This is an optimization exercise on Yosys and OpenROAD, whose aim is small area and a short achievable clock period, not a production implementation.
Where RTL was checked, it was by simulation tests only, not by an equivalence proof against the original.
Not every run is shown, and edits may drop behaviour that the tests do not exercise.
The RTL of runs 1 to 7 was laid out without a check of its function.

## flow/design.v in outline (module list and top-level ports)
// module mas_radix_encoder: 25 lines
// module mas_radix_xnor: 3 lines
// module mas_radix_sel: 3 lines
// module mas_radix_adder: 10 lines
// module mas_radix_pfx_a: 3 lines
// module mas_radix_pfx_ap: 4 lines
// module mas_radix_pfx_o: 3 lines
// module mas_radix_pfx_op: 4 lines
// module mas_radix_nand2: 3 lines
// module mas_radix_inv: 3 lines
// module mas_radix_fa1: 4 lines
// module mas_radix_ha: 9 lines
// module mas_mul_radix_top: 2309 lines
module mas_mul_radix_top (
  input               clk,
  input               rstn,
  input        [31:0] in1,
  input        [31:0] in2,
  output logic [63:0] res
);
  // ...
==> flow/flow/run.sh <==
#!/bin/bash
# Own layout flow: the standard synthesis and layout, with the port
# buffers made from plain buffers (buffer_ports -buffer_cell) instead of the
# cell buffer_ports picks by itself.  Each tool's output goes to a log here.
set -euo pipefail
bash standard.sh synth > synth.log 2>&1
bash standard.sh "BUFFER_PORTS_ARGS=-buffer_cell sky130_fd_sc_hd__buf_2" finish > layout.log 2>&1
==> flow/standard.sh <==
#!/bin/bash
# synth_recipe.tcl (not shown) runs the flow's synth.tcl, then flattens the netlist and writes it again
# the make line also repeats each setting of config.mk as NAME=value (left out here)
make -C /OpenROAD-flow-scripts/flow DESIGN_CONFIG=/design/flow/config.mk WORK_HOME=/design/flow/orfs CLKGATE_MAP_FILE= SYNTH_SCRIPT=/design/flow/synth_recipe.tcl "${@:-finish}"
==> flow/config.mk <==
export PLATFORM = sky130hd
export DESIGN_NAME = mas_mul_radix_top
export DESIGN_NICKNAME = mas_mul_radix_top
export VERILOG_FILES = /design/flow/design.v
export SDC_FILE = /design/flow/constraint.sdc
export NUM_CORES = 4
export LEC_CHECK = 0
export CAP_MARGIN = 30
export CORE_MARGIN = 2
export CORE_UTILIZATION = 60
export SETUP_SLACK_MARGIN = 5
export SLEW_MARGIN = 50
export SYNTH_HIERARCHICAL = 1
export SYNTH_MINIMUM_KEEP_SIZE = 0
==> flow/constraint.sdc <==
create_clock -name core_clock -period 13.5 [get_ports {clk}]
set_input_delay 2.7000 -clock core_clock [delete_from_list [all_inputs] [get_ports {clk}]]
set_output_delay 2.7000 -clock core_clock [all_outputs]
set_load 0.01 [all_outputs]
run_1/final_placement.png
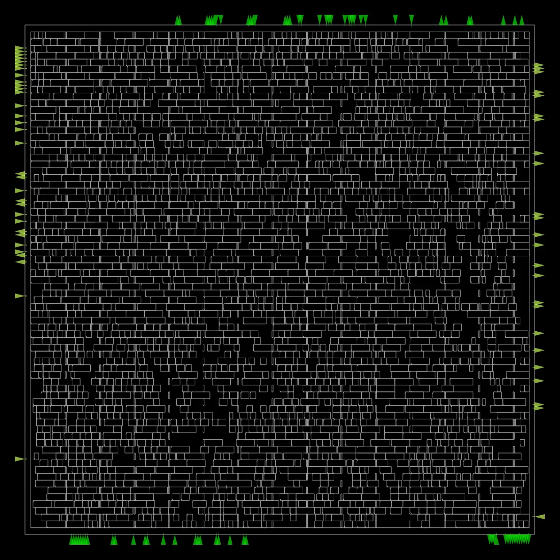
final core occ: 68.12%
FILL cells: 3,187
num sequential: 64

run_1/met2.png
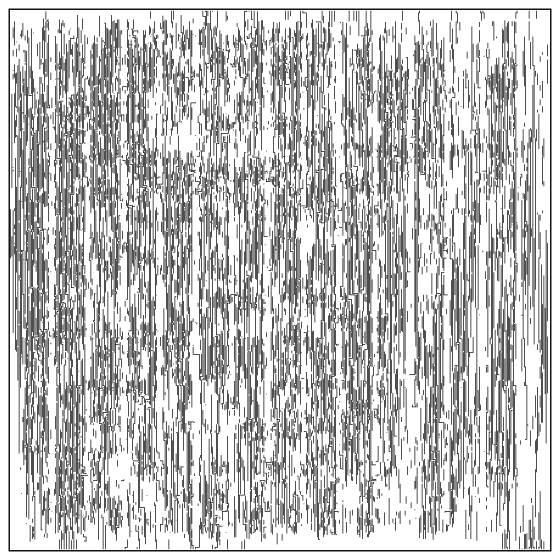
longest straight run	94.7 µm
share of all routed wire	41%
wire length on this layer	39.3 mm
Post-Route WL: 96.19 mm
via count: 21,404
M2 GR Usage: 66.36%

run_1/gate_families.png
Scale bar: 50 µm.
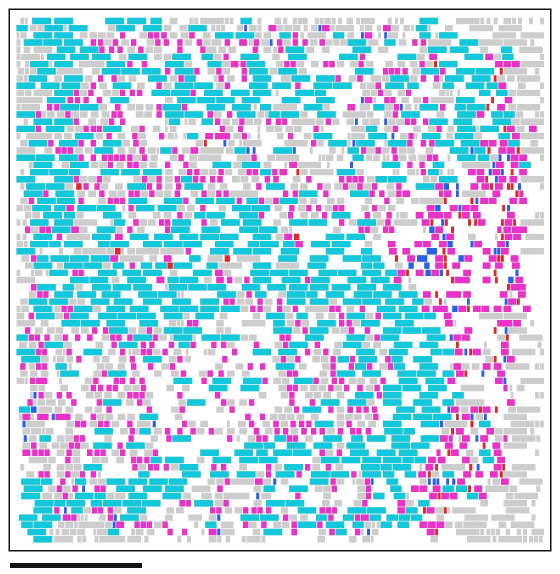
color	family	cells
red	NAND gates	72
cyan	adder and majority cells	600
blue	NOR gates	84
magenta	inverting AOI/OAI gates	730
post-route non-filler standard cell count: 3,023
multi-input combinational area share: 82.35%
most common cell after layout, fill and taps aside: xnor2_1

==> impl_metrics.tcl, run 1 <==
set metrics [dict create \
    status "no timing/DRC/antenna violations" \
    cts_buffers 9 \
    antenna_cells 0 \
    top_layer "met4" \
    coreArea_um2 39640 \
    buf_share_pct 6.325 \
    route.met2.wl_mm 39.33 \
    clock_buffers 9 \
    ys_seq_elements 64 \
    grt_max_degree 67 \
    multi_input_area_um2 22240 \
    signal_buffers 192 \
    die_h_um 204.1 \
    relSlewSlack_pct 45.38 \
    drive_gt1_share_pct 18.57 \
    grt_pass1_wl_mm 139.8 \
    grt_use_met3_pct 19.98 \
    antenna_found_initial 0 \
    period_needed_ns 8.411 \
    critical_path_depth 20 \
    htree_levels 3 \
    num-multi-input-gates 2113 \
    layout_common_cells "xnor2_1, o22ai_1, fa_1, ha_1, a21oi_2" \
    ant_nets 0 \
    place_area_um2 25930 \
    use_met1_pct 59.32 \
    crit_path_start_kind "input pin" \
    grt-ovfl-total 0 \
    seqCellArea_um2 1602 \
    clock_sinks 64 \
    clk_pin_slew_ns 0.06 \
    ys_types 17 \
]
run 1: cell usage after synthesis (all sizes together):
library cell | number | share of area, %
o21ai | 72 | 2.3
conb | 1 | 0.016
o22ai | 528 | 14
fa | 469 | 39
xor2 | 21 | 0.77
and2 | 32 | 1.0
clkbuf | 3 | 0.063
nor2 | 84 | 1.3
inv | 113 | 1.8
xnor2 | 554 | 20
ha | 131 | 6.8
a21oi | 130 | 4.5
and3b | 16 | 0.58
nand2 | 72 | 1.1
dfrtp | 64 | 6.7
run 1: logic make-up after synthesis:
logic type / after synthesis / share of synthesized area, %
AND/OR/NAND/NOR: 204 / 4.023
flip-flops: 64 / 6.670
XOR/XNOR: 575 / 20.97
other: 1 / 0.01562
buffers and inverters: 116 / 1.829
adder cells (fa/ha/maj): 600 / 45.93
AO/OA/AOI/OAI: 730 / 20.56
run 1: what timing repair did:
action                                  CTS  global route
endpoints found under the setup margin   35            33
setup buffers                             1             5
resized for setup                        71            66
pin swaps                                 0             2
gates cloned                              0             3
hold buffers                              0             0
--- run 2: outline of the changes from run 1 ---
flow/design.v: 2383 -> 2452 lines; modules unchanged: 10
  mas_radix_encoder: edited, 25 -> 25 lines
  mas_radix_negn: new, 3 lines
  mas_radix_two: new, 3 lines
  mas_radix_neg: new, 3 lines
  mas_mul_radix_top: edited, 2309 -> 2372 lines
  removed: mas_radix_nand2
==> module mas_radix_two as of run 2 <==
module mas_radix_two (input b2, b1, one_n, output y);
assign y = ~(one_n & (b2 ^ b1));
endmodule
==> module mas_radix_neg as of run 2 <==
module mas_radix_neg (input [2:0] b, output y);
assign y = b[2] & ~(b[1] & b[0]);
endmodule
==> module mas_radix_negn as of run 2 <==
module mas_radix_negn (input [2:0] b, output y);
assign y = ~b[2] | (b[1] & b[0]);
endmodule
==> module mas_radix_encoder as of run 2 <==
module mas_radix_encoder (
  input  [31:0] in1,
  input  [2:0]  in2,
  output        flag,
  output        flag_n,
  output [32:0] res
);
wire one_n = ~(in2[0] ^ in2[1]);
wire two_n = ~((in2[2] & ~in2[1] & ~in2[0]) | (~in2[2] & in2[1] & in2[0]));
assign flag = in2[2] & ~(in2[1] & in2[0]);
mas_radix_negn c3 (.b(in2), .y(flag_n));
wire [33:0] un;
wire s_n = ~in2[2];
assign un[0]  = s_n;
assign un[33] = s_n;
genvar j;
generate
  for (j = 0; j < 32; j = j + 1) begin : g_x
    mas_radix_xnor x (.a(in1[j]), .b(in2[2]), .y(un[j+1]));
  end
  for (j = 0; j < 33; j = j + 1) begin : g_s
    mas_radix_sel s (.one_n(one_n), .u1_n(un[j+1]), .two_n(two_n), .u2_n(un[j]), .y(res[j]));
  end
endgenerate
endmodule
run_2/met2.png
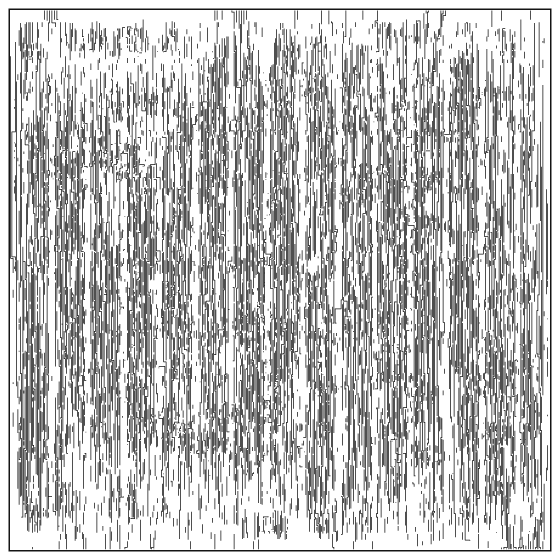
share of all routed wire	48%
wire length on this layer	40.3 mm
M2 GR Usage: 68.16%
Post-Route WL: 84.31 mm
via count: 20,800

run_2/gate_families.png
Scale bar: 50 µm.
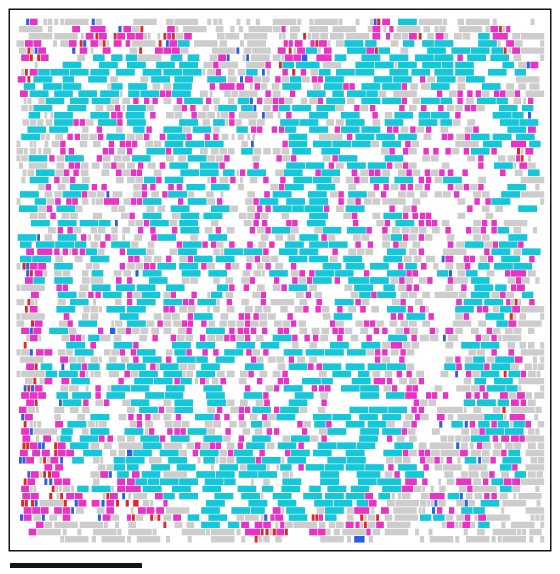
color	family	cells	where
cyan	adder and majority cells	600	widely spread
blue	NOR gates	67	widely spread
red	NAND gates	74	widely spread
magenta	inverting AOI/OAI gates	715	widely spread
post-route non-filler standard cell count: 3,075
multi-input combinational area share: 81.49%

run_2/clock_map.png
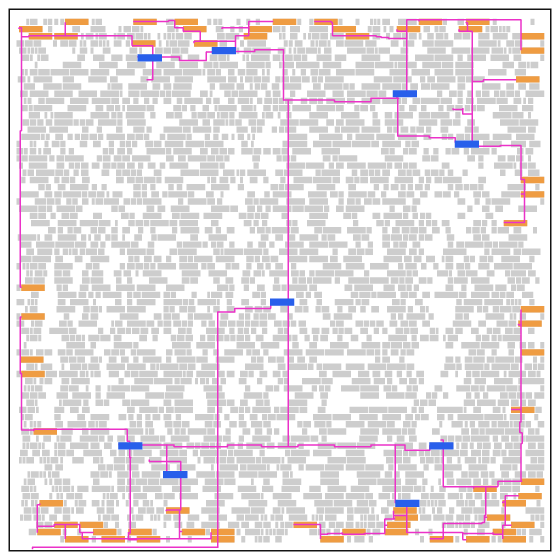
[magenta] clock wires | length: 1,760 µm
[orange] flip-flops | count: 64
[blue] cells driving clock nets | count: 9
routed clock nets	10

==> impl_metrics.tcl, run 2 <==
set metrics [dict create \
    status "no timing/DRC/antenna violations" \
    relSlewSlack_pct 46.89 \
    antenna_found_initial 0 \
    ys_types 18 \
    grt_max_degree 65 \
    ys_seq_elements 64 \
    htree_levels 3 \
    antenna_cells 0 \
    ant_nets 0 \
    cts_buffers 9 \
    ys.flop_type "dfrtp_1" \
    synthTopCellsByCount "xnor2_1, o22ai_1, fa_1" \
    synth_largest_area_cell "fa_1" \
    fin_util_pct 68.63 \
    grt-ovfl-total 0 \
    synth_area_leaders "fa_1, xnor2_1, o22ai_1, ha_1, dfrtp_1" \
    use_met1_pct 49.82 \
    place_area_um2 25970 \
    synth_top_area_share_pct 38.96 \
    cts.hold.buffers_added 0 \
    critical_path_depth 22 \
    yosys.cell_count.top_type "xnor2_1" \
    finalSetupTns_ns 0 \
    period_needed_ns 8.380 \
    fillerInstances 3153 \
    clk_pin_slew_ns 0.07 \
    grt_use_met3_pct 9.837 \
    grt_pass1_wl_mm 127.7 \
    layout_common_cells "xnor2_1, o22ai_1, fa_1, inv_1, ha_1" \
]
==> run 2: kinds of logic after synthesis <==
kind of cell	share of synthesized area [%]
AOI/OAI and AO/OA	20.50
xor gates and xnor gates	20.90
adders and majority gates	45.76
buffers and inverters	2.414
DFF	6.645
other	0.01556
and+or+nand+nor	3.774
==> run 2: area by class of cell <==
class	instances	area, µm²	area share, %
clock inverters	6	51.30	0.1881
repair buffers	219	1883	6.905
clock buffers	10	239.0	0.8763
inverters	151	615.6	2.257
multi-input cells	2100	22220	81.49
well taps	525	656.9	2.409
flip-flops and latches	64	1602	5.873
==> run 2: repair_timing <==
action | 4_1_cts | 5_1_grt
buffers inserted | 14 | 22
pin swaps | 3 | 5
gates cloned | 0 | 4
setup endpoints to repair | 33 | 19
gates resized for setup | 54 | 71
==> run 2: layer usage <==
layer  share of wire (%)  vias up
li1                    -     8766
met1                  36    10316
met2                  48     1338
met3                  10      380
met4                 6.5        0
met5                   0        -
==> run 3: too many edits to list; what changed since run 2 <==
flow/design.v: 2452 -> 2167 lines; modules unchanged: 10
  mas_radix_encoder: edited, 25 -> 25 lines
  mas_radix_nand2: new, 3 lines
  mas_mul_radix_top: edited, 2372 -> 2093 lines
  removed: mas_radix_negn, mas_radix_two, mas_radix_neg
==> module mas_radix_nand2 as of run 3 <==
module mas_radix_nand2 (input a, b, output y);
assign y = ~(a & b);
endmodule
==> module mas_radix_encoder as of run 3 <==
module mas_radix_encoder (
  input  [31:0] in1,
  input  [2:0]  in2,
  output        flag,
  output        flag_n,
  output [32:0] res
);
wire one_n = ~(in2[0] ^ in2[1]);
wire two_n = ~((in2[2] & ~in2[1] & ~in2[0]) | (~in2[2] & in2[1] & in2[0]));
assign flag = in2[2] & ~(in2[1] & in2[0]);
mas_radix_inv c3 (.a(flag), .y(flag_n));
wire [33:0] un;
wire s_n = ~in2[2];
assign un[0]  = s_n;
assign un[33] = s_n;
genvar j;
generate
  for (j = 0; j < 32; j = j + 1) begin : g_x
    mas_radix_xnor x (.a(in1[j]), .b(in2[2]), .y(un[j+1]));
  end
  for (j = 0; j < 33; j = j + 1) begin : g_s
    mas_radix_sel s (.one_n(one_n), .u1_n(un[j+1]), .two_n(two_n), .u2_n(un[j]), .y(res[j]));
  end
endgenerate
endmodule
run_3/metal_stack.png
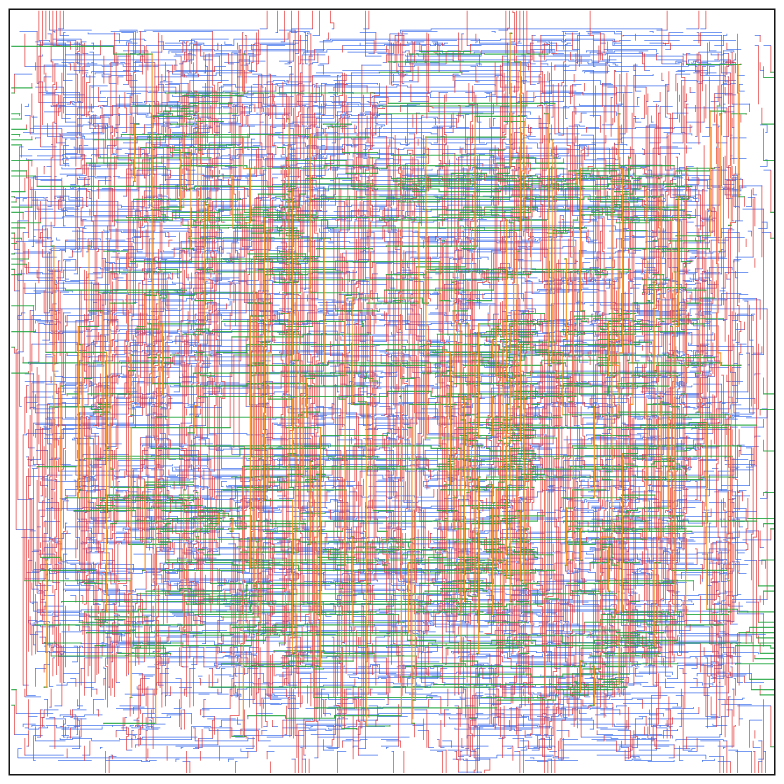
color	layer	wire length
red	met2	38.4 mm
blue	met1	29.6 mm
orange	met4	6,280 µm
green	met3	9,860 µm
Post-Route WL: 84.13 mm
drt wl/cell: 28.69 µm

run_3/gate_families.png
Scale bar: 50 µm.
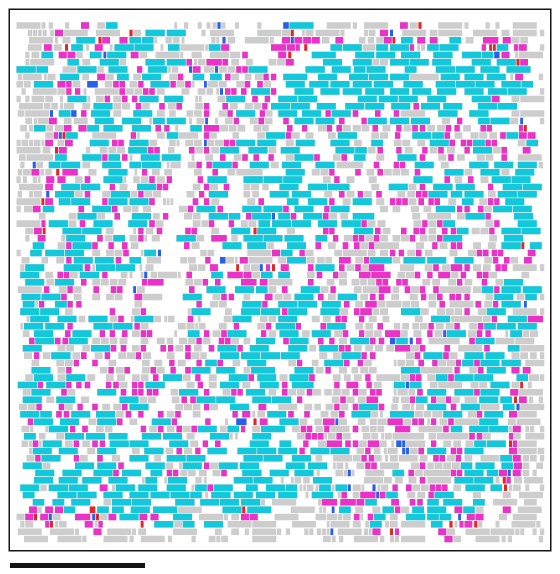
color	family	cells	where
cyan	adder and majority cells	600	widely spread
blue	NOR gates	48	widely spread
magenta	inverting AOI/OAI gates	660	widely spread
red	NAND gates	36	widely spread
post-route non-filler standard cell count: 2,932
multi-input combinational area share: 79.85%

run_3/final_placement.png
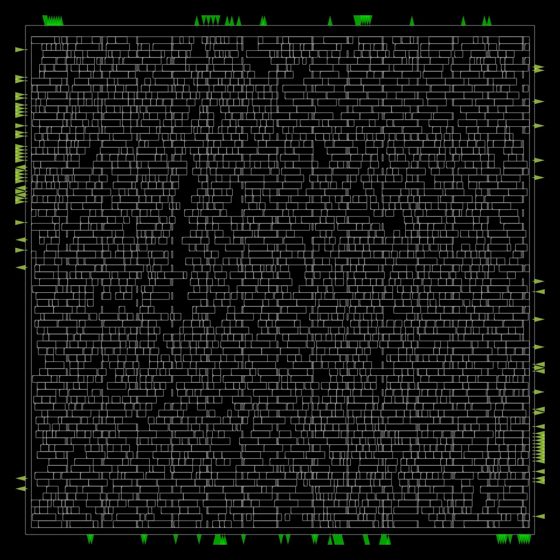
sequential share of cell area: 5.925%
final core occ: 71.43%
Well Taps: 511
FILL cells: 2,898
cell row count: 71

==> impl_metrics.tcl, run 3 <==
set metrics [dict create \
    met3_length_mm 9.861 \
    clock_sinks 64 \
    cts.hold.buffers_added 0 \
    synth_async_sr_flop_share_pct 100.0 \
    top_layer "met4" \
    fmax_mhz 118.3 \
    ys_seq_elements 64 \
    route.met2.wl_mm 38.38 \
    cts_buffers 9 \
    grt_use_met3_pct 11.23 \
    clk_pin_slew_ns 0.06 \
    finalSetupTns_ns 0 \
    status "no timing/DRC/antenna violations" \
    htree_levels 3 \
    layout_commonest_cell "xnor2_1" \
    ant_nets 0 \
    critical_path_depth 24 \
    synth_largest_area_cell "fa_1" \
    grt_use_met2_pct 66.65 \
    use_met1_pct 51.16 \
    period_needed_ns 8.450 \
    synth_area_leaders "fa_1, xnor2_1, o22ai_1, ha_1, dfrtp_1" \
    synth_edf_count 0 \
    die_h_um 200.3 \
    layout_common_cells "xnor2_1, o22ai_1, fa_1, ha_1, buf_2" \
    synthTopCellsByCount "xnor2_1, o22ai_1, fa_1" \
    place_area_um2 25020 \
    ys.flop_type "dfrtp_1" \
    drive_gt1_share_pct 19.30 \
    crit_path_start_kind "input pin" \
    critPathKind "input pin to flip-flop" \
    yosys.cell_count.top_type "xnor2_1" \
    grt_max_degree 65 \
    coreArea_um2 37840 \
    grt-ovfl-total 0 \
    relSlewSlack_pct 47.89 \
    vias 20294 \
    hp-class "input pin to asynchronous set/reset pin" \
    antenna_found_initial 2 \
    post_cts_resized 84 \
]
==> run 3: cell count changes after synthesis <==
cell     previous run  this run
o21ai_2            35        16
a21bo_1            16         0
xnor2_1           547       554
inv_1             151       113
xor2_1             28        21
nand2_1            74        36
o21ai_1            27        20
nor2_1             67        48
a21oi_2           109        78
==> run 3: cell families after synthesis <==
group	count (synthesis)	synth area share, %
other cells	1	0.01623
xor+xnor	575	21.79
compound gates	658	18.63
fa+ha+maj	600	47.72
flops	64	6.930
simple gates	132	3.010
buf+inv	116	1.900
==> run 3: metrics by stage <==
step	util (%)	std cells	setup slack (ns)
after CTS	69.12	2896	5.004
final	71.43	2932	5.050
after global placement	65.73	2836	3.603
after global routing	71.42	2931	4.937
after floorplan	-	2149	5.001
after detailed placement	66.11	2841	3.520
==> run 3: final cells by class <==
type | instances | area, µm²
tap | 511 | 639.4
timing repair inverter | 1 | 7.507
fill | 2898 | 10810
sequential | 64 | 1602
antenna | 1 | 2.502
timing repair buffer | 255 | 2454
clock inverter | 3 | 40.04
inverter | 113 | 442.9
clock buffer | 13 | 260.3
multi-input combinational | 1971 | 21580
==> run 4: too many edits to list; what changed since run 3 <==
flow/design.v: 2167 -> 2491 lines; modules unchanged: 11
  mas_radix_negn: new, 3 lines
  mas_radix_two: new, 3 lines
  mas_radix_neg: new, 3 lines
  mas_mul_radix_top: edited, 2093 -> 2411 lines
  removed: mas_radix_nand2
==> module mas_radix_two as of run 4 <==
module mas_radix_two (input b2, b1, one_n, output y);
assign y = ~(one_n & (b2 ^ b1));
endmodule
==> module mas_radix_negn as of run 4 <==
module mas_radix_negn (input [2:0] b, output y);
assign y = ~b[2] | (b[1] & b[0]);
endmodule
==> module mas_radix_neg as of run 4 <==
module mas_radix_neg (input [2:0] b, output y);
assign y = b[2] & ~(b[1] & b[0]);
endmodule
run_4/met2.png
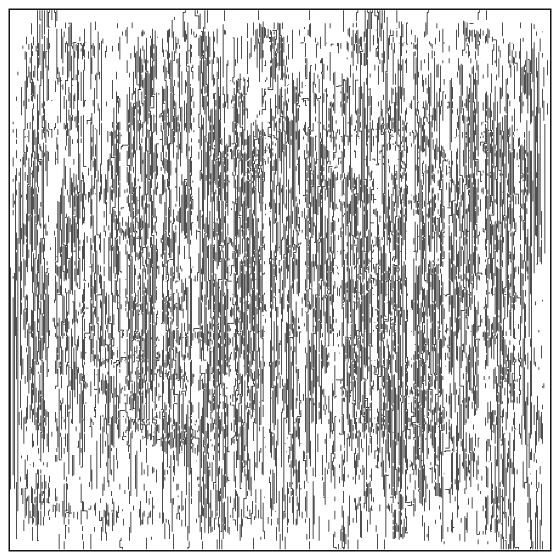
share of all routed wire	45%
nets with wire on the layer	2,820
M2 GR Usage: 63.98%
via count: 20,932
Post-Route WL: 83.11 mm

run_4/gate_families.png
Scale bar: 50 µm.
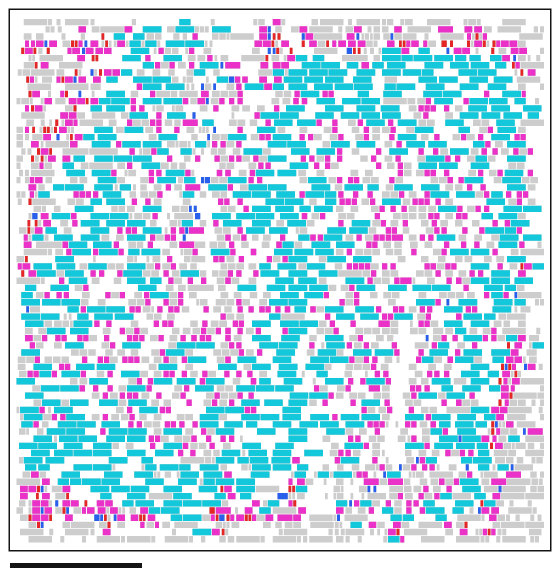
color	family	cells	where
red	NAND gates	93	widely spread
magenta	inverting AOI/OAI gates	730	widely spread
blue	NOR gates	63	widely spread
cyan	adder and majority cells	600	widely spread
multi-input combinational area share: 81.76%
post-route non-filler standard cell count: 3,091

run_4/metal_stack.png
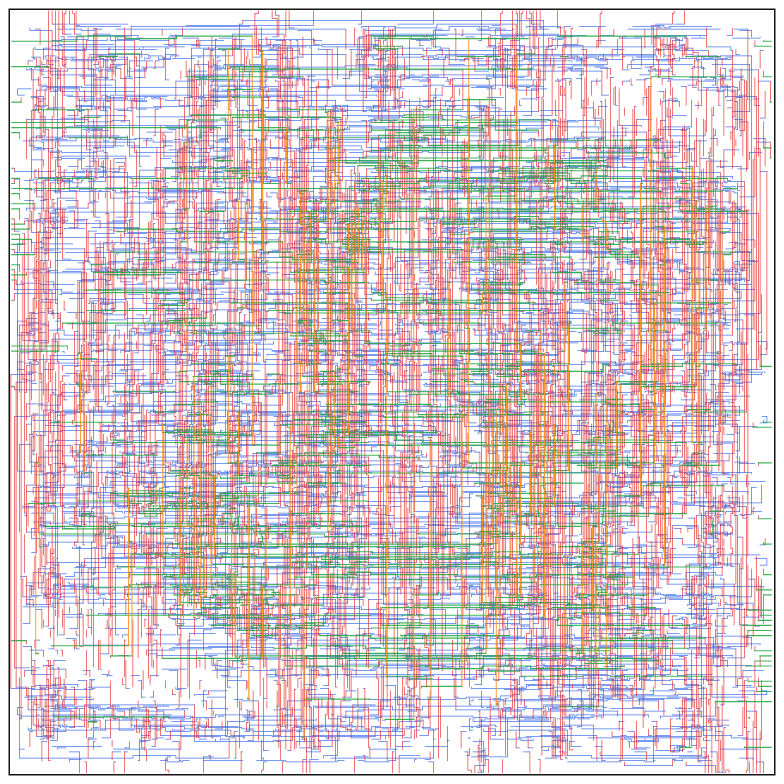
color	layer	wire length
green	met3	9,310 µm
red	met2	37.6 mm
blue	met1	31.4 mm
orange	met4	4,780 µm
drt wl/cell: 26.89 µm
total track usage: 41.19%

==> impl_metrics.tcl, run 4 <==
set metrics [dict create \
    synth_top_area_share_pct 38.91 \
    ys.flop_type "dfrtp_1" \
    grt_use_met3_pct 9.497 \
    period_needed_ns 8.342 \
    layout_commonest_cell "xnor2_1" \
    grt-ovfl-total 0 \
    critical_path_depth 20 \
    yosys.cell_count.top_type "xnor2_1" \
    synth-simple-area-share_pct 4.003 \
    status "no timing/DRC/antenna violations" \
    fin_util_pct 68.10 \
    place_area_um2 26040 \
    antenna_cells 0 \
    drive_gt1_share_pct 17.15 \
    coreArea_um2 39730 \
    cts_buffers 9 \
    route.met2.wl_mm 37.62 \
    ant_nets 0 \
    critPathKind "input pin to flip-flop" \
]
==> run 4: layout make-up <==
type                    count  area (µm²)
multi-input cells        2113       22120
fillers                  3219       12670
repair buffers            209        1707
flip-flops and latches     64        1602
well taps                 525       656.9
inverters                 164       640.6
clock buffers              12       256.5
clock inverters             3       65.06
repair inverters            1       7.507
==> run 4: kinds of logic (layout without fill, tap and decap cells) <==
group	after synthesis	after routing
AOI/OAI and AO/OA	730	730
and+or+nand+nor	204	204
adders and majority gates	600	600
xor gates and xnor gates	575	575
DFF	64	64
buffers and inverters	167	389
other	1	4
==> run 4: what timing repair did <==
action / CTS / global route
resized for setup: 49 / 50
buffers inserted: 5 / 20
pin swaps: 2 / 4
setup endpoints to repair: 31 / 31
cloned: 0 / 2
hold endpoints to repair: 0 / 0
==> run 4: per-stage QoR <==
step	setup slack, ns	hold slack [ns]	cells
2_1_floorplan	5.001	2.404	2344
3_3_place_gp	4.012	2.883	3044
3_5_place_dp	4.060	2.766	3047
4_1_cts	5.002	2.347	3067
5_1_grt	4.978	2.358	3091
6_report	5.158	2.308	3091
## Run 5: large edit since run 4, in outline
flow/design.v: 2491 -> 2562 lines; modules unchanged: 14
  mas_radix_nand2: new, 3 lines
  mas_mul_radix_top: edited, 2411 -> 2479 lines
==> module mas_radix_nand2 as of run 5 <==
module mas_radix_nand2 (input a, b, output y);
assign y = ~(a & b);
endmodule
run_5/clock_map.png
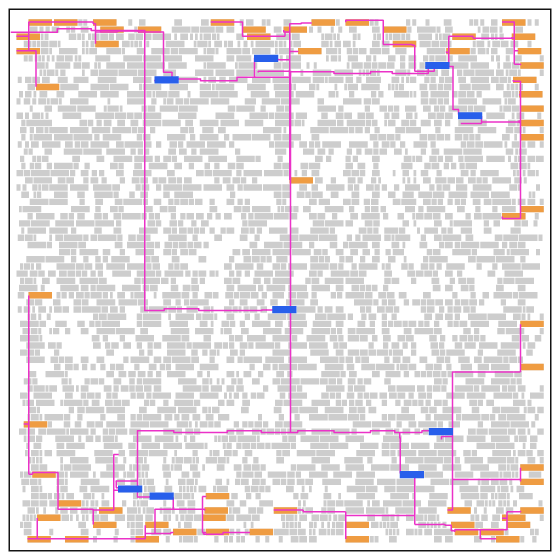
[orange] flip-flops | count: 64
[blue] cells driving clock nets | count: 9
[magenta] clock wires | length: 1,690 µm
routed clock nets	10

run_5/metal_stack.png
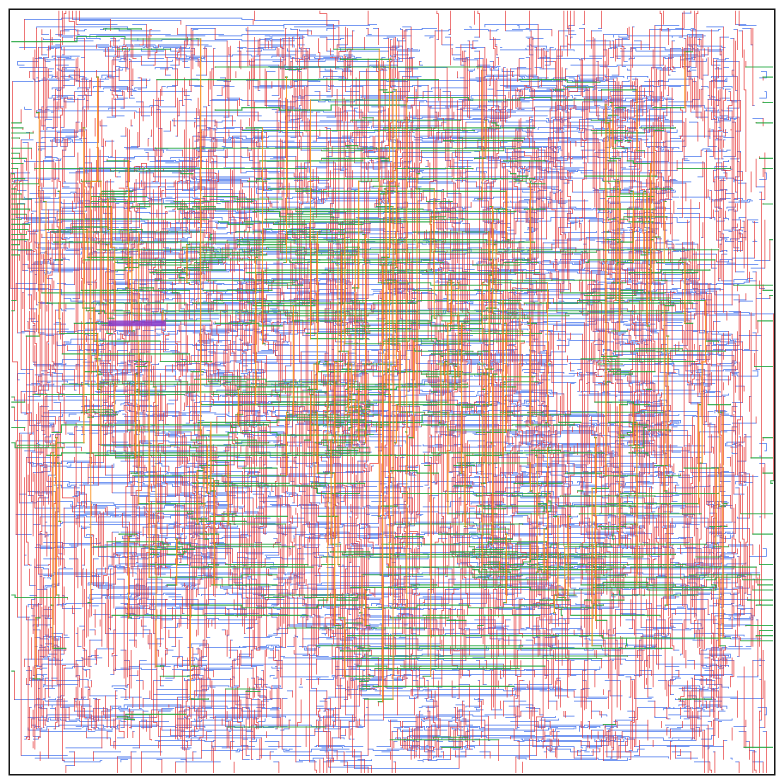
color	layer	wire length
purple	met5	13.8 µm
green	met3	9,200 µm
orange	met4	4,680 µm
blue	met1	30.2 mm
red	met2	38.9 mm
via count: 21,034
total track usage: 40.77%

run_5/met2.png
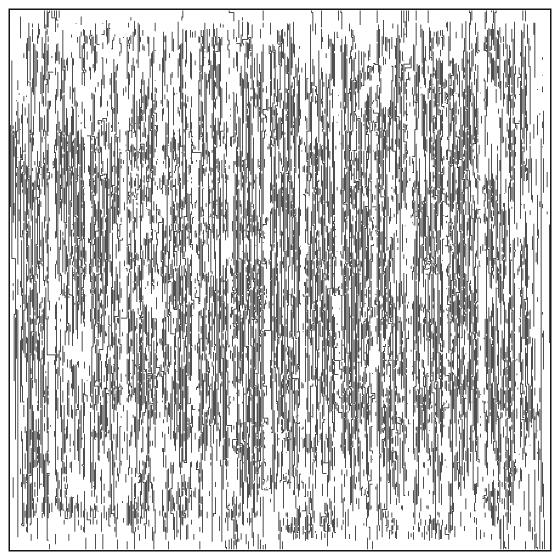
longest straight run	141 µm
share of all routed wire	47%
wire length on this layer	38.9 mm
nets with wire on the layer	2,867
main direction	vertical
M2 GR Usage: 65.78%
Post-Route WL: 82.92 mm

==> impl_metrics.tcl, run 5 <==
set metrics [dict create \
    multi_input_area_um2 22220 \
    drive_gt1_share_pct 16.90 \
    synthTopCellsByCount "xnor2_1, o22ai_1, fa_1" \
    synth_largest_area_cell "fa_1" \
    status "no timing/DRC/antenna violations" \
    worst_hold_slack_ns 2.318 \
    synth_async_sr_flop_share_pct 100.0 \
    fillerInstances 3240 \
    wl_per_cell_um 26.35 \
    clk_pin_slew_ns 0.07 \
    synth_edf_count 0 \
    finalSetupTns_ns 0 \
    synth_area_leaders "fa_1, xnor2_1, o22ai_1, dfrtp_1, ha_1" \
    yosys.cell_count.top_type "xnor2_1" \
    fmax_mhz 118.7 \
    coreArea_um2 39730 \
    grt_max_degree 65 \
    synth-xor-area-share_pct 23.13 \
    cts_buffers 9 \
    synth_top_area_share_pct 38.87 \
    seqCellArea_um2 1602 \
    relSlewSlack_pct 48.01 \
    critPathKind "input pin to flip-flop" \
    crit_path_start_kind "input pin" \
    hp-class "input pin to asynchronous set/reset pin" \
    critical_path_depth 19 \
    muxShareOfSynthArea_pct 0 \
]
[run 5: cell types whose count changed after synthesis, sizes merged]
cell   previous run  this run
inv             164       168
a21oi           131       104
conb              1         2
nand2            93       125
ha              131        68
xnor2           534       612
nor2             63        93
xor2             41        26
o21ai            71        98
[run 5: per-stage QoR]
| step | area [µm²] | worst slack (ns) |
|---|---|---|
| after floorplan | 24320 | 5.054 |
| after global placement | 25950 | 3.116 |
| after detailed placement | 26090 | 3.400 |
| after CTS | 26580 | 5.004 |
| after global routing | 26850 | 4.950 |
| final | 26850 | 5.073 |
[run 5: layout make-up]
class | count | share of cell area, %
flip-flops and latches | 64 | 5.965
clock buffers | 12 | 0.9554
well taps | 525 | 2.447
repair buffers | 196 | 5.071
inverters | 168 | 2.437
multi-input cells | 2175 | 82.77
clock inverters | 4 | 0.2843
repair inverters | 3 | 0.07457
[run 5: metal layers]
layer  track usage (%)  vias to the layer above  routed length [µm]
met1             50.41                    10560               30170
met2             65.78                     1198               38860
met5                 0                        -                  13
met3             11.36                      347                9196
li1                  -                     8927                   -
met4             20.08                        2                4682
==> run 6: too many edits to list; what changed since run 5 <==
flow/design.v: 2562 -> 2456 lines; modules unchanged: 15
  mas_mul_radix_top: edited, 2479 -> 2373 lines
run_6/gate_families.png
Scale bar: 50 µm.
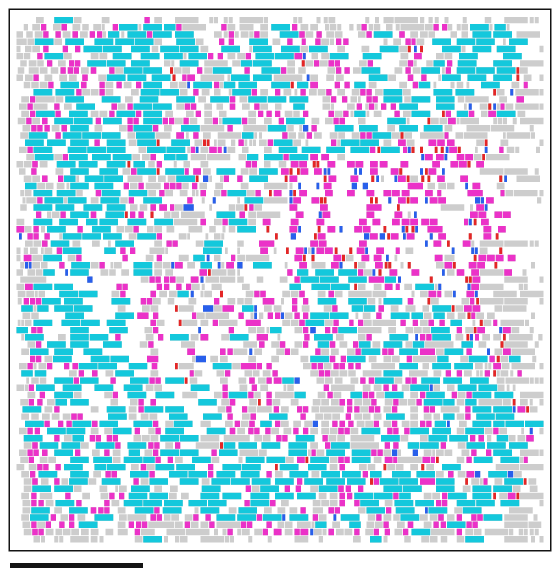
color	family	cells
blue	NOR gates	104
cyan	adder and majority cells	537
magenta	inverting AOI/OAI gates	730
red	NAND gates	114
post-route non-filler standard cell count: 3,100
multi-input combinational area share: 82.54%

run_6/metal_stack.png
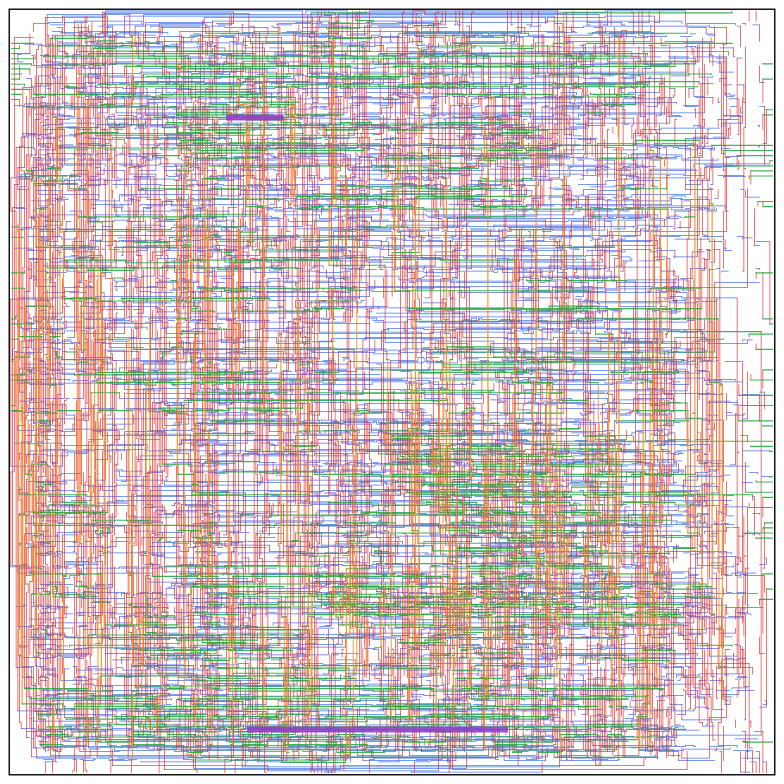
color	layer	wire length
green	met3	14,100 µm
blue	met1	36.2 mm
orange	met4	7,200 µm
red	met2	40.6 mm
purple	met5	81.9 µm
via count: 21,988
drt wl/cell: 31.66 µm
total track usage: 47.99%
Post-Route WL: 98.14 mm

run_6/clock_map.png
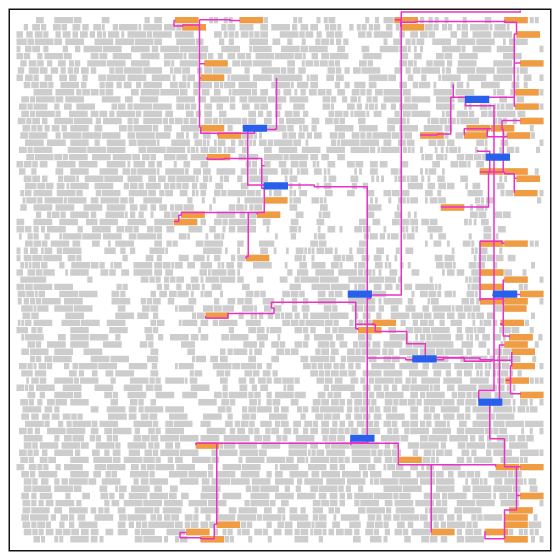
[blue] cells driving clock nets | count: 9
[orange] flip-flops | count: 64
[magenta] clock wires | length: 1,570 µm
routed clock nets	10

==> impl_metrics.tcl, run 6 <==
set metrics [dict create \
    status "no timing/DRC/antenna violations" \
    finalSetupTns_ns 0 \
    place_area_um2 25780 \
    wl_met1_mm 36.17 \
    hp-class "input pin to asynchronous set/reset pin" \
    cts_setup_buffers 3 \
    synth_largest_area_cell "fa_1" \
    rows 73 \
    top_layer "met5" \
    worst_hold_slack_ns 2.333 \
    synth_top_area_share_pct 39.22 \
    coreArea_um2 39550 \
    design_area_um2 26980 \
    synth-simple-area-share_pct 5.008 \
    grt-ovfl-total 0 \
    critical_path_depth 22 \
    period_needed_ns 8.422 \
    synth-xor-area-share_pct 23.34 \
    synth_edf_count 0 \
    synth_fa_ha_area_share_pct 42.78 \
    dp_slack_ns 4.013 \
    yosys.cell_count.top_type "xnor2_1" \
    use_met1_pct 62.87 \
    cts_buffers 9 \
    route.met2.wl_mm 40.59 \
    cts.hold.buffers_added 0 \
    finalWorstSetupSlack_ns 5.078 \
    clock_sinks 64 \
    met3_length_mm 14.10 \
    fmax_mhz 118.7 \
    fillerInstances 3174 \
    grt_max_degree 65 \
    critPathKind "input pin to flip-flop" \
    top_usage_layer "met2" \
    ys_types 17 \
    grt_use_met3_pct 16.70 \
    antenna_found_initial 2 \
    clk_pin_slew_ns 0.08 \
    htree_levels 3 \
    ant_nets 0 \
]
[run 6: cell types whose count changed after synthesis, sizes merged]
| cell | previous run | this run |
|---|---|---|
| xor2 | 26 | 21 |
| o21ai | 98 | 114 |
| nand2 | 125 | 114 |
| xnor2 | 612 | 617 |
| inv | 168 | 115 |
| a21oi | 104 | 88 |
| nor2 | 93 | 104 |
[run 6: final cells by class]
type | instances | area [µm²] | share of cell area [%]
diodes | 1 | 2.502 | 0.009275
inverters | 115 | 447.9 | 1.660
clock inverters | 6 | 107.6 | 0.3988
clock buffers | 10 | 229.0 | 0.8487
multi-input cells | 2175 | 22270 | 82.54
well taps | 525 | 656.9 | 2.435
repair buffers | 204 | 1664 | 6.168
flip-flops and latches | 64 | 1602 | 5.936
==> run 7: too many edits to list; what changed since run 6 <==
flow/design.v: 2456 -> 2770 lines; modules unchanged: 12
  mas_mul_radix_top: edited, 2373 -> 2696 lines
  removed: mas_radix_negn, mas_radix_two, mas_radix_neg
run_7/metal_stack.png
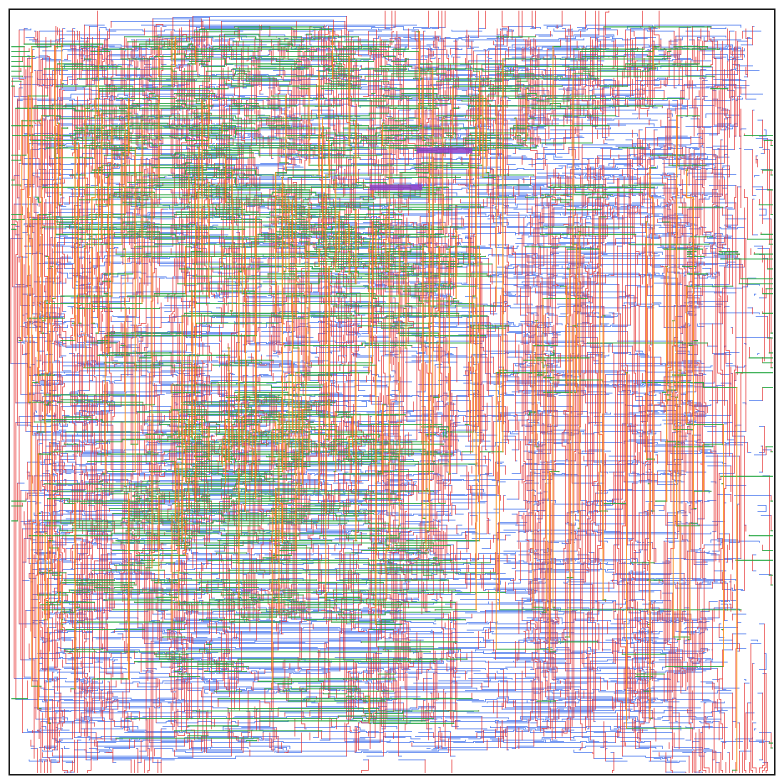
color	layer	wire length
blue	met1	36.2 mm
orange	met4	7,520 µm
green	met3	14,100 µm
red	met2	42.0 mm
purple	met5	26.7 µm
via count: 23,338
total track usage: 45.49%
Post-Route WL: 99.79 mm

run_7/clock_map.png
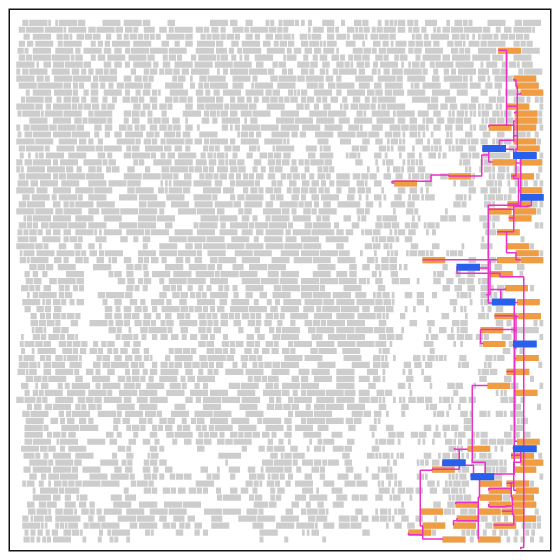
[magenta] clock wires | length: 990 µm
[blue] cells driving clock nets | count: 9
[orange] flip-flops | count: 64
routed clock nets	10

run_7/final_placement.png
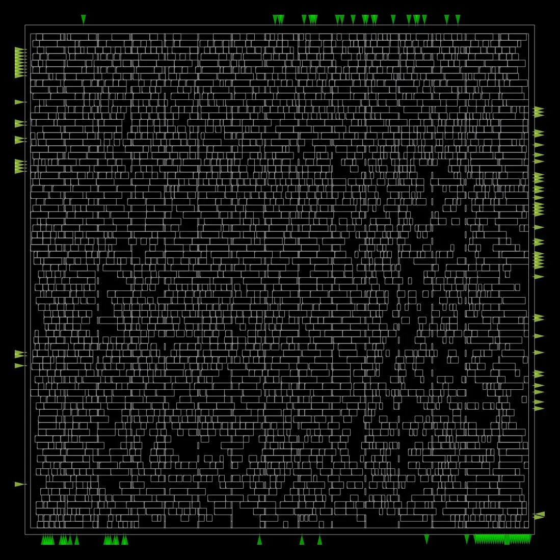
cell row count: 75
post-route non-filler standard cell count: 3,293
final core occ: 67.62%
sequential share of cell area: 5.646%
core area: 41,950 µm²

==> impl_metrics.tcl, run 7 <==
set metrics [dict create \
    finalSetupTns_ns 0 \
    status "no timing/DRC/antenna violations" \
    grt-ovfl-total 0 \
    crit_path_start_kind "input pin" \
    synth_top_family_by_area "adder cells" \
    htree_levels 3 \
    finalWorstSetupSlack_ns 5.032 \
    worst_hold_slack_ns 2.443 \
    synth-xor-area-share_pct 19.71 \
    grt_max_degree 65 \
    grt_pass1_wl_mm 149.2 \
    clk_pin_slew_ns 0.05 \
    drive_gt1_share_pct 21.06 \
    die_h_um 210.3 \
    hp-class "input pin to asynchronous set/reset pin" \
    layout_common_cells "xnor2_1, o22ai_1, fa_1, a21oi_2, nand2_1" \
    dp_slack_ns 3.675 \
    fmax_mhz 118.1 \
    synth_compound_area_share_pct 23.44 \
    layout_commonest_cell "xnor2_1" \
    place_inst 3270 \
    synth_largest_area_cell "fa_1" \
    fillerInstances 3381 \
    cts_buffers 9 \
    yosys.cell_count.top_type "xnor2_1" \
    synth_area_leaders "fa_1, xnor2_1, o22ai_1, ha_1, dfrtp_1" \
    critical_path_depth 19 \
    design_area_um2 28360 \
    wl_per_cell_um 30.30 \
    multi_input_area_um2 23800 \
    ant_nets 0 \
    ys.flop_type "dfrtp_1" \
    ys_types 17 \
    period_needed_ns 8.468 \
    synthTopCellsByCount "xnor2_1, o22ai_1, fa_1" \
    antenna_found_initial 2 \
    cts.hold.buffers_added 0 \
    synth-simple-area-share_pct 5.676 \
    synth_fa_ha_area_share_pct 43.17 \
    synth_top_area_share_pct 36.75 \
    ys_seq_elements 64 \
    clock_sinks 64 \
    critPathKind "input pin to flip-flop" \
    synth_async_sr_flop_share_pct 100.0 \
]
run 7: cell types whose count changed after synthesis, sizes merged, moves of 2 or more:
cell and delta:
a21oi +96, xnor2 -84, ha +63, nor2 +34
nand2 +33, o21ai +33, xor2 +21, inv -2
run 7: final cells by class:
class | instances | share of cell area [%]
clock buffers | 10 | 0.8426
clock inverters | 6 | 0.4058
inverters | 113 | 1.566
multi-input cells | 2372 | 83.91
flip-flops and latches | 64 | 5.646
well taps | 539 | 2.378
repair buffers | 189 | 5.254
run 7: metal layers:
metal / up-vias / part of all wire, % / GRT usage (%)
li1: 9605 / - / -
met1: 11357 / 36 / 59.15
met2: 1934 / 42 / 66.56
met3: 438 / 14 / 14.66
met4: 4 / 7.5 / 27.27
met5: - / 0.026 / 0
run 7: what timing repair did:
item                                    4_1_cts  5_1_grt
setup buffers                                 3        1
hold endpoints to repair                      0        0
pin swaps                                     0        0
gates cloned                                  0        1
endpoints found under the setup margin       35       32
gates resized for setup                      62       79
## Run 8: large edit since run 7, in outline
flow/design.v: 2770 -> 2506 lines; modules unchanged: 2
  mas_radix_encoder: edited, 25 -> 12 lines
  mas_mul_radix_top: edited, 2696 -> 2475 lines
  removed: mas_radix_xnor, mas_radix_sel, mas_radix_pfx_a, mas_radix_pfx_ap, mas_radix_pfx_o, mas_radix_pfx_op, mas_radix_nand2, mas_radix_inv, mas_radix_fa1
==> module mas_radix_encoder as of run 8 <==
module mas_radix_encoder (
  input  [31:0] in1,
  input  [2:0]  in2,
  output        flag,
  output [32:0] res
);
wire one = in2[0] ^ in2[1];
wire two = (in2[2] & ~in2[1] & ~in2[0]) | (~in2[2] & in2[1] & in2[0]);
assign flag = in2[2] & ~(in2[1] & in2[0]);
wire [33:0] u = {{1'b0, in1} ^ {33{flag}}, flag};
assign res = ({33{one}} & u[33:1]) | ({33{two}} & u[32:0]);
endmodule
==> flow/run.sh (new file) <==
#!/bin/bash
# synth_recipe.tcl (not shown) runs the flow's synth.tcl, then flattens the netlist and writes it again
# the make line also repeats each setting of config.mk as NAME=value (left out here)
make -C /OpenROAD-flow-scripts/flow DESIGN_CONFIG=/design/flow/config.mk WORK_HOME=/design/flow/orfs CLKGATE_MAP_FILE= SYNTH_SCRIPT=/design/flow/synth_recipe.tcl finish
--- a/flow/config.mk
+++ b/flow/config.mk
@@ -6,9 +6,9 @@
 export NUM_CORES = 4
 export LEC_CHECK = 0
-export CAP_MARGIN = 30
+export CAP_MARGIN = 20
 export CORE_MARGIN = 2
-export CORE_UTILIZATION = 60
-export SETUP_SLACK_MARGIN = 5
-export SLEW_MARGIN = 50
+export CORE_UTILIZATION = 45
+export SETUP_SLACK_MARGIN = 3
+export SLEW_MARGIN = 20
 export SYNTH_HIERARCHICAL = 1
 export SYNTH_MINIMUM_KEEP_SIZE = 0
removed: flow/flow/run.sh
removed: flow/standard.sh
run_8/final_placement.png
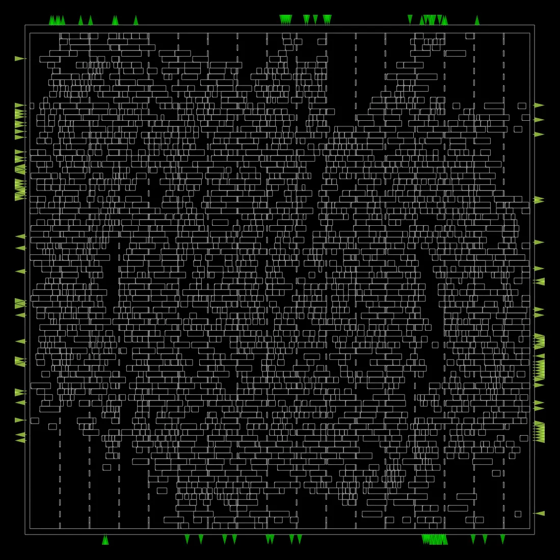
Well Taps: 696
core area: 53,920 µm²
FILL cells: 4,907
final core occ: 49.97%

run_8/gate_families.png
Scale bar: 50 µm.
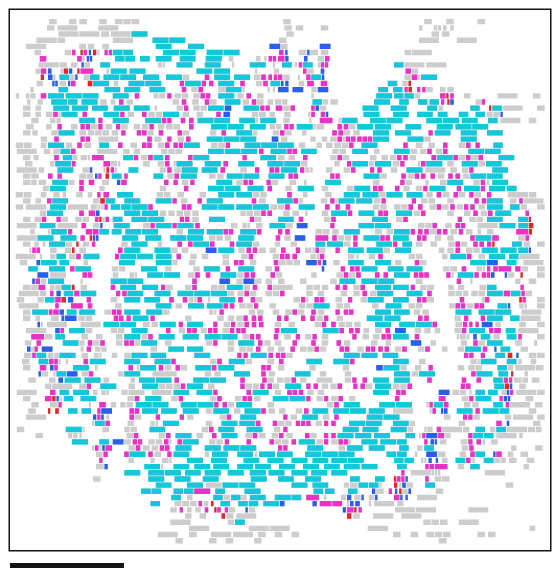
color	family	cells
magenta	inverting AOI/OAI gates	658
cyan	adder and majority cells	611
blue	NOR gates	112
red	NAND gates	40
multi-input combinational area share: 81.64%
post-route non-filler standard cell count: 3,155

run_8/metal_stack.png
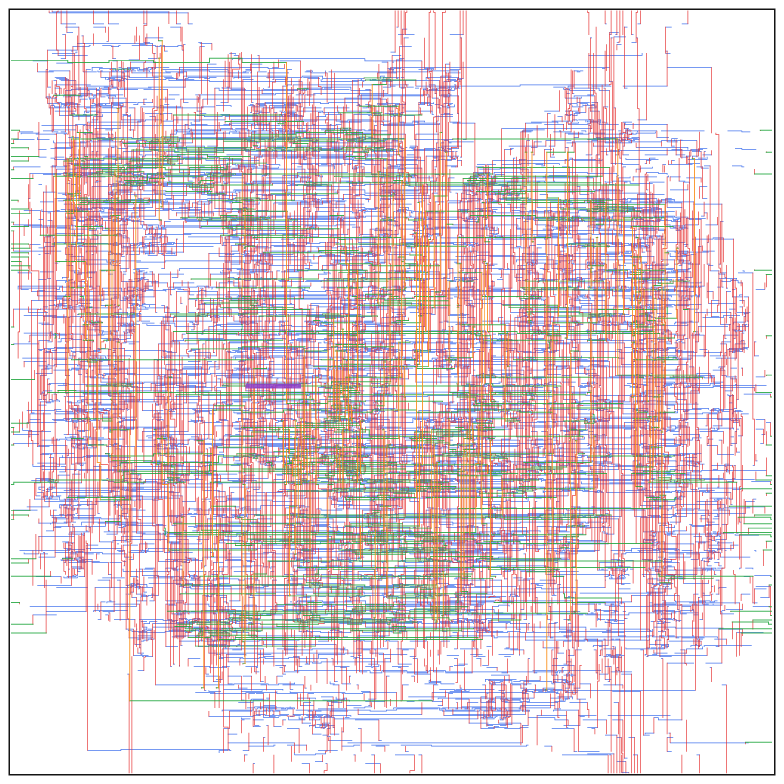
color	layer	wire length
purple	met5	15.6 µm
orange	met4	5,090 µm
blue	met1	32.6 mm
red	met2	40.9 mm
green	met3	9,820 µm
total track usage: 31.36%
drt wl/cell: 28.02 µm

==> impl_metrics.tcl, run 8 <==
set metrics [dict create \
    signal_buffers 210 \
    synthTopCellsByCount "xnor2_1, o22ai_1, fa_1" \
    clock_sinks 64 \
    grt_pass1_wl_mm 133.1 \
    synth_top_area_share_pct 39.10 \
    synth_async_sr_flop_share_pct 100.0 \
    wl_met1_mm 32.57 \
    grt_max_degree 65 \
    grt_use_met3_pct 8.454 \
    synth_edf_count 0 \
    critical_path_depth 22 \
    cts_buffers 9 \
    muxShareOfSynthArea_pct 0.04073 \
    grt-ovfl-total 0 \
    layout_common_cells "xnor2_1, o22ai_1, fa_1, ha_1, clkdlybuf4s50_1" \
    buf_share_pct 6.984 \
    multi_input_area_um2 22000 \
    synth_compound_area_share_pct 17.55 \
    antenna_found_initial 4 \
    wirelength_mm 88.40 \
    synth_largest_area_cell "fa_1" \
    status "no timing/DRC/antenna violations" \
    yosys.cell_count.top_type "xnor2_1" \
    clk_pin_slew_ns 0.06 \
    crit_path_start_kind "input pin" \
    ys.flop_type "dfrtp_1" \
    finalWorstSetupSlack_ns 3.284 \
    relSlewSlack_pct 22.23 \
    seqCellArea_um2 1602 \
    synth-xor-area-share_pct 19.85 \
    dp_slack_ns 2.536 \
    layout_commonest_cell "xnor2_1" \
    route.met2.wl_mm 40.91 \
    ant_nets 0 \
    hp-class "input pin to asynchronous set/reset pin" \
    top_usage_layer "met2" \
    clock_buffers 9 \
    critPathKind "input pin to flip-flop" \
]
## run 8: changes by cell type after synthesis, sizes merged, moves of 26 or more
cell,previous run,this run
a21oi,184,49
nor3,0,26
clkbuf,3,51
xor2,42,14
o21ai,147,48
nor2,138,49
inv,113,84
nand2,147,23
buf,0,112
## run 8: through the flow
step	hold slack (ns)	util (%)	cells	cell area, µm²
4_1_cts	2.488	49.55	3139	26720
2_1_floorplan	2.404	-	2387	24640
3_5_place_dp	2.908	48.95	3120	26400
3_3_place_gp	2.901	48.95	3120	26400
6_report	2.446	49.97	3155	26950
5_1_grt	2.532	49.97	3155	26950
## run 8: what timing repair did
action	4_1_cts	5_1_grt
pin swaps	0	1
setup endpoints to repair	2	21
cloned	4	7
setup buffers	1	9
resized for setup	1	9
--- run 9 (diff from run 8) ---
--- a/flow/config.mk
+++ b/flow/config.mk
@@ -8,7 +8,7 @@
 export CAP_MARGIN = 20
 export CORE_MARGIN = 2
 export CORE_UTILIZATION = 45
-export SETUP_SLACK_MARGIN = 3
+export SETUP_SLACK_MARGIN = 5
 export SLEW_MARGIN = 20
 export SYNTH_HIERARCHICAL = 1
 export SYNTH_MINIMUM_KEEP_SIZE = 0
run_9/metal_stack.png
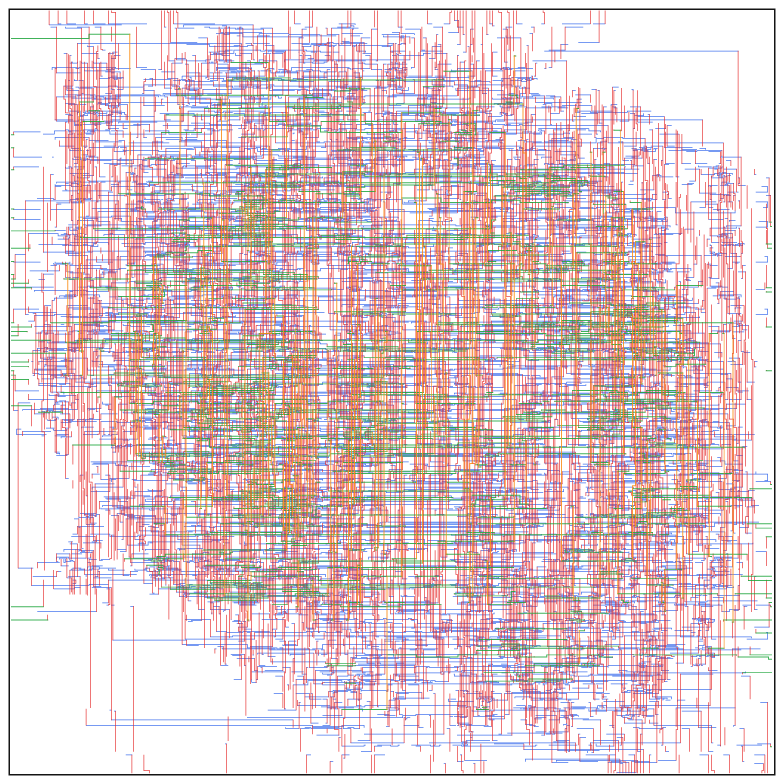
color	layer	wire length
blue	met1	35.2 mm
green	met3	10,900 µm
orange	met4	7,660 µm
red	met2	46.9 mm
Post-Route WL: 100.6 mm
drt wl/cell: 29.02 µm
via count: 22,639
total track usage: 34.34%

run_9/gate_families.png
Scale bar: 50 µm.
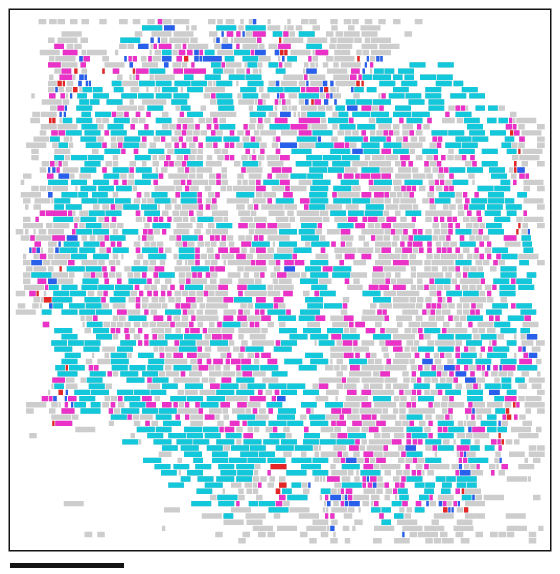
color	family	cells
blue	NOR gates	108
cyan	adder and majority cells	611
magenta	inverting AOI/OAI gates	659
red	NAND gates	40
multi-input combinational area share: 73.00%
post-route non-filler standard cell count: 3,468

run_9/clock_map.png
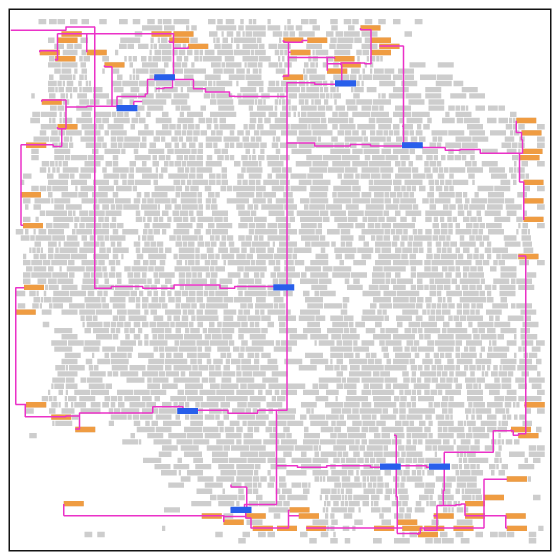
[orange] flip-flops | count: 64
[magenta] clock wires | length: 1,970 µm
[blue] cells driving clock nets | count: 9
routed clock nets	10

==> impl_metrics.tcl, run 9 <==
set metrics [dict create \
    layout_commonest_cell "xnor2_1" \
    route.met2.wl_mm 46.91 \
    synth_largest_area_cell "fa_1" \
    top_layer "met4" \
    period_needed_ns 8.721 \
    clk_pin_slew_ns 0.07 \
    drive_gt1_share_pct 34.56 \
    htree_levels 3 \
    synth_edf_count 0 \
    ant_nets 0 \
    place_inst 3124 \
    ys_seq_elements 64 \
    synth_top_area_share_pct 39.10 \
    clock_sinks 64 \
    place_area_um2 26760 \
    use_met1_pct 41.46 \
    status "no timing/DRC/antenna violations" \
    die_h_um 237.7 \
    synthTopCellsByCount "xnor2_1, o22ai_1, fa_1" \
    wl_met1_mm 35.18 \
    design_area_um2 34360 \
    critPathKind "input pin to flip-flop" \
    cts.hold.buffers_added 0 \
    fmax_mhz 114.7 \
    met3_length_mm 10.87 \
    relSlewSlack_pct 35.31 \
    layout_common_cells "xnor2_1, o22ai_1, fa_1, buf_4, fa_2" \
    yosys.cell_count.top_type "xnor2_1" \
    critical_path_depth 24 \
    worst_hold_slack_ns 2.431 \
    cts_buffers 9 \
    crit_path_start_kind "input pin" \
    grt-ovfl-total 0 \
    antenna_found_initial 0 \
    grt_max_degree 65 \
    grt_use_met3_pct 8.710 \
    grt_use_met2_pct 55.22 \
    ys.flop_type "dfrtp_1" \
]
## run 9: cell type report
cell class	instances	area, µm²
clock buffer	13	270.3
clock inverter	2	37.54
fill	4043	19560
inverter	84	326.6
multi-input combinational	2084	25080
sequential	64	1602
tap	696	870.8
timing repair buffer	525	6172
## run 9: what timing repair did
action,4_1_cts,5_1_grt
endpoints found under the hold margin,0,0
resized for setup,673,228
endpoints found under the setup margin,46,35
pin swaps,137,79
setup buffers,173,127
gates cloned,23,6
## run 9: logic make-up after synthesis
| kind of cell | synth area share (%) |
|---|---|
| compound gates | 17.55 |
| fa+ha+maj | 45.77 |
| xor+xnor | 19.85 |
| buf+inv | 5.728 |
| simple gates | 4.511 |
| flops | 6.517 |
| other cells | 0.03056 |
| mux | 0.04073 |
## run 9: stage by stage
step,worst slack (ns),utilization (%)
after floorplan,4.922,-
after global placement,2.114,49.63
after detailed placement,1.948,49.63
after CTS,4.903,59.16
after global routing,4.609,63.73
final,4.779,63.73
--- run 10 (diff from run 9) ---
--- a/flow/config.mk
+++ b/flow/config.mk
@@ -8,7 +8,6 @@
 export CAP_MARGIN = 20
 export CORE_MARGIN = 2
 export CORE_UTILIZATION = 45
-export SETUP_SLACK_MARGIN = 5
 export SLEW_MARGIN = 20
 export SYNTH_HIERARCHICAL = 1
 export SYNTH_MINIMUM_KEEP_SIZE = 0
run_10/metal_stack.png
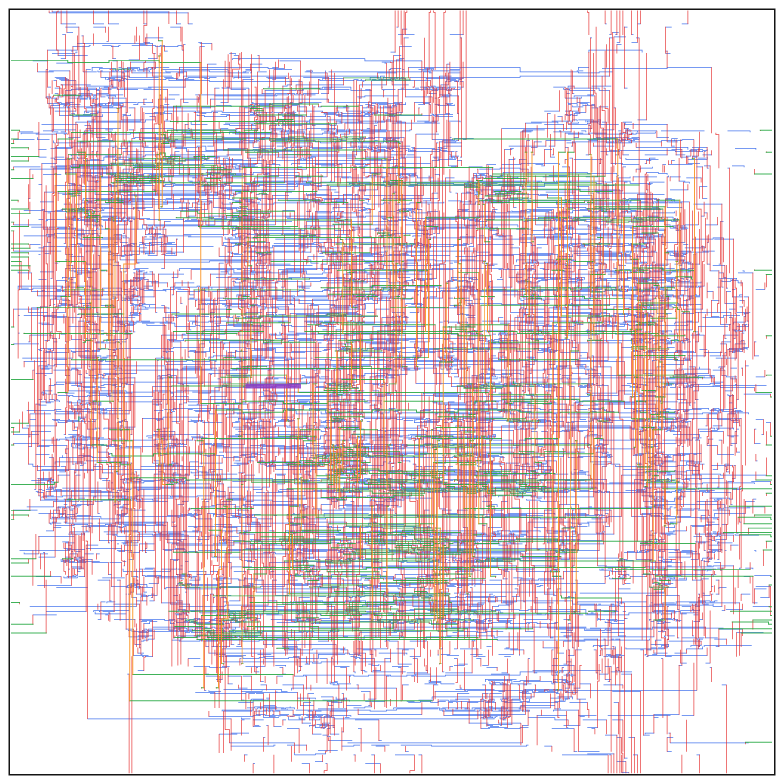
color	layer	wire length
blue	met1	32.0 mm
green	met3	8,690 µm
orange	met4	4,650 µm
red	met2	39.7 mm
purple	met5	15.6 µm
via count: 20,439
total track usage: 30.98%
drt wl/cell: 27.14 µm

run_10/final_placement.png
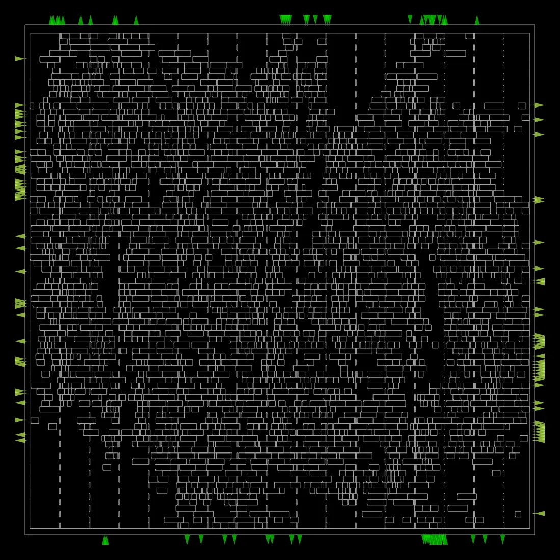
sequential share of cell area: 6.005%
final core occ: 49.47%

run_10/gate_families.png
Scale bar: 50 µm.
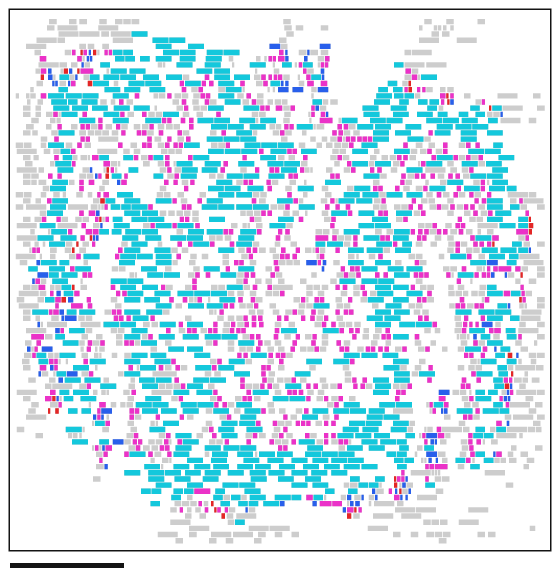
color	family	cells
red	NAND gates	40
magenta	inverting AOI/OAI gates	658
cyan	adder and majority cells	611
blue	NOR gates	101
post-route non-filler standard cell count: 3,134
multi-input combinational area share: 81.93%

==> impl_metrics.tcl, run 10 <==
set metrics [dict create \
    status "no timing/DRC/antenna violations" \
    antenna_found_initial 3 \
    ys.flop_type "dfrtp_1" \
    rows 85 \
    post_cts_resized 0 \
    synth_top_area_share_pct 39.10 \
    dominant-cell-class "multi-input combinational cells" \
    met3_length_mm 8.686 \
    nWellTaps 696 \
    fmax_mhz 93.94 \
    period_needed_ns 10.64 \
    cts_buffers 9 \
    relSlewSlack_pct 22.92 \
    finalSetupTns_ns 0 \
    die_h_um 237.7 \
    top_layer "met5" \
    grt_use_met2_pct 50.06 \
    htree_levels 3 \
    critical_path_depth 22 \
    drive_gt1_share_pct 5.947 \
    clock_buffers 9 \
    ys_types 62 \
    synth_edf_count 0 \
    clock_sinks 64 \
    wirelength_mm 85.06 \
    cts_setup_buffers 0 \
    buf_share_pct 6.586 \
    synth_area_leaders "fa_1, xnor2_1, o22ai_1, ha_1, dfrtp_1" \
    antenna_cells 0 \
    ys_seq_elements 64 \
    clk_pin_slew_ns 0.06 \
    fillerInstances 4927 \
    inverters 84 \
    wl_met1_mm 31.96 \
    crit_path_start_kind "input pin" \
]
-- run 10: changes by cell type in the layout (fill, tap and decap cells not counted), sizes merged, moves of 6 or more --
| cell | before | now |
|---|---|---|
| buf | 415 | 85 |
| clkdlybuf4s50 | 80 | 115 |
| clkbuf | 25 | 9 |
| nor2b | 28 | 21 |
| bufbuf | 6 | 0 |
| dlygate4sd2 | 6 | 0 |
-- run 10: per-stage QoR --
| step | hold slack (ns) | setup WS [ns] | utilization (%) |
|---|---|---|---|
| floorplan | 2.404 | 4.639 | - |
| CTS | 2.488 | 2.951 | 49.47 |
| finish | 2.439 | 2.855 | 49.47 |
| global placement | 2.901 | 2.648 | 48.95 |
| global route | 2.534 | 2.427 | 49.47 |
| detailed placement | 2.908 | 2.536 | 48.95 |
-- run 10: cell families (layout without fill, tap and decap cells) --
kind of cell	Yosys count	in the layout	synth area share (%)
adders and majority gates	611	611	45.77
and+or+nand+nor	203	203	4.511
xor gates and xnor gates	557	557	19.85
buffers and inverters	247	298	5.728
DFF	64	64	6.517
other	2	20	0.03056
AOI/OAI and AO/OA	684	684	17.55
muxes	1	1	0.04073
--- run 11: outline of the changes from run 10 ---
flow/design.v: 2506 -> 2363 lines; modules unchanged: 2
  mas_radix_encoder: edited, 12 -> 23 lines
  mas_radix_xnor: new, 3 lines
  mas_radix_sel: new, 3 lines
  mas_radix_pfx_a: new, 3 lines
  mas_radix_pfx_ap: new, 4 lines
  mas_radix_pfx_o: new, 3 lines
  mas_radix_pfx_op: new, 4 lines
  mas_radix_inv: new, 3 lines
  mas_mul_radix_top: edited, 2475 -> 2298 lines
==> module mas_radix_sel as of run 11 <==
module mas_radix_sel (input one_n, u1_n, two_n, u2_n, output y);
assign y = ~((one_n | u1_n) & (two_n | u2_n));
endmodule
==> module mas_radix_pfx_ap as of run 11 <==
module mas_radix_pfx_ap (input gh, ph, gl, pl, output g, p);
assign g = ~(gh | (ph & gl));
assign p = ~(ph & pl);
endmodule
==> module mas_radix_xnor as of run 11 <==
module mas_radix_xnor (input a, b, output y);
assign y = ~(a ^ b);
endmodule
==> module mas_radix_pfx_a as of run 11 <==
module mas_radix_pfx_a (input gh, ph, gl, output g);
assign g = ~(gh | (ph & gl));
endmodule
==> module mas_radix_pfx_o as of run 11 <==
module mas_radix_pfx_o (input gh, ph, gl, output g);
assign g = ~(gh & (ph | gl));
endmodule
==> module mas_radix_pfx_op as of run 11 <==
module mas_radix_pfx_op (input gh, ph, gl, pl, output g, p);
assign g = ~(gh & (ph | gl));
assign p = ~(ph | pl);
endmodule
==> module mas_radix_inv as of run 11 <==
module mas_radix_inv (input a, output y);
assign y = ~a;
endmodule
==> module mas_radix_encoder as of run 11 <==
module mas_radix_encoder (
  input  [31:0] in1,
  input  [2:0]  in2,
  output        flag,
  output [32:0] res
);
wire one_n = ~(in2[0] ^ in2[1]);
wire two_n = ~((in2[2] & ~in2[1] & ~in2[0]) | (~in2[2] & in2[1] & in2[0]));
assign flag = in2[2] & ~(in2[1] & in2[0]);
wire [33:0] un;
wire s_n = ~in2[2];
assign un[0]  = s_n;
assign un[33] = s_n;
genvar j;
generate
  for (j = 0; j < 32; j = j + 1) begin : g_x
    mas_radix_xnor x (.a(in1[j]), .b(in2[2]), .y(un[j+1]));
  end
  for (j = 0; j < 33; j = j + 1) begin : g_s
    mas_radix_sel s (.one_n(one_n), .u1_n(un[j+1]), .two_n(two_n), .u2_n(un[j]), .y(res[j]));
  end
endgenerate
endmodule
==> flow/flow/run.sh (new file) <==
#!/bin/bash
# Own layout flow: the standard synthesis and layout, with the port
# buffers made from plain buffers (buffer_ports -buffer_cell) instead of the
# cell buffer_ports picks by itself.  Each tool's output goes to a log here.
set -euo pipefail
bash standard.sh synth > synth.log 2>&1
bash standard.sh "BUFFER_PORTS_ARGS=-buffer_cell sky130_fd_sc_hd__buf_2" finish > layout.log 2>&1
==> flow/standard.sh (new file) <==
#!/bin/bash
# synth_recipe.tcl (not shown) runs the flow's synth.tcl, then flattens the netlist and writes it again
# the make line also repeats each setting of config.mk as NAME=value (left out here)
make -C /OpenROAD-flow-scripts/flow DESIGN_CONFIG=/design/flow/config.mk WORK_HOME=/design/flow/orfs CLKGATE_MAP_FILE= SYNTH_SCRIPT=/design/flow/synth_recipe.tcl "${@:-finish}"
--- a/flow/config.mk
+++ b/flow/config.mk
@@ -6,8 +6,8 @@
 export NUM_CORES = 4
 export LEC_CHECK = 0
-export CAP_MARGIN = 20
+export CAP_MARGIN = 50
 export CORE_MARGIN = 2
-export CORE_UTILIZATION = 45
-export SLEW_MARGIN = 20
+export CORE_UTILIZATION = 60
+export SLEW_MARGIN = 75
 export SYNTH_HIERARCHICAL = 1
 export SYNTH_MINIMUM_KEEP_SIZE = 0
removed: flow/run.sh
run_11/final_placement.png
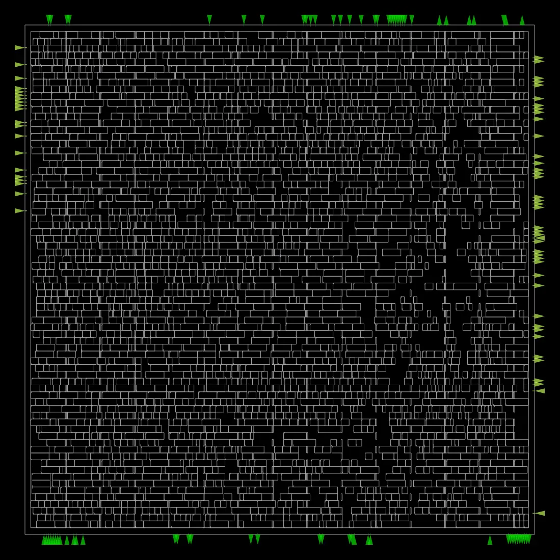
post-route non-filler standard cell count: 3,002
sequential share of cell area: 5.893%
core area: 39,550 µm²
FILL cells: 3,081

run_11/met2.png
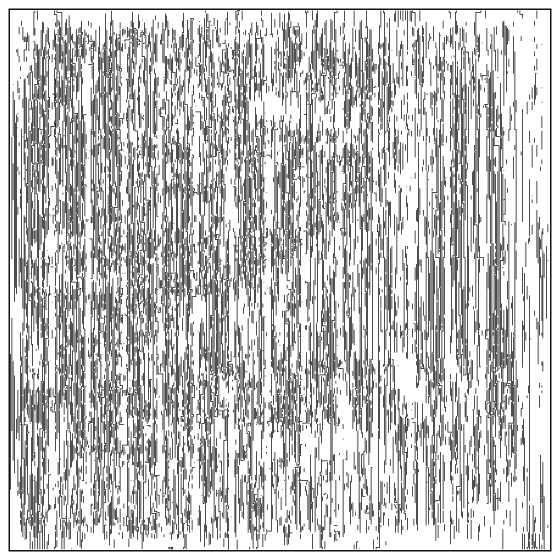
nets with wire on the layer	2,817
share of all routed wire	41%
wire length on this layer	38.3 mm
M2 GR Usage: 64.27%
Post-Route WL: 92.82 mm
via count: 21,042

run_11/gate_families.png
Scale bar: 50 µm.
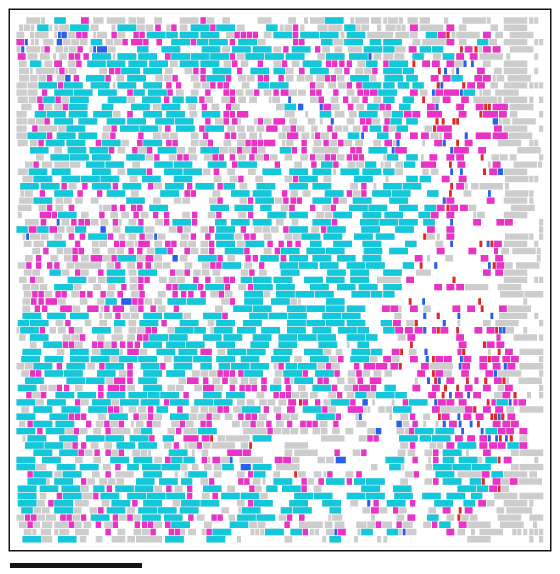
color	family	cells	where
red	NAND gates	72	a vertical strip on the right
cyan	adder and majority cells	605	widely spread
magenta	inverting AOI/OAI gates	730	widely spread
blue	NOR gates	84	widely spread
multi-input combinational area share: 83.20%

==> impl_metrics.tcl, run 11 <==
set metrics [dict create \
    status "no timing/DRC/antenna violations" \
    htree_levels 3 \
    route.met2.wl_mm 38.28 \
    wl_per_cell_um 30.92 \
    crit_path_start_kind "input pin" \
    layout_commonest_cell "xnor2_1" \
    synthTopCellsByCount "xnor2_1, o22ai_1, fa_1" \
    antenna_cells 1 \
    finalSetupTns_ns 0 \
    post_cts_resized 0 \
    cts.hold.buffers_added 0 \
    seqCellArea_um2 1602 \
    fmax_mhz 111.9 \
    ys.flop_type "dfrtp_1" \
    ys_types 17 \
    hp-class "input pin to asynchronous set/reset pin" \
    rows 73 \
    antenna_found_initial 4 \
    yosys.cell_count.top_type "xnor2_1" \
    synth_area_leaders "fa_1, xnor2_1, o22ai_1, dfrtp_1, ha_1" \
    seq_cells 64 \
    clock_sinks 64 \
    grt_pass1_wl_mm 136.6 \
    period_needed_ns 8.933 \
    top_layer "met5" \
    grt-ovfl-total 0 \
    dominant-cell-class "multi-input combinational cells" \
    critical_path_depth 22 \
    critPathKind "input pin to flip-flop" \
    wl_met1_mm 34.11 \
    die_h_um 203.9 \
    grt_use_met3_pct 18.14 \
    nWellTaps 525 \
    synth_edf_count 0 \
    layout_common_cells "xnor2_1, o22ai_1, fa_1, ha_1, a21oi_2" \
    grt_max_degree 39 \
    multi_input_area_um2 22610 \
    use_met1_pct 60.23 \
    synth_largest_area_cell "fa_1" \
    clock_buffers 9 \
]
[run 11: cell count changes after synthesis, sizes merged, moves of 20 or more]
cell    before  now
inv         84   64
nor3        26    0
nand2       23   72
clkbuf      51    3
buf        112    0
nor2        49   84
a21oi       49  130
nor2b       21    0
o21ai       48   72
[run 11: cells by family (layout without fill, tap and decap cells)]
logic type | count (synthesis) | count (layout) | synth area share [%]
fa+ha+maj | 605 | 605 | 46.60
compound gates | 730 | 730 | 20.59
other cells | 2 | 21 | 0.03132
simple gates | 204 | 204 | 4.029
buf+inv | 67 | 278 | 1.065
flops | 64 | 64 | 6.680
xor+xnor | 575 | 575 | 21.00
[run 11: through the flow]
stage / cells / hold WS [ns] / setup slack [ns] / instance area [µm²] / util (%)
2_1_floorplan: 2265 / 2.404 / 4.856 / 24040 / -
3_3_place_gp: 2962 / 2.907 / 3.797 / 25740 / 65.08
3_5_place_dp: 2975 / 2.637 / 4.405 / 26550 / 67.14
4_1_cts: 2991 / 2.246 / 4.769 / 26850 / 67.89
5_1_grt: 3001 / 2.262 / 4.368 / 27170 / 68.71
6_report: 3002 / 2.263 / 4.567 / 27170 / 68.71
--- run 12 (diff from run 11) ---
--- a/flow/config.mk
+++ b/flow/config.mk
@@ -8,6 +8,7 @@
 export CAP_MARGIN = 50
 export CORE_MARGIN = 2
 export CORE_UTILIZATION = 60
+export SETUP_SLACK_MARGIN = 5
 export SLEW_MARGIN = 75
 export SYNTH_HIERARCHICAL = 1
 export SYNTH_MINIMUM_KEEP_SIZE = 0
run_12/final_placement.png
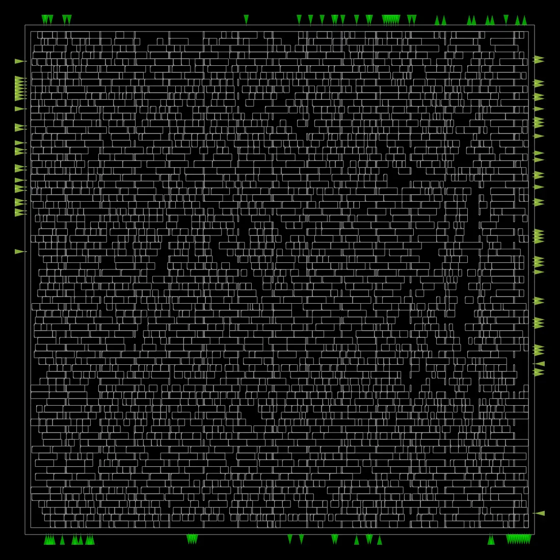
cell row count: 73
post-route non-filler standard cell count: 3,003
FILL cells: 3,087
Well Taps: 525

run_12/metal_stack.png
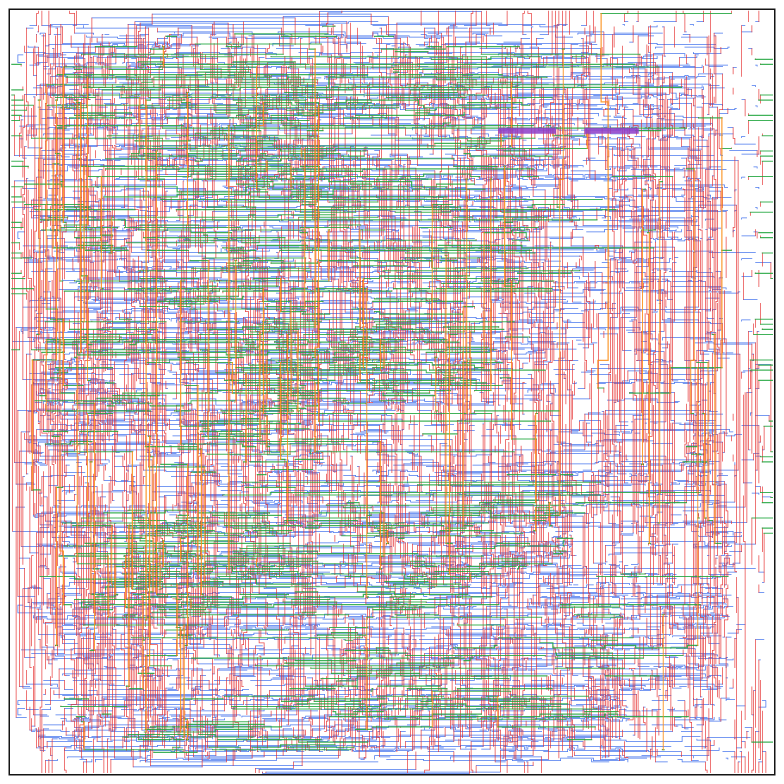
color	layer	wire length
green	met3	14,000 µm
blue	met1	34.7 mm
purple	met5	26.7 µm
red	met2	38.7 mm
orange	met4	4,190 µm
via count: 21,157
drt wl/cell: 30.50 µm

run_12/clock_map.png
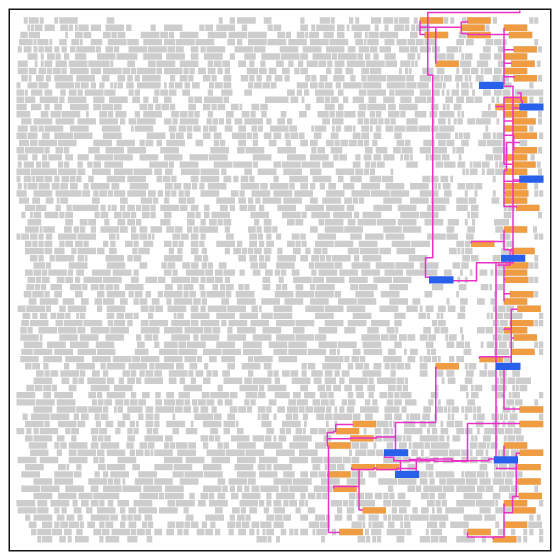
[magenta] clock wires | length: 1,040 µm
[orange] flip-flops | count: 64
[blue] cells driving clock nets | count: 9
routed clock nets	10

==> impl_metrics.tcl, run 12 <==
set metrics [dict create \
    status "no timing/DRC/antenna violations" \
    clock_sinks 64 \
    synth_fa_ha_area_share_pct 46.60 \
    synth_top_area_share_pct 40.08 \
    seq_cells 64 \
    critPathKind "input pin to flip-flop" \
    clock_buffers 9 \
    synth_largest_area_cell "fa_1" \
    ys_types 17 \
    period_needed_ns 8.434 \
    post_cts_resized 17 \
    layout_commonest_cell "xnor2_1" \
    worst_hold_slack_ns 2.305 \
    grt_max_degree 39 \
    hp-class "input pin to asynchronous set/reset pin" \
    antenna_found_initial 2 \
    ys_seq_elements 64 \
    cts_setup_buffers 0 \
    synth_top_family_by_area "adder cells" \
    multi_input_area_um2 22710 \
    seq_share_pct 5.855 \
    grt_pass1_wl_mm 135.2 \
    layout_common_cells "xnor2_1, o22ai_1, fa_1, a21oi_2, ha_1" \
    seqCellArea_um2 1602 \
    yosys.cell_count.top_type "xnor2_1" \
    clk_pin_slew_ns 0.06 \
    grtUsageTotal_pct 44.59 \
    critical_path_depth 21 \
    fmax_mhz 118.6 \
    wirelength_mm 91.59 \
    grt-ovfl-total 0 \
    synth_edf_count 0 \
    place_area_um2 26490 \
    die_h_um 203.9 \
    finalSetupTns_ns 0 \
    inverters 64 \
    drive_gt1_share_pct 20.51 \
    coreArea_um2 39550 \
    antenna_cells 1 \
    num-multi-input-gates 2134 \
    cts.hold.buffers_added 0 \
    synth_compound_area_share_pct 20.59 \
]
## run 12: cell counts after synthesis
Identical to the previous run, type by type.
## run 12: cells by family after synthesis
| family | count (synthesis) |
|---|---|
| AOI/OAI and AO/OA | 730 |
| xor gates and xnor gates | 575 |
| adders and majority gates | 605 |
| buffers and inverters | 67 |
| DFF | 64 |
| other | 2 |
| and+or+nand+nor | 204 |
## run 12: through the flow
step,setup WS [ns],std cells
floorplan,5.100,2265
global placement,4.006,2969
detailed placement,4.343,2975
CTS,5.010,2991
global route,4.989,3002
finish,5.066,3003
## run 12: routing by layer
layer,routed length [µm],part of all wire [%],track usage (%),up-vias
met5,26,0.028,0,-
met4,4194,4.6,17.23,4
met3,14000,15,16.92,258
met2,38660,42,64.30,1726
met1,34710,38,60.93,10543
li1,-,-,-,8626
--- run 13 (diff from run 12) ---
--- a/flow/config.mk
+++ b/flow/config.mk
@@ -8,7 +8,7 @@
 export CAP_MARGIN = 50
 export CORE_MARGIN = 2
 export CORE_UTILIZATION = 60
-export SETUP_SLACK_MARGIN = 5
+export SETUP_SLACK_MARGIN = 4.5
 export SLEW_MARGIN = 75
 export SYNTH_HIERARCHICAL = 1
 export SYNTH_MINIMUM_KEEP_SIZE = 0
run_13/metal_stack.png
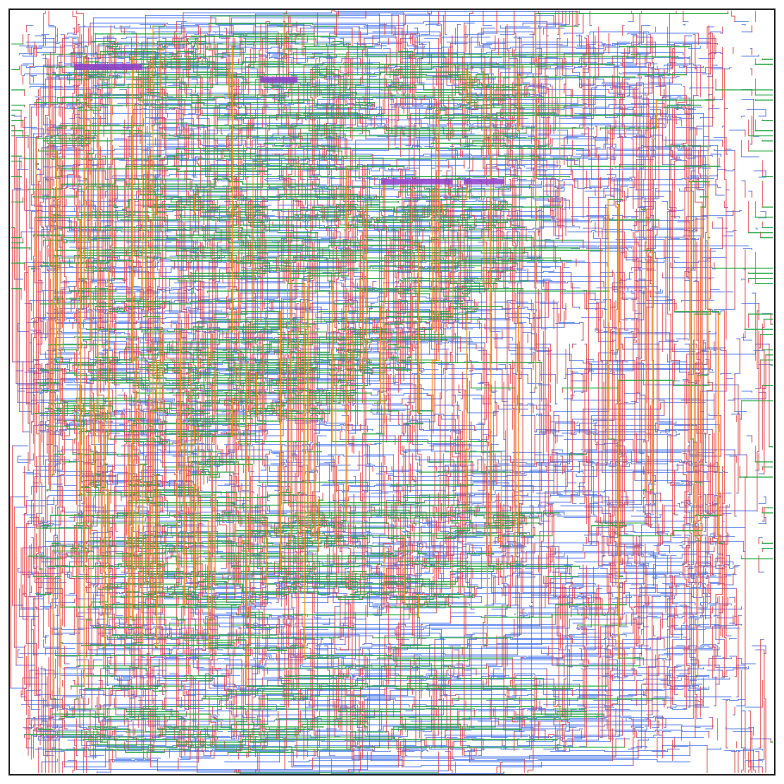
color	layer	wire length
blue	met1	34.1 mm
green	met3	15,000 µm
red	met2	38.3 mm
purple	met5	51.5 µm
orange	met4	5,530 µm
drt wl/cell: 30.95 µm
via count: 21,113
total track usage: 45.22%

run_13/final_placement.png
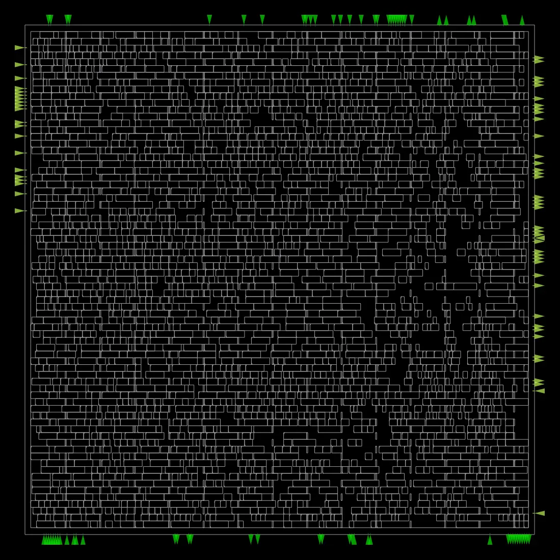
sequential share of cell area: 5.893%
post-route non-filler standard cell count: 3,001
FILL cells: 3,079
final core occ: 68.72%

run_13/clock_map.png
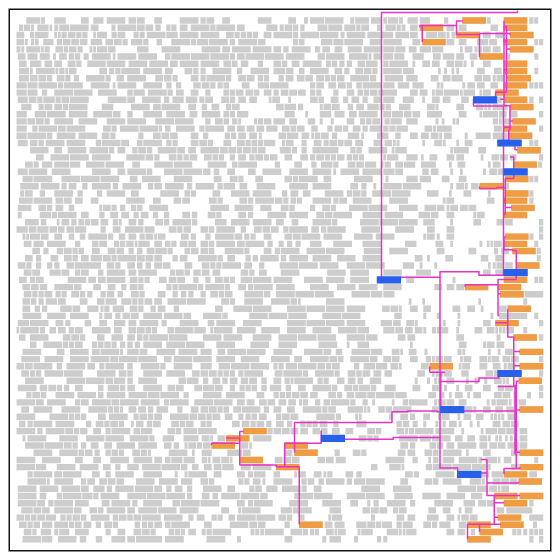
[magenta] clock wires | length: 1,120 µm
[orange] flip-flops | count: 64
[blue] cells driving clock nets | count: 9
routed clock nets	10

==> impl_metrics.tcl, run 13 <==
set metrics [dict create \
    synth_top_family_by_area "adder cells" \
    synth_fa_ha_area_share_pct 46.60 \
    finalWorstSetupSlack_ns 4.771 \
    rows 73 \
    grt_max_degree 39 \
    ys_types 17 \
    drive_gt1_share_pct 19.51 \
    buf_share_pct 6.454 \
    cts_buffers 9 \
    critPathKind "input pin to flip-flop" \
    dp_slack_ns 4.405 \
    crit_path_start_kind "input pin" \
    design_area_um2 27180 \
    ys_seq_elements 64 \
    clock_buffers 9 \
    ant_nets 0 \
    status "no timing/DRC/antenna violations" \
    htree_levels 3 \
    synth_largest_area_cell "fa_1" \
    grt-ovfl-total 0 \
    ys.flop_type "dfrtp_1" \
    synth-simple-area-share_pct 4.029 \
    synth_async_sr_flop_share_pct 100.0 \
    synth-xor-area-share_pct 21.00 \
    critical_path_depth 22 \
    synthTopCellsByCount "xnor2_1, o22ai_1, fa_1" \
    dominant-cell-class "multi-input combinational cells" \
    synth_area_leaders "fa_1, xnor2_1, o22ai_1, dfrtp_1, ha_1" \
    multi_input_area_share_pct 83.20 \
    wirelength_mm 92.89 \
    fmax_mhz 114.6 \
    antenna_cells 0 \
    clock_sinks 64 \
    yosys.cell_count.top_type "xnor2_1" \
]
## run 13: cell count changes in the layout (fill, tap and decap cells not counted), moves of 4 or more
cell	change
nor2_1	+11
ha_2	-5
nor2_2	-8
buf_6	-5
buf_8	+4
buf_12	-6
ha_1	+5
buf_4	+6
## run 13: timing repair
action / CTS / global route
setup endpoints to repair: 0 / 6
hold buffers: 0 / 0
resized for setup: 0 / 2
endpoints found under the hold margin: 0 / 0
## run 13: metal layers
layer / vias up / wire, µm / GRT usage, % / part of all wire, %
li1: 8626 / - / - / -
met1: 10336 / 34070 / 60.23 / 37
met2: 1791 / 38260 / 64.27 / 41
met3: 352 / 14980 / 18.14 / 16
met4: 8 / 5526 / 21.74 / 5.9
met5: - / 51 / 0 / 0.055
--- run 14 (diff from run 13) ---
--- a/flow/config.mk
+++ b/flow/config.mk
@@ -5,10 +5,10 @@
 export SDC_FILE = /design/flow/constraint.sdc
 export NUM_CORES = 4
 export LEC_CHECK = 0
-export CAP_MARGIN = 50
+export CAP_MARGIN = 30
 export CORE_MARGIN = 2
 export CORE_UTILIZATION = 60
 export SETUP_SLACK_MARGIN = 4.5
-export SLEW_MARGIN = 75
+export SLEW_MARGIN = 50
 export SYNTH_HIERARCHICAL = 1
 export SYNTH_MINIMUM_KEEP_SIZE = 0
run_14/metal_stack.png
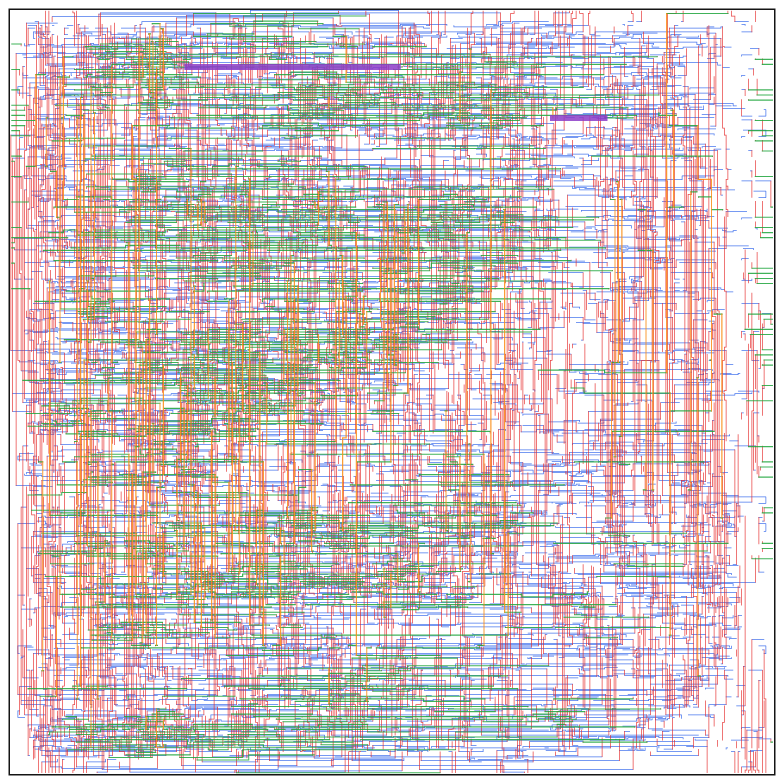
color	layer	wire length
green	met3	15,100 µm
blue	met1	33.4 mm
purple	met5	69.9 µm
orange	met4	5,620 µm
red	met2	37.8 mm
Post-Route WL: 92.03 mm
via count: 20,963
total track usage: 44.88%

run_14/met2.png
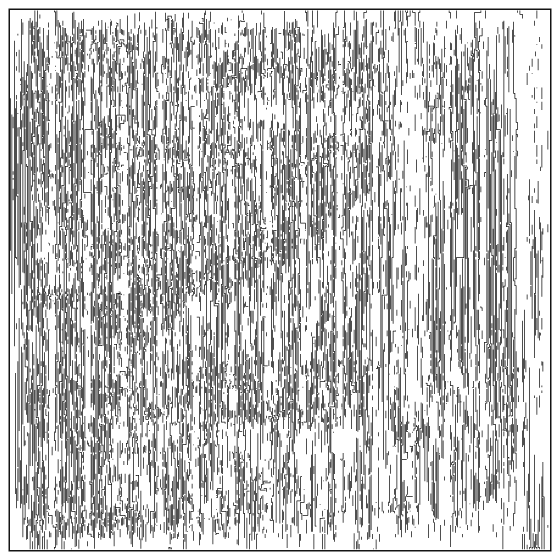
wire length on this layer	37.8 mm
nets with wire on the layer	2,795
main direction	vertical
longest straight run	115 µm
M2 GR Usage: 63.29%

run_14/final_placement.png
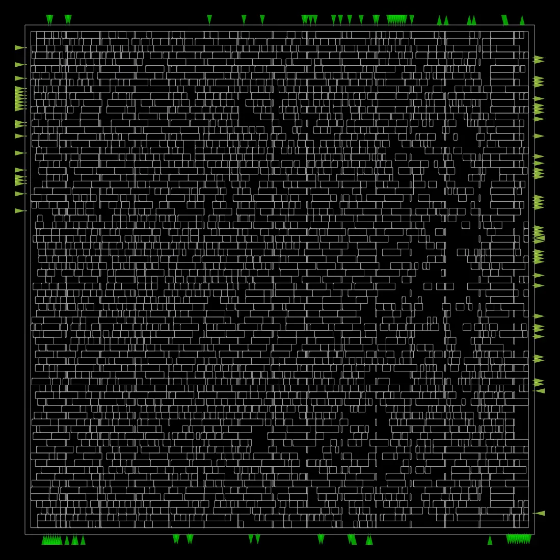
FILL cells: 3,234
final core occ: 66.49%
post-route non-filler standard cell count: 2,984
sequential share of cell area: 6.090%

==> impl_metrics.tcl, run 14 <==
set metrics [dict create \
    cts_setup_buffers 0 \
    synthTopCellsByCount "xnor2_1, o22ai_1, fa_1" \
    grt-ovfl-total 0 \
    status "no timing/DRC/antenna violations" \
    layout_commonest_cell "xnor2_1" \
    top_layer "met5" \
    critical_path_depth 21 \
    cts.hold.buffers_added 0 \
    hp-class "input pin to asynchronous set/reset pin" \
    htree_levels 3 \
    antenna_found_initial 2 \
    wl_per_cell_um 30.84 \
    drv_cap 0 \
    yosys.cell_count.top_type "xnor2_1" \
    ant_nets 0 \
    ys.flop_type "dfrtp_1" \
    cp_num_buf_inv 4 \
    post_cts_resized 6 \
    ys_types 17 \
    design_area_um2 26300 \
    finalWorstSetupSlack_ns 4.563 \
    grt_pass1_wl_mm 134.9 \
    synth_area_leaders "fa_1, xnor2_1, o22ai_1, dfrtp_1, ha_1" \
    layout_common_cells "xnor2_1, o22ai_1, fa_1, a21oi_2, ha_1" \
    met3_length_mm 15.12 \
    rows 73 \
    place_area_um2 25850 \
    period_needed_ns 8.937 \
    synth_largest_area_cell "fa_1" \
    die_h_um 203.9 \
    clk_pin_slew_ns 0.07 \
    clock_sinks 64 \
    route.met2.wl_mm 37.82 \
    crit_path_start_kind "input pin" \
    finalSetupTns_ns 0 \
    dp_slack_ns 3.916 \
    wl_met1_mm 33.40 \
    ys_seq_elements 64 \
    drive_gt1_share_pct 17.13 \
]
[run 14: metal layers]
layer,vias up,GRT usage (%)
li1,8572,-
met1,10330,59.30
met2,1725,63.29
met3,332,18.59
met4,4,22.55
met5,-,1.190
[run 14: cell type report]
type | instances | area, µm²
antenna | 2 | 5.005
clock buffer | 9 | 225.2
clock inverter | 7 | 71.32
fill | 3234 | 13250
inverter | 64 | 254.0
multi-input combinational | 2134 | 22290
sequential | 64 | 1602
tap | 525 | 656.9
timing repair buffer | 179 | 1191
[run 14: cell families (layout without fill, tap and decap cells)]
family	count (synthesis)	in the layout	synth area share (%)
fa+ha+maj	605	605	46.60
xor+xnor	575	575	21.00
simple gates	204	204	4.029
buf+inv	67	259	1.065
other cells	2	22	0.03132
compound gates	730	730	20.59
flops	64	64	6.680
[run 14: stage by stage]
stage,hold WS [ns],instances,utilization [%]
after floorplan,2.404,2265,-
after global placement,2.907,2962,65.08
after detailed placement,2.815,2965,65.36
after CTS,2.432,2981,66.16
after global routing,2.473,2983,66.49
final,2.418,2984,66.49
--- run 15 (diff from run 14) ---
--- a/flow/config.mk
+++ b/flow/config.mk
@@ -8,7 +8,7 @@
 export CAP_MARGIN = 30
 export CORE_MARGIN = 2
 export CORE_UTILIZATION = 60
-export SETUP_SLACK_MARGIN = 4.5
+export SETUP_SLACK_MARGIN = 5
 export SLEW_MARGIN = 50
 export SYNTH_HIERARCHICAL = 1
 export SYNTH_MINIMUM_KEEP_SIZE = 0
run_15/clock_map.png
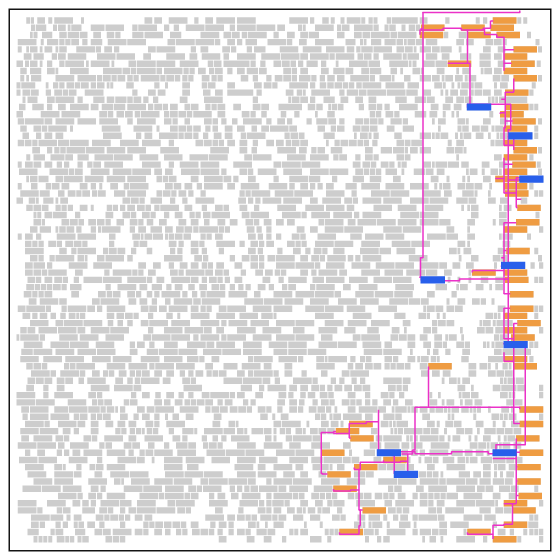
[magenta] clock wires | length: 1,020 µm
[blue] cells driving clock nets | count: 9
[orange] flip-flops | count: 64
routed clock nets	10

run_15/metal_stack.png
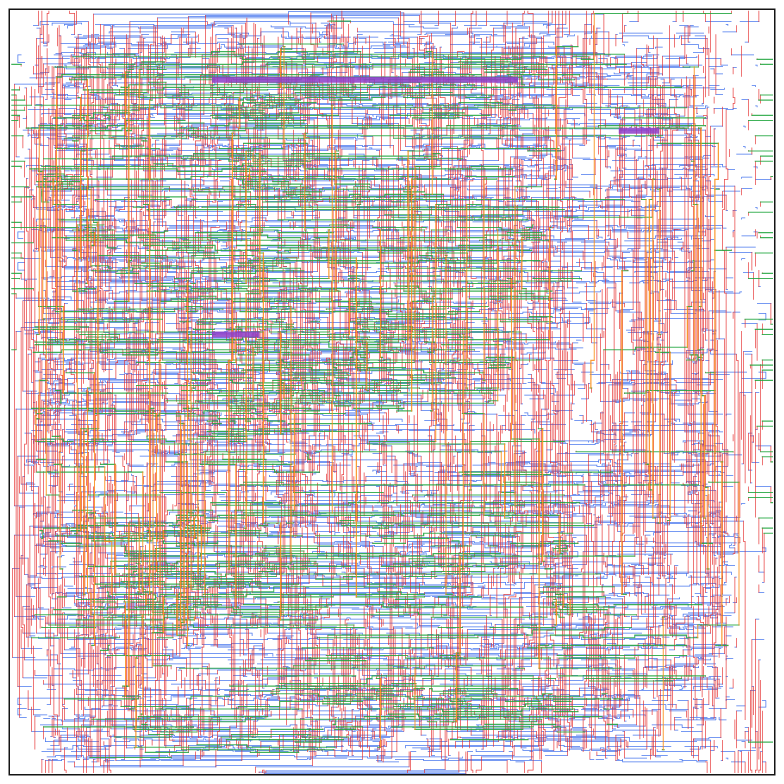
color	layer	wire length
purple	met5	100 µm
red	met2	38.0 mm
orange	met4	4,900 µm
green	met3	14,900 µm
blue	met1	33.6 mm
Post-Route WL: 91.58 mm
drt wl/cell: 30.62 µm
total track usage: 44.72%
via count: 21,109

run_15/final_placement.png
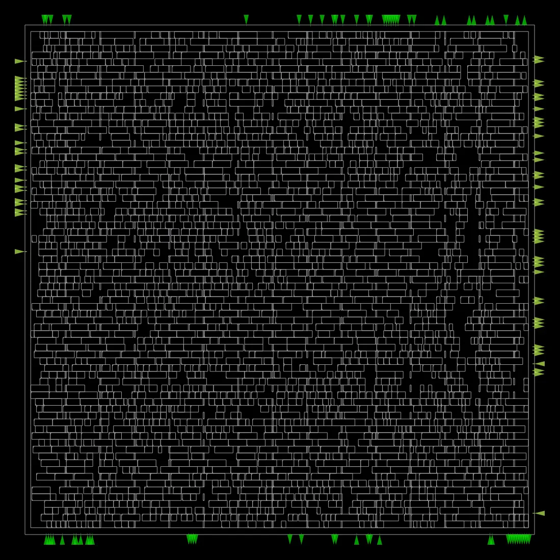
FILL cells: 3,200
post-route non-filler standard cell count: 2,991
final core occ: 67.46%

==> impl_metrics.tcl, run 15 <==
set metrics [dict create \
    status "no timing/DRC/antenna violations" \
    relSlewSlack_pct 44.72 \
    signal_buffers 187 \
    wl_met1_mm 33.64 \
    ys_types 17 \
    grt-ovfl-total 0 \
    cts_setup_buffers 1 \
    htree_levels 3 \
    seqCellArea_um2 1602 \
    hp-class "input pin to asynchronous set/reset pin" \
    coreArea_um2 39550 \
    finalSetupTns_ns 0 \
    clock_buffers 10 \
    layout_common_cells "xnor2_1, o22ai_1, fa_1, a21oi_2, ha_1" \
    yosys.cell_count.top_type "xnor2_1" \
    ant_nets 0 \
    inverters 64 \
    synthTopCellsByCount "xnor2_1, o22ai_1, fa_1" \
    design_area_um2 26680 \
    top_usage_layer "met2" \
    num-multi-input-gates 2134 \
    grt_use_met2_pct 63.67 \
    multi_input_area_um2 22380 \
    seq_cells 64 \
    layout_commonest_cell "xnor2_1" \
    clock_sinks 64 \
    use_met1_pct 60.86 \
    drive_gt1_share_pct 18.34 \
    place_area_um2 25910 \
    rows 73 \
]
==> run 15: metrics by stage <==
| stage | utilization, % | setup WS, ns |
|---|---|---|
| 2_1_floorplan | - | 5.100 |
| 3_3_place_gp | 65.21 | 4.006 |
| 3_5_place_dp | 65.52 | 3.985 |
| 4_1_cts | 66.79 | 5.010 |
| 5_1_grt | 67.45 | 4.989 |
| 6_report | 67.46 | 5.069 |
==> run 15: kinds of logic after synthesis <==
| group | after synthesis | share of synthesized area, % |
|---|---|---|
| DFF | 64 | 6.680 |
| xor gates and xnor gates | 575 | 21.00 |
| other | 2 | 0.03132 |
| adders and majority gates | 605 | 46.60 |
| AOI/OAI and AO/OA | 730 | 20.59 |
| and+or+nand+nor | 204 | 4.029 |
| buffers and inverters | 67 | 1.065 |
--- run 16 (diff from run 15) ---
--- a/flow/config.mk
+++ b/flow/config.mk
@@ -8,6 +8,7 @@
 export CAP_MARGIN = 30
 export CORE_MARGIN = 2
 export CORE_UTILIZATION = 60
+export PLACE_DENSITY = 0.8
 export SETUP_SLACK_MARGIN = 5
 export SLEW_MARGIN = 50
 export SYNTH_HIERARCHICAL = 1
run_16/clock_map.png
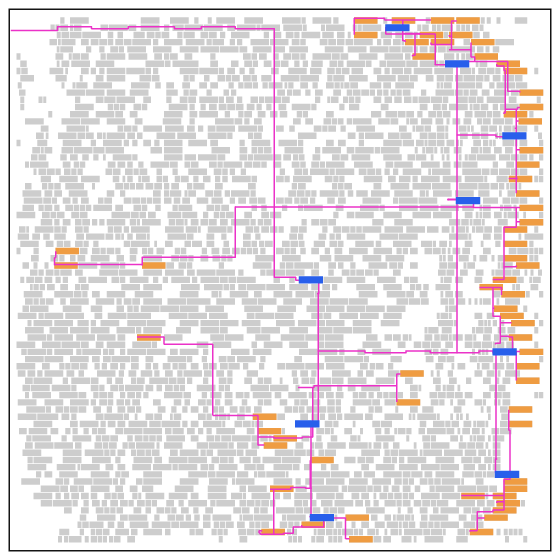
[magenta] clock wires | length: 1,470 µm
[blue] cells driving clock nets | count: 9
[orange] flip-flops | count: 64
routed clock nets	10

run_16/metal_stack.png
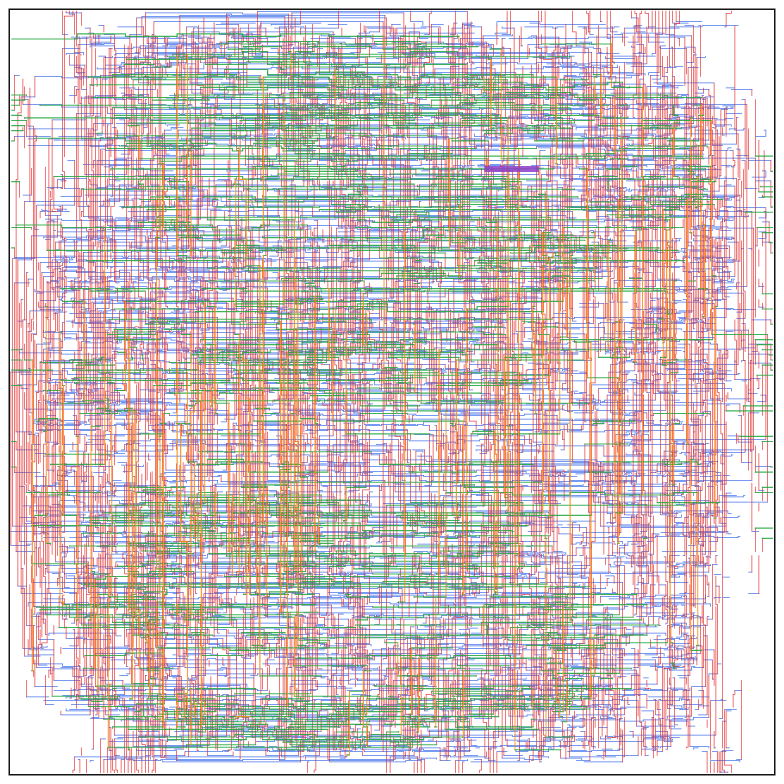
color	layer	wire length
red	met2	40.3 mm
green	met3	15,000 µm
purple	met5	12.9 µm
blue	met1	33.9 mm
orange	met4	6,150 µm
drt wl/cell: 31.83 µm
via count: 21,360

run_16/final_placement.png
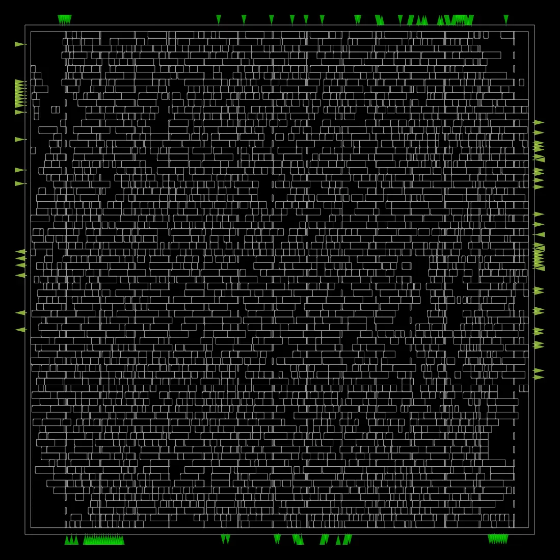
final core occ: 68.10%
sequential share of cell area: 5.946%

==> impl_metrics.tcl, run 16 <==
set metrics [dict create \
    route.met2.wl_mm 40.33 \
    hp-class "input pin to asynchronous set/reset pin" \
    use_met1_pct 60.09 \
    worst_hold_slack_ns 2.311 \
    critPathKind "input pin to flip-flop" \
    status "no timing/DRC/antenna violations" \
    synth-simple-area-share_pct 4.029 \
    die_h_um 203.9 \
    design_area_um2 26930 \
    htree_levels 3 \
    synthTopCellsByCount "xnor2_1, o22ai_1, fa_1" \
    ys.flop_type "dfrtp_1" \
    ys_seq_elements 64 \
    fmax_mhz 117.4 \
    synth_largest_area_cell "fa_1" \
    cts_setup_buffers 3 \
    finalSetupTns_ns 0 \
    clk_pin_slew_ns 0.09 \
    grt_pass1_wl_mm 141.3 \
    layout_commonest_cell "xnor2_1" \
    grt-ovfl-total 0 \
    place_inst 2968 \
    coreArea_um2 39550 \
    ant_nets 0 \
    layout_common_cells "xnor2_1, o22ai_1, fa_1, a21oi_2, ha_1" \
    fillerInstances 3139 \
    drive_gt1_share_pct 19.64 \
    critical_path_depth 20 \
    wirelength_mm 95.36 \
    post_cts_resized 63 \
    place_area_um2 25860 \
    grt_max_degree 65 \
    crit_path_start_kind "input pin" \
    antenna_found_initial 3 \
    synth_edf_count 0 \
    synth_fa_ha_area_share_pct 46.60 \
]
==> run 16: changes by cell type in the layout (fill, tap and decap cells not counted), moves of 5 or more <==
cell	previous run	this run
buf_4	32	44
nor2_1	71	63
buf_6	22	15
nor2_4	1	7
inv_1	61	56
o21ai_1	8	3
==> run 16: final cells by class <==
type | count | area, µm² | area share [%]
multi-input cells | 2134 | 22590 | 83.88
clock inverters | 4 | 70.07 | 0.2602
diodes | 1 | 2.502 | 0.009291
clock buffers | 11 | 232.7 | 0.8641
flip-flops and latches | 64 | 1602 | 5.946
repair buffers | 193 | 1509 | 5.603
inverters | 64 | 269.0 | 0.9988
well taps | 525 | 656.9 | 2.439
==> run 16: cells by family after synthesis <==
logic type	count (synthesis)
buffers and inverters	67
and+or+nand+nor	204
other	2
DFF	64
adders and majority gates	605
AOI/OAI and AO/OA	730
xor gates and xnor gates	575
--- run 17 (diff from run 16) ---
--- a/flow/config.mk
+++ b/flow/config.mk
@@ -8,7 +8,7 @@
 export CAP_MARGIN = 30
 export CORE_MARGIN = 2
 export CORE_UTILIZATION = 60
-export PLACE_DENSITY = 0.8
+export GPL_ROUTABILITY_DRIVEN = 0
 export SETUP_SLACK_MARGIN = 5
 export SLEW_MARGIN = 50
 export SYNTH_HIERARCHICAL = 1
run_17/clock_map.png
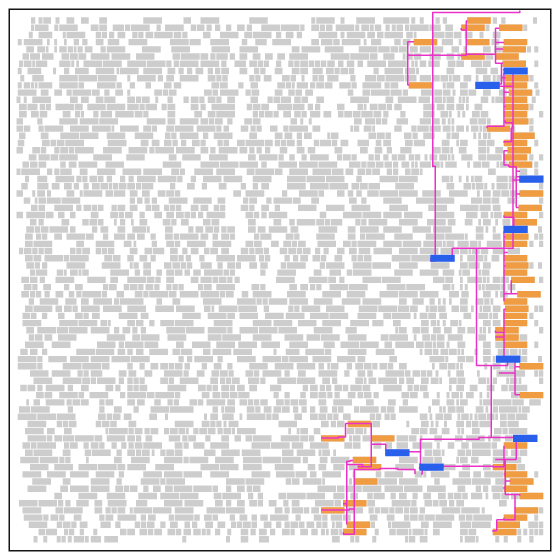
[orange] flip-flops | count: 64
[blue] cells driving clock nets | count: 9
[magenta] clock wires | length: 973 µm
routed clock nets	10

run_17/final_placement.png
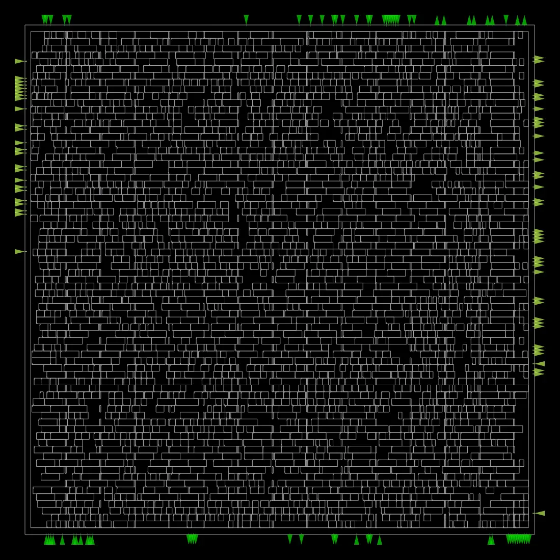
final core occ: 67.80%
sequential share of cell area: 5.973%
FILL cells: 3,223
post-route non-filler standard cell count: 2,993

run_17/gate_families.png
Scale bar: 50 µm.
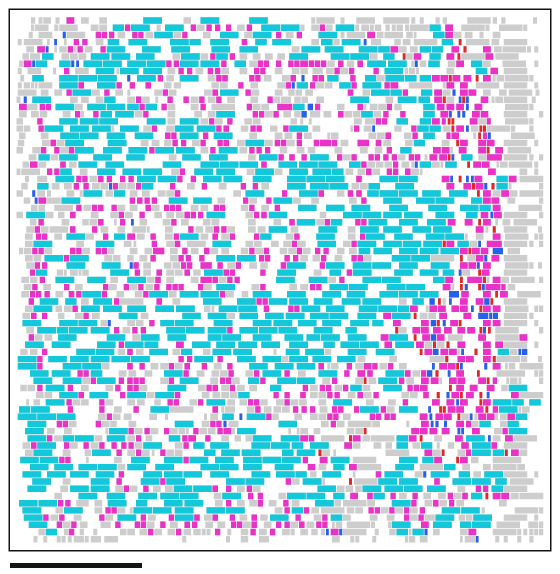
color	family	cells	where
blue	NOR gates	84	widely spread
magenta	inverting AOI/OAI gates	730	widely spread
red	NAND gates	72	a vertical strip on the right
cyan	adder and majority cells	605	widely spread
multi-input combinational area share: 83.71%

==> impl_metrics.tcl, run 17 <==
set metrics [dict create \
    fmax_mhz 118.1 \
    ys_seq_elements 64 \
    ys.flop_type "dfrtp_1" \
    met3_length_mm 14.31 \
    crit_path_start_kind "input pin" \
    wl_per_cell_um 30.75 \
    drive_gt1_share_pct 18.76 \
    clock_buffers 10 \
    clk_pin_slew_ns 0.06 \
    ant_nets 0 \
    nWellTaps 525 \
    buf_share_pct 5.693 \
    rows 73 \
    seq_cells 64 \
    cts_buffers 9 \
    synth_area_leaders "fa_1, xnor2_1, o22ai_1, dfrtp_1, ha_1" \
    use_met1_pct 60.86 \
    synth_largest_area_cell "fa_1" \
    synth_top_area_share_pct 40.08 \
    top_layer "met5" \
    multi_input_area_um2 22440 \
    dominant-cell-class "multi-input combinational cells" \
    hp-class "input pin to asynchronous set/reset pin" \
    synthTopCellsByCount "xnor2_1, o22ai_1, fa_1" \
    route.met2.wl_mm 37.57 \
    critical_path_depth 21 \
    period_needed_ns 8.470 \
    status "no timing/DRC/antenna violations" \
    htree_levels 3 \
    clk_share_pct 1.227 \
    inverters 64 \
    synth_edf_count 0 \
    grtUsageTotal_pct 44.92 \
]
-- run 17: cell types whose count changed in the layout (fill, tap and decap cells not counted), sizes merged --
cell / previous run / this run
buf: 190 / 185
clkbuf: 14 / 15
clkinv: 2 / 1
clkinvlp: 7 / 5
diode: 1 / 0
inv: 57 / 62
-- run 17: logic make-up after synthesis --
kind of cell / after synthesis / synth area share, %
AO/OA/AOI/OAI: 730 / 20.59
adder cells (fa/ha/maj): 605 / 46.60
other: 2 / 0.03132
AND/OR/NAND/NOR: 204 / 4.029
flip-flops: 64 / 6.680
XOR/XNOR: 575 / 21.00
buffers and inverters: 67 / 1.065
-- run 17: per-stage QoR --
step	cells	hold slack, ns	util (%)	instance area [µm²]	worst slack, ns
after floorplan	2265	2.404	-	24090	5.100
after global placement	2967	2.897	65.17	25770	3.986
after detailed placement	2968	2.805	65.35	25840	3.916
after CTS	2987	2.438	66.81	26420	4.994
after global routing	2993	2.475	67.80	26810	4.980
final	2993	2.415	67.80	26810	5.030
-- run 17: what timing repair did --
item,4_1_cts,5_1_grt
hold buffers,0,0
hold endpoints to repair,0,0
setup endpoints to repair,32,31
cloned,0,3
gates resized for setup,56,72
setup buffers,3,3
pin swaps,0,1
--- run 18 (diff from run 17) ---
--- a/flow/config.mk
+++ b/flow/config.mk
@@ -7,8 +7,7 @@
 export LEC_CHECK = 0
 export CAP_MARGIN = 30
 export CORE_MARGIN = 2
-export CORE_UTILIZATION = 60
-export GPL_ROUTABILITY_DRIVEN = 0
+export CORE_UTILIZATION = 66
 export SETUP_SLACK_MARGIN = 5
 export SLEW_MARGIN = 50
 export SYNTH_HIERARCHICAL = 1
run_18/gate_families.png
Scale bar: 50 µm.
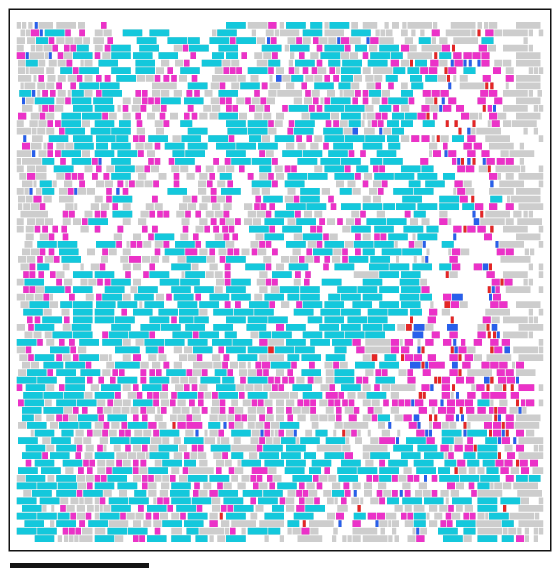
color	family	cells	where
blue	NOR gates	84	widely spread
cyan	adder and majority cells	605	widely spread
red	NAND gates	72	a vertical strip on the right
magenta	inverting AOI/OAI gates	730	widely spread
multi-input combinational area share: 83.80%
post-route non-filler standard cell count: 2,936

run_18/final_placement.png
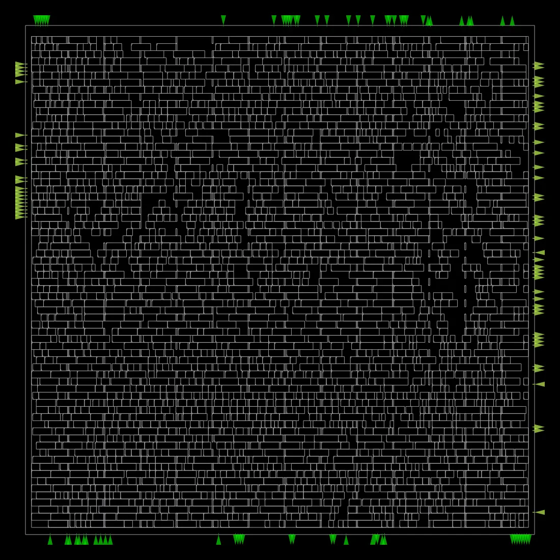
core area: 35,660 µm²
final core occ: 75.22%
cell row count: 69

run_18/met2.png
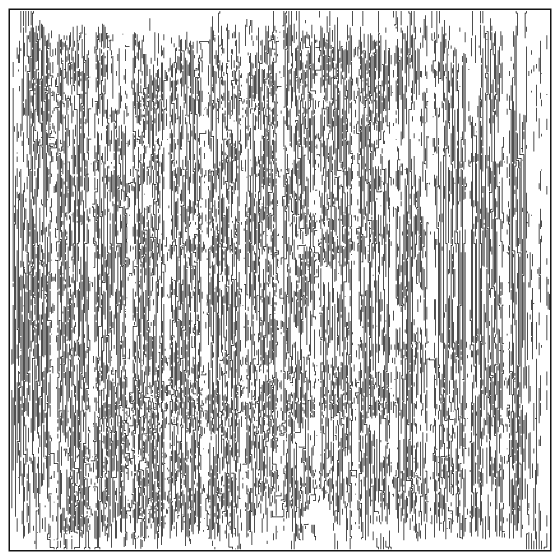
longest straight run	97.2 µm
wire length on this layer	38.8 mm
via count: 21,840
Post-Route WL: 93.95 mm
M2 GR Usage: 71.06%

==> impl_metrics.tcl, run 18 <==
set metrics [dict create \
    status "no timing/DRC/antenna violations" \
    relSlewSlack_pct 45.26 \
    cts_setup_buffers 0 \
    cp_num_buf_inv 3 \
    critPathKind "input pin to flip-flop" \
    synth_edf_count 0 \
    yosys.cell_count.top_type "xnor2_1" \
    clock_sinks 64 \
    synthTopCellsByCount "xnor2_1, o22ai_1, fa_1" \
    cts.hold.buffers_added 0 \
    post_cts_resized 55 \
    hp-class "input pin to asynchronous set/reset pin" \
    place_area_um2 25700 \
    synth_async_sr_flop_share_pct 100.0 \
    critical_path_depth 20 \
    wl_per_cell_um 32.00 \
    fmax_mhz 118.0 \
    grt_max_degree 65 \
    dp_slack_ns 3.736 \
    grt-ovfl-total 0 \
    fillerInstances 2500 \
    seqCellArea_um2 1602 \
    ys_types 17 \
    finalWorstSetupSlack_ns 5.029 \
    worst_hold_slack_ns 2.450 \
    multi_input_area_um2 22480 \
    antenna_cells 0 \
    period_needed_ns 8.471 \
    htree_levels 3 \
    finalSetupTns_ns 0 \
    design_area_um2 26820 \
    drive_gt1_share_pct 19.11 \
    ys_seq_elements 64 \
    layout_common_cells "xnor2_1, o22ai_1, fa_1, a21oi_2, ha_1" \
    clk_pin_slew_ns 0.06 \
    antenna_found_initial 1 \
    drv_cap 0 \
    synth_largest_area_cell "fa_1" \
    place_inst 2900 \
    die_h_um 194.6 \
]
==> run 18: cell count changes in the layout (fill, tap and decap cells not counted), sizes merged <==
cell | before | now
clkbuf | 15 | 16
clkinv | 1 | 4
inv | 62 | 60
buf | 185 | 190
==> run 18: cells by family (layout without fill, tap and decap cells) <==
kind of cell	count (synthesis)	after routing	synth area share (%)
compound gates	730	730	20.59
simple gates	204	204	4.029
fa+ha+maj	605	605	46.60
xor+xnor	575	575	21.00
flops	64	64	6.680
other cells	2	20	0.03132
buf+inv	67	277	1.065
==> run 18: cell type report <==
| cell class | count | area share [%] |
|---|---|---|
| timing repair inverter | 1 | 0.02799 |
| clock buffer | 10 | 0.8537 |
| inverter | 64 | 0.9610 |
| sequential | 64 | 5.971 |
| timing repair buffer | 196 | 5.920 |
| multi-input combinational | 2134 | 83.80 |
| tap | 461 | 2.151 |
| clock inverter | 6 | 0.3126 |
==> run 18: per-layer routing <==
metal / share of wire (%) / routed length, µm / global-route usage (%)
met3: 17 / 15640 / 19.40
met1: 34 / 32150 / 63.12
met5: 0.087 / 82 / 0.3831
met4: 7.7 / 7255 / 29.34
met2: 41 / 38820 / 71.06

re-timing with driven ports:
No port has a modelled driver above. Below, the same layouts with a new extraction and two added sets of constraints. Step 1 assumes that a clkbuf_16 drives the clock port and a buf_2 every other input. Step 2 adds t to the input delays and takes it off the output delays; t is the mean of the earliest and latest rising clock arrival at the registers after step 1. Input paths then give back, and output paths get back, about the clock's delay inside the block. Slacks: no drivers / after step 1 / after step 2; pairs: no drivers / after step 1.
run	t, ns	slack for setup (ns)	worst setup path after step 2	worst slew at a driven data input, ns
run 1	0.411	5.089 / 5.116 / 4.705	input to register	0.06
run 2	0.439	5.120 / 5.147 / 4.708	input to register	0.09
run 3	0.442	5.050 / 5.088 / 4.647	input to register	0.05
run 4	0.445	5.158 / 5.189 / 4.744	input to register	0.09
run 5	0.446	5.073 / 5.106 / 4.660	input to register	0.05
run 6	0.425	5.078 / 5.108 / 4.683	input to register	0.13
run 7	0.384	5.032 / 5.053 / 4.669	input to register	0.05
run 8	0.449	3.284 / 3.320 / 2.871	input to register	0.06
run 9	0.463	4.779 / 4.808 / 4.345	input to register	0.08
run 10	0.447	2.855 / 2.895 / 2.449	input to register	0.05
run 11	0.400	4.567 / 4.595 / 4.194	input to register	0.10
run 12	0.394	5.066 / 5.090 / 4.696	input to register	0.05
run 13	0.400	4.771 / 4.800 / 4.400	input to register	0.11
run 14	0.403	4.563 / 4.590 / 4.187	input to register	0.08
run 15	0.394	5.069 / 5.095 / 4.702	input to register	0.05
run 16	0.445	4.985 / 5.025 / 4.580	input to register	0.05
run 17	0.392	5.030 / 5.052 / 4.661	input to register	0.06
run 18	0.396	5.029 / 5.047 / 4.651	input to register	0.05
After both steps setup and hold are still met in every run listed. For run 9, which loses most, drivers alone change the setup slack by +0.029 ns; drivers and shift together by -0.434 ns.
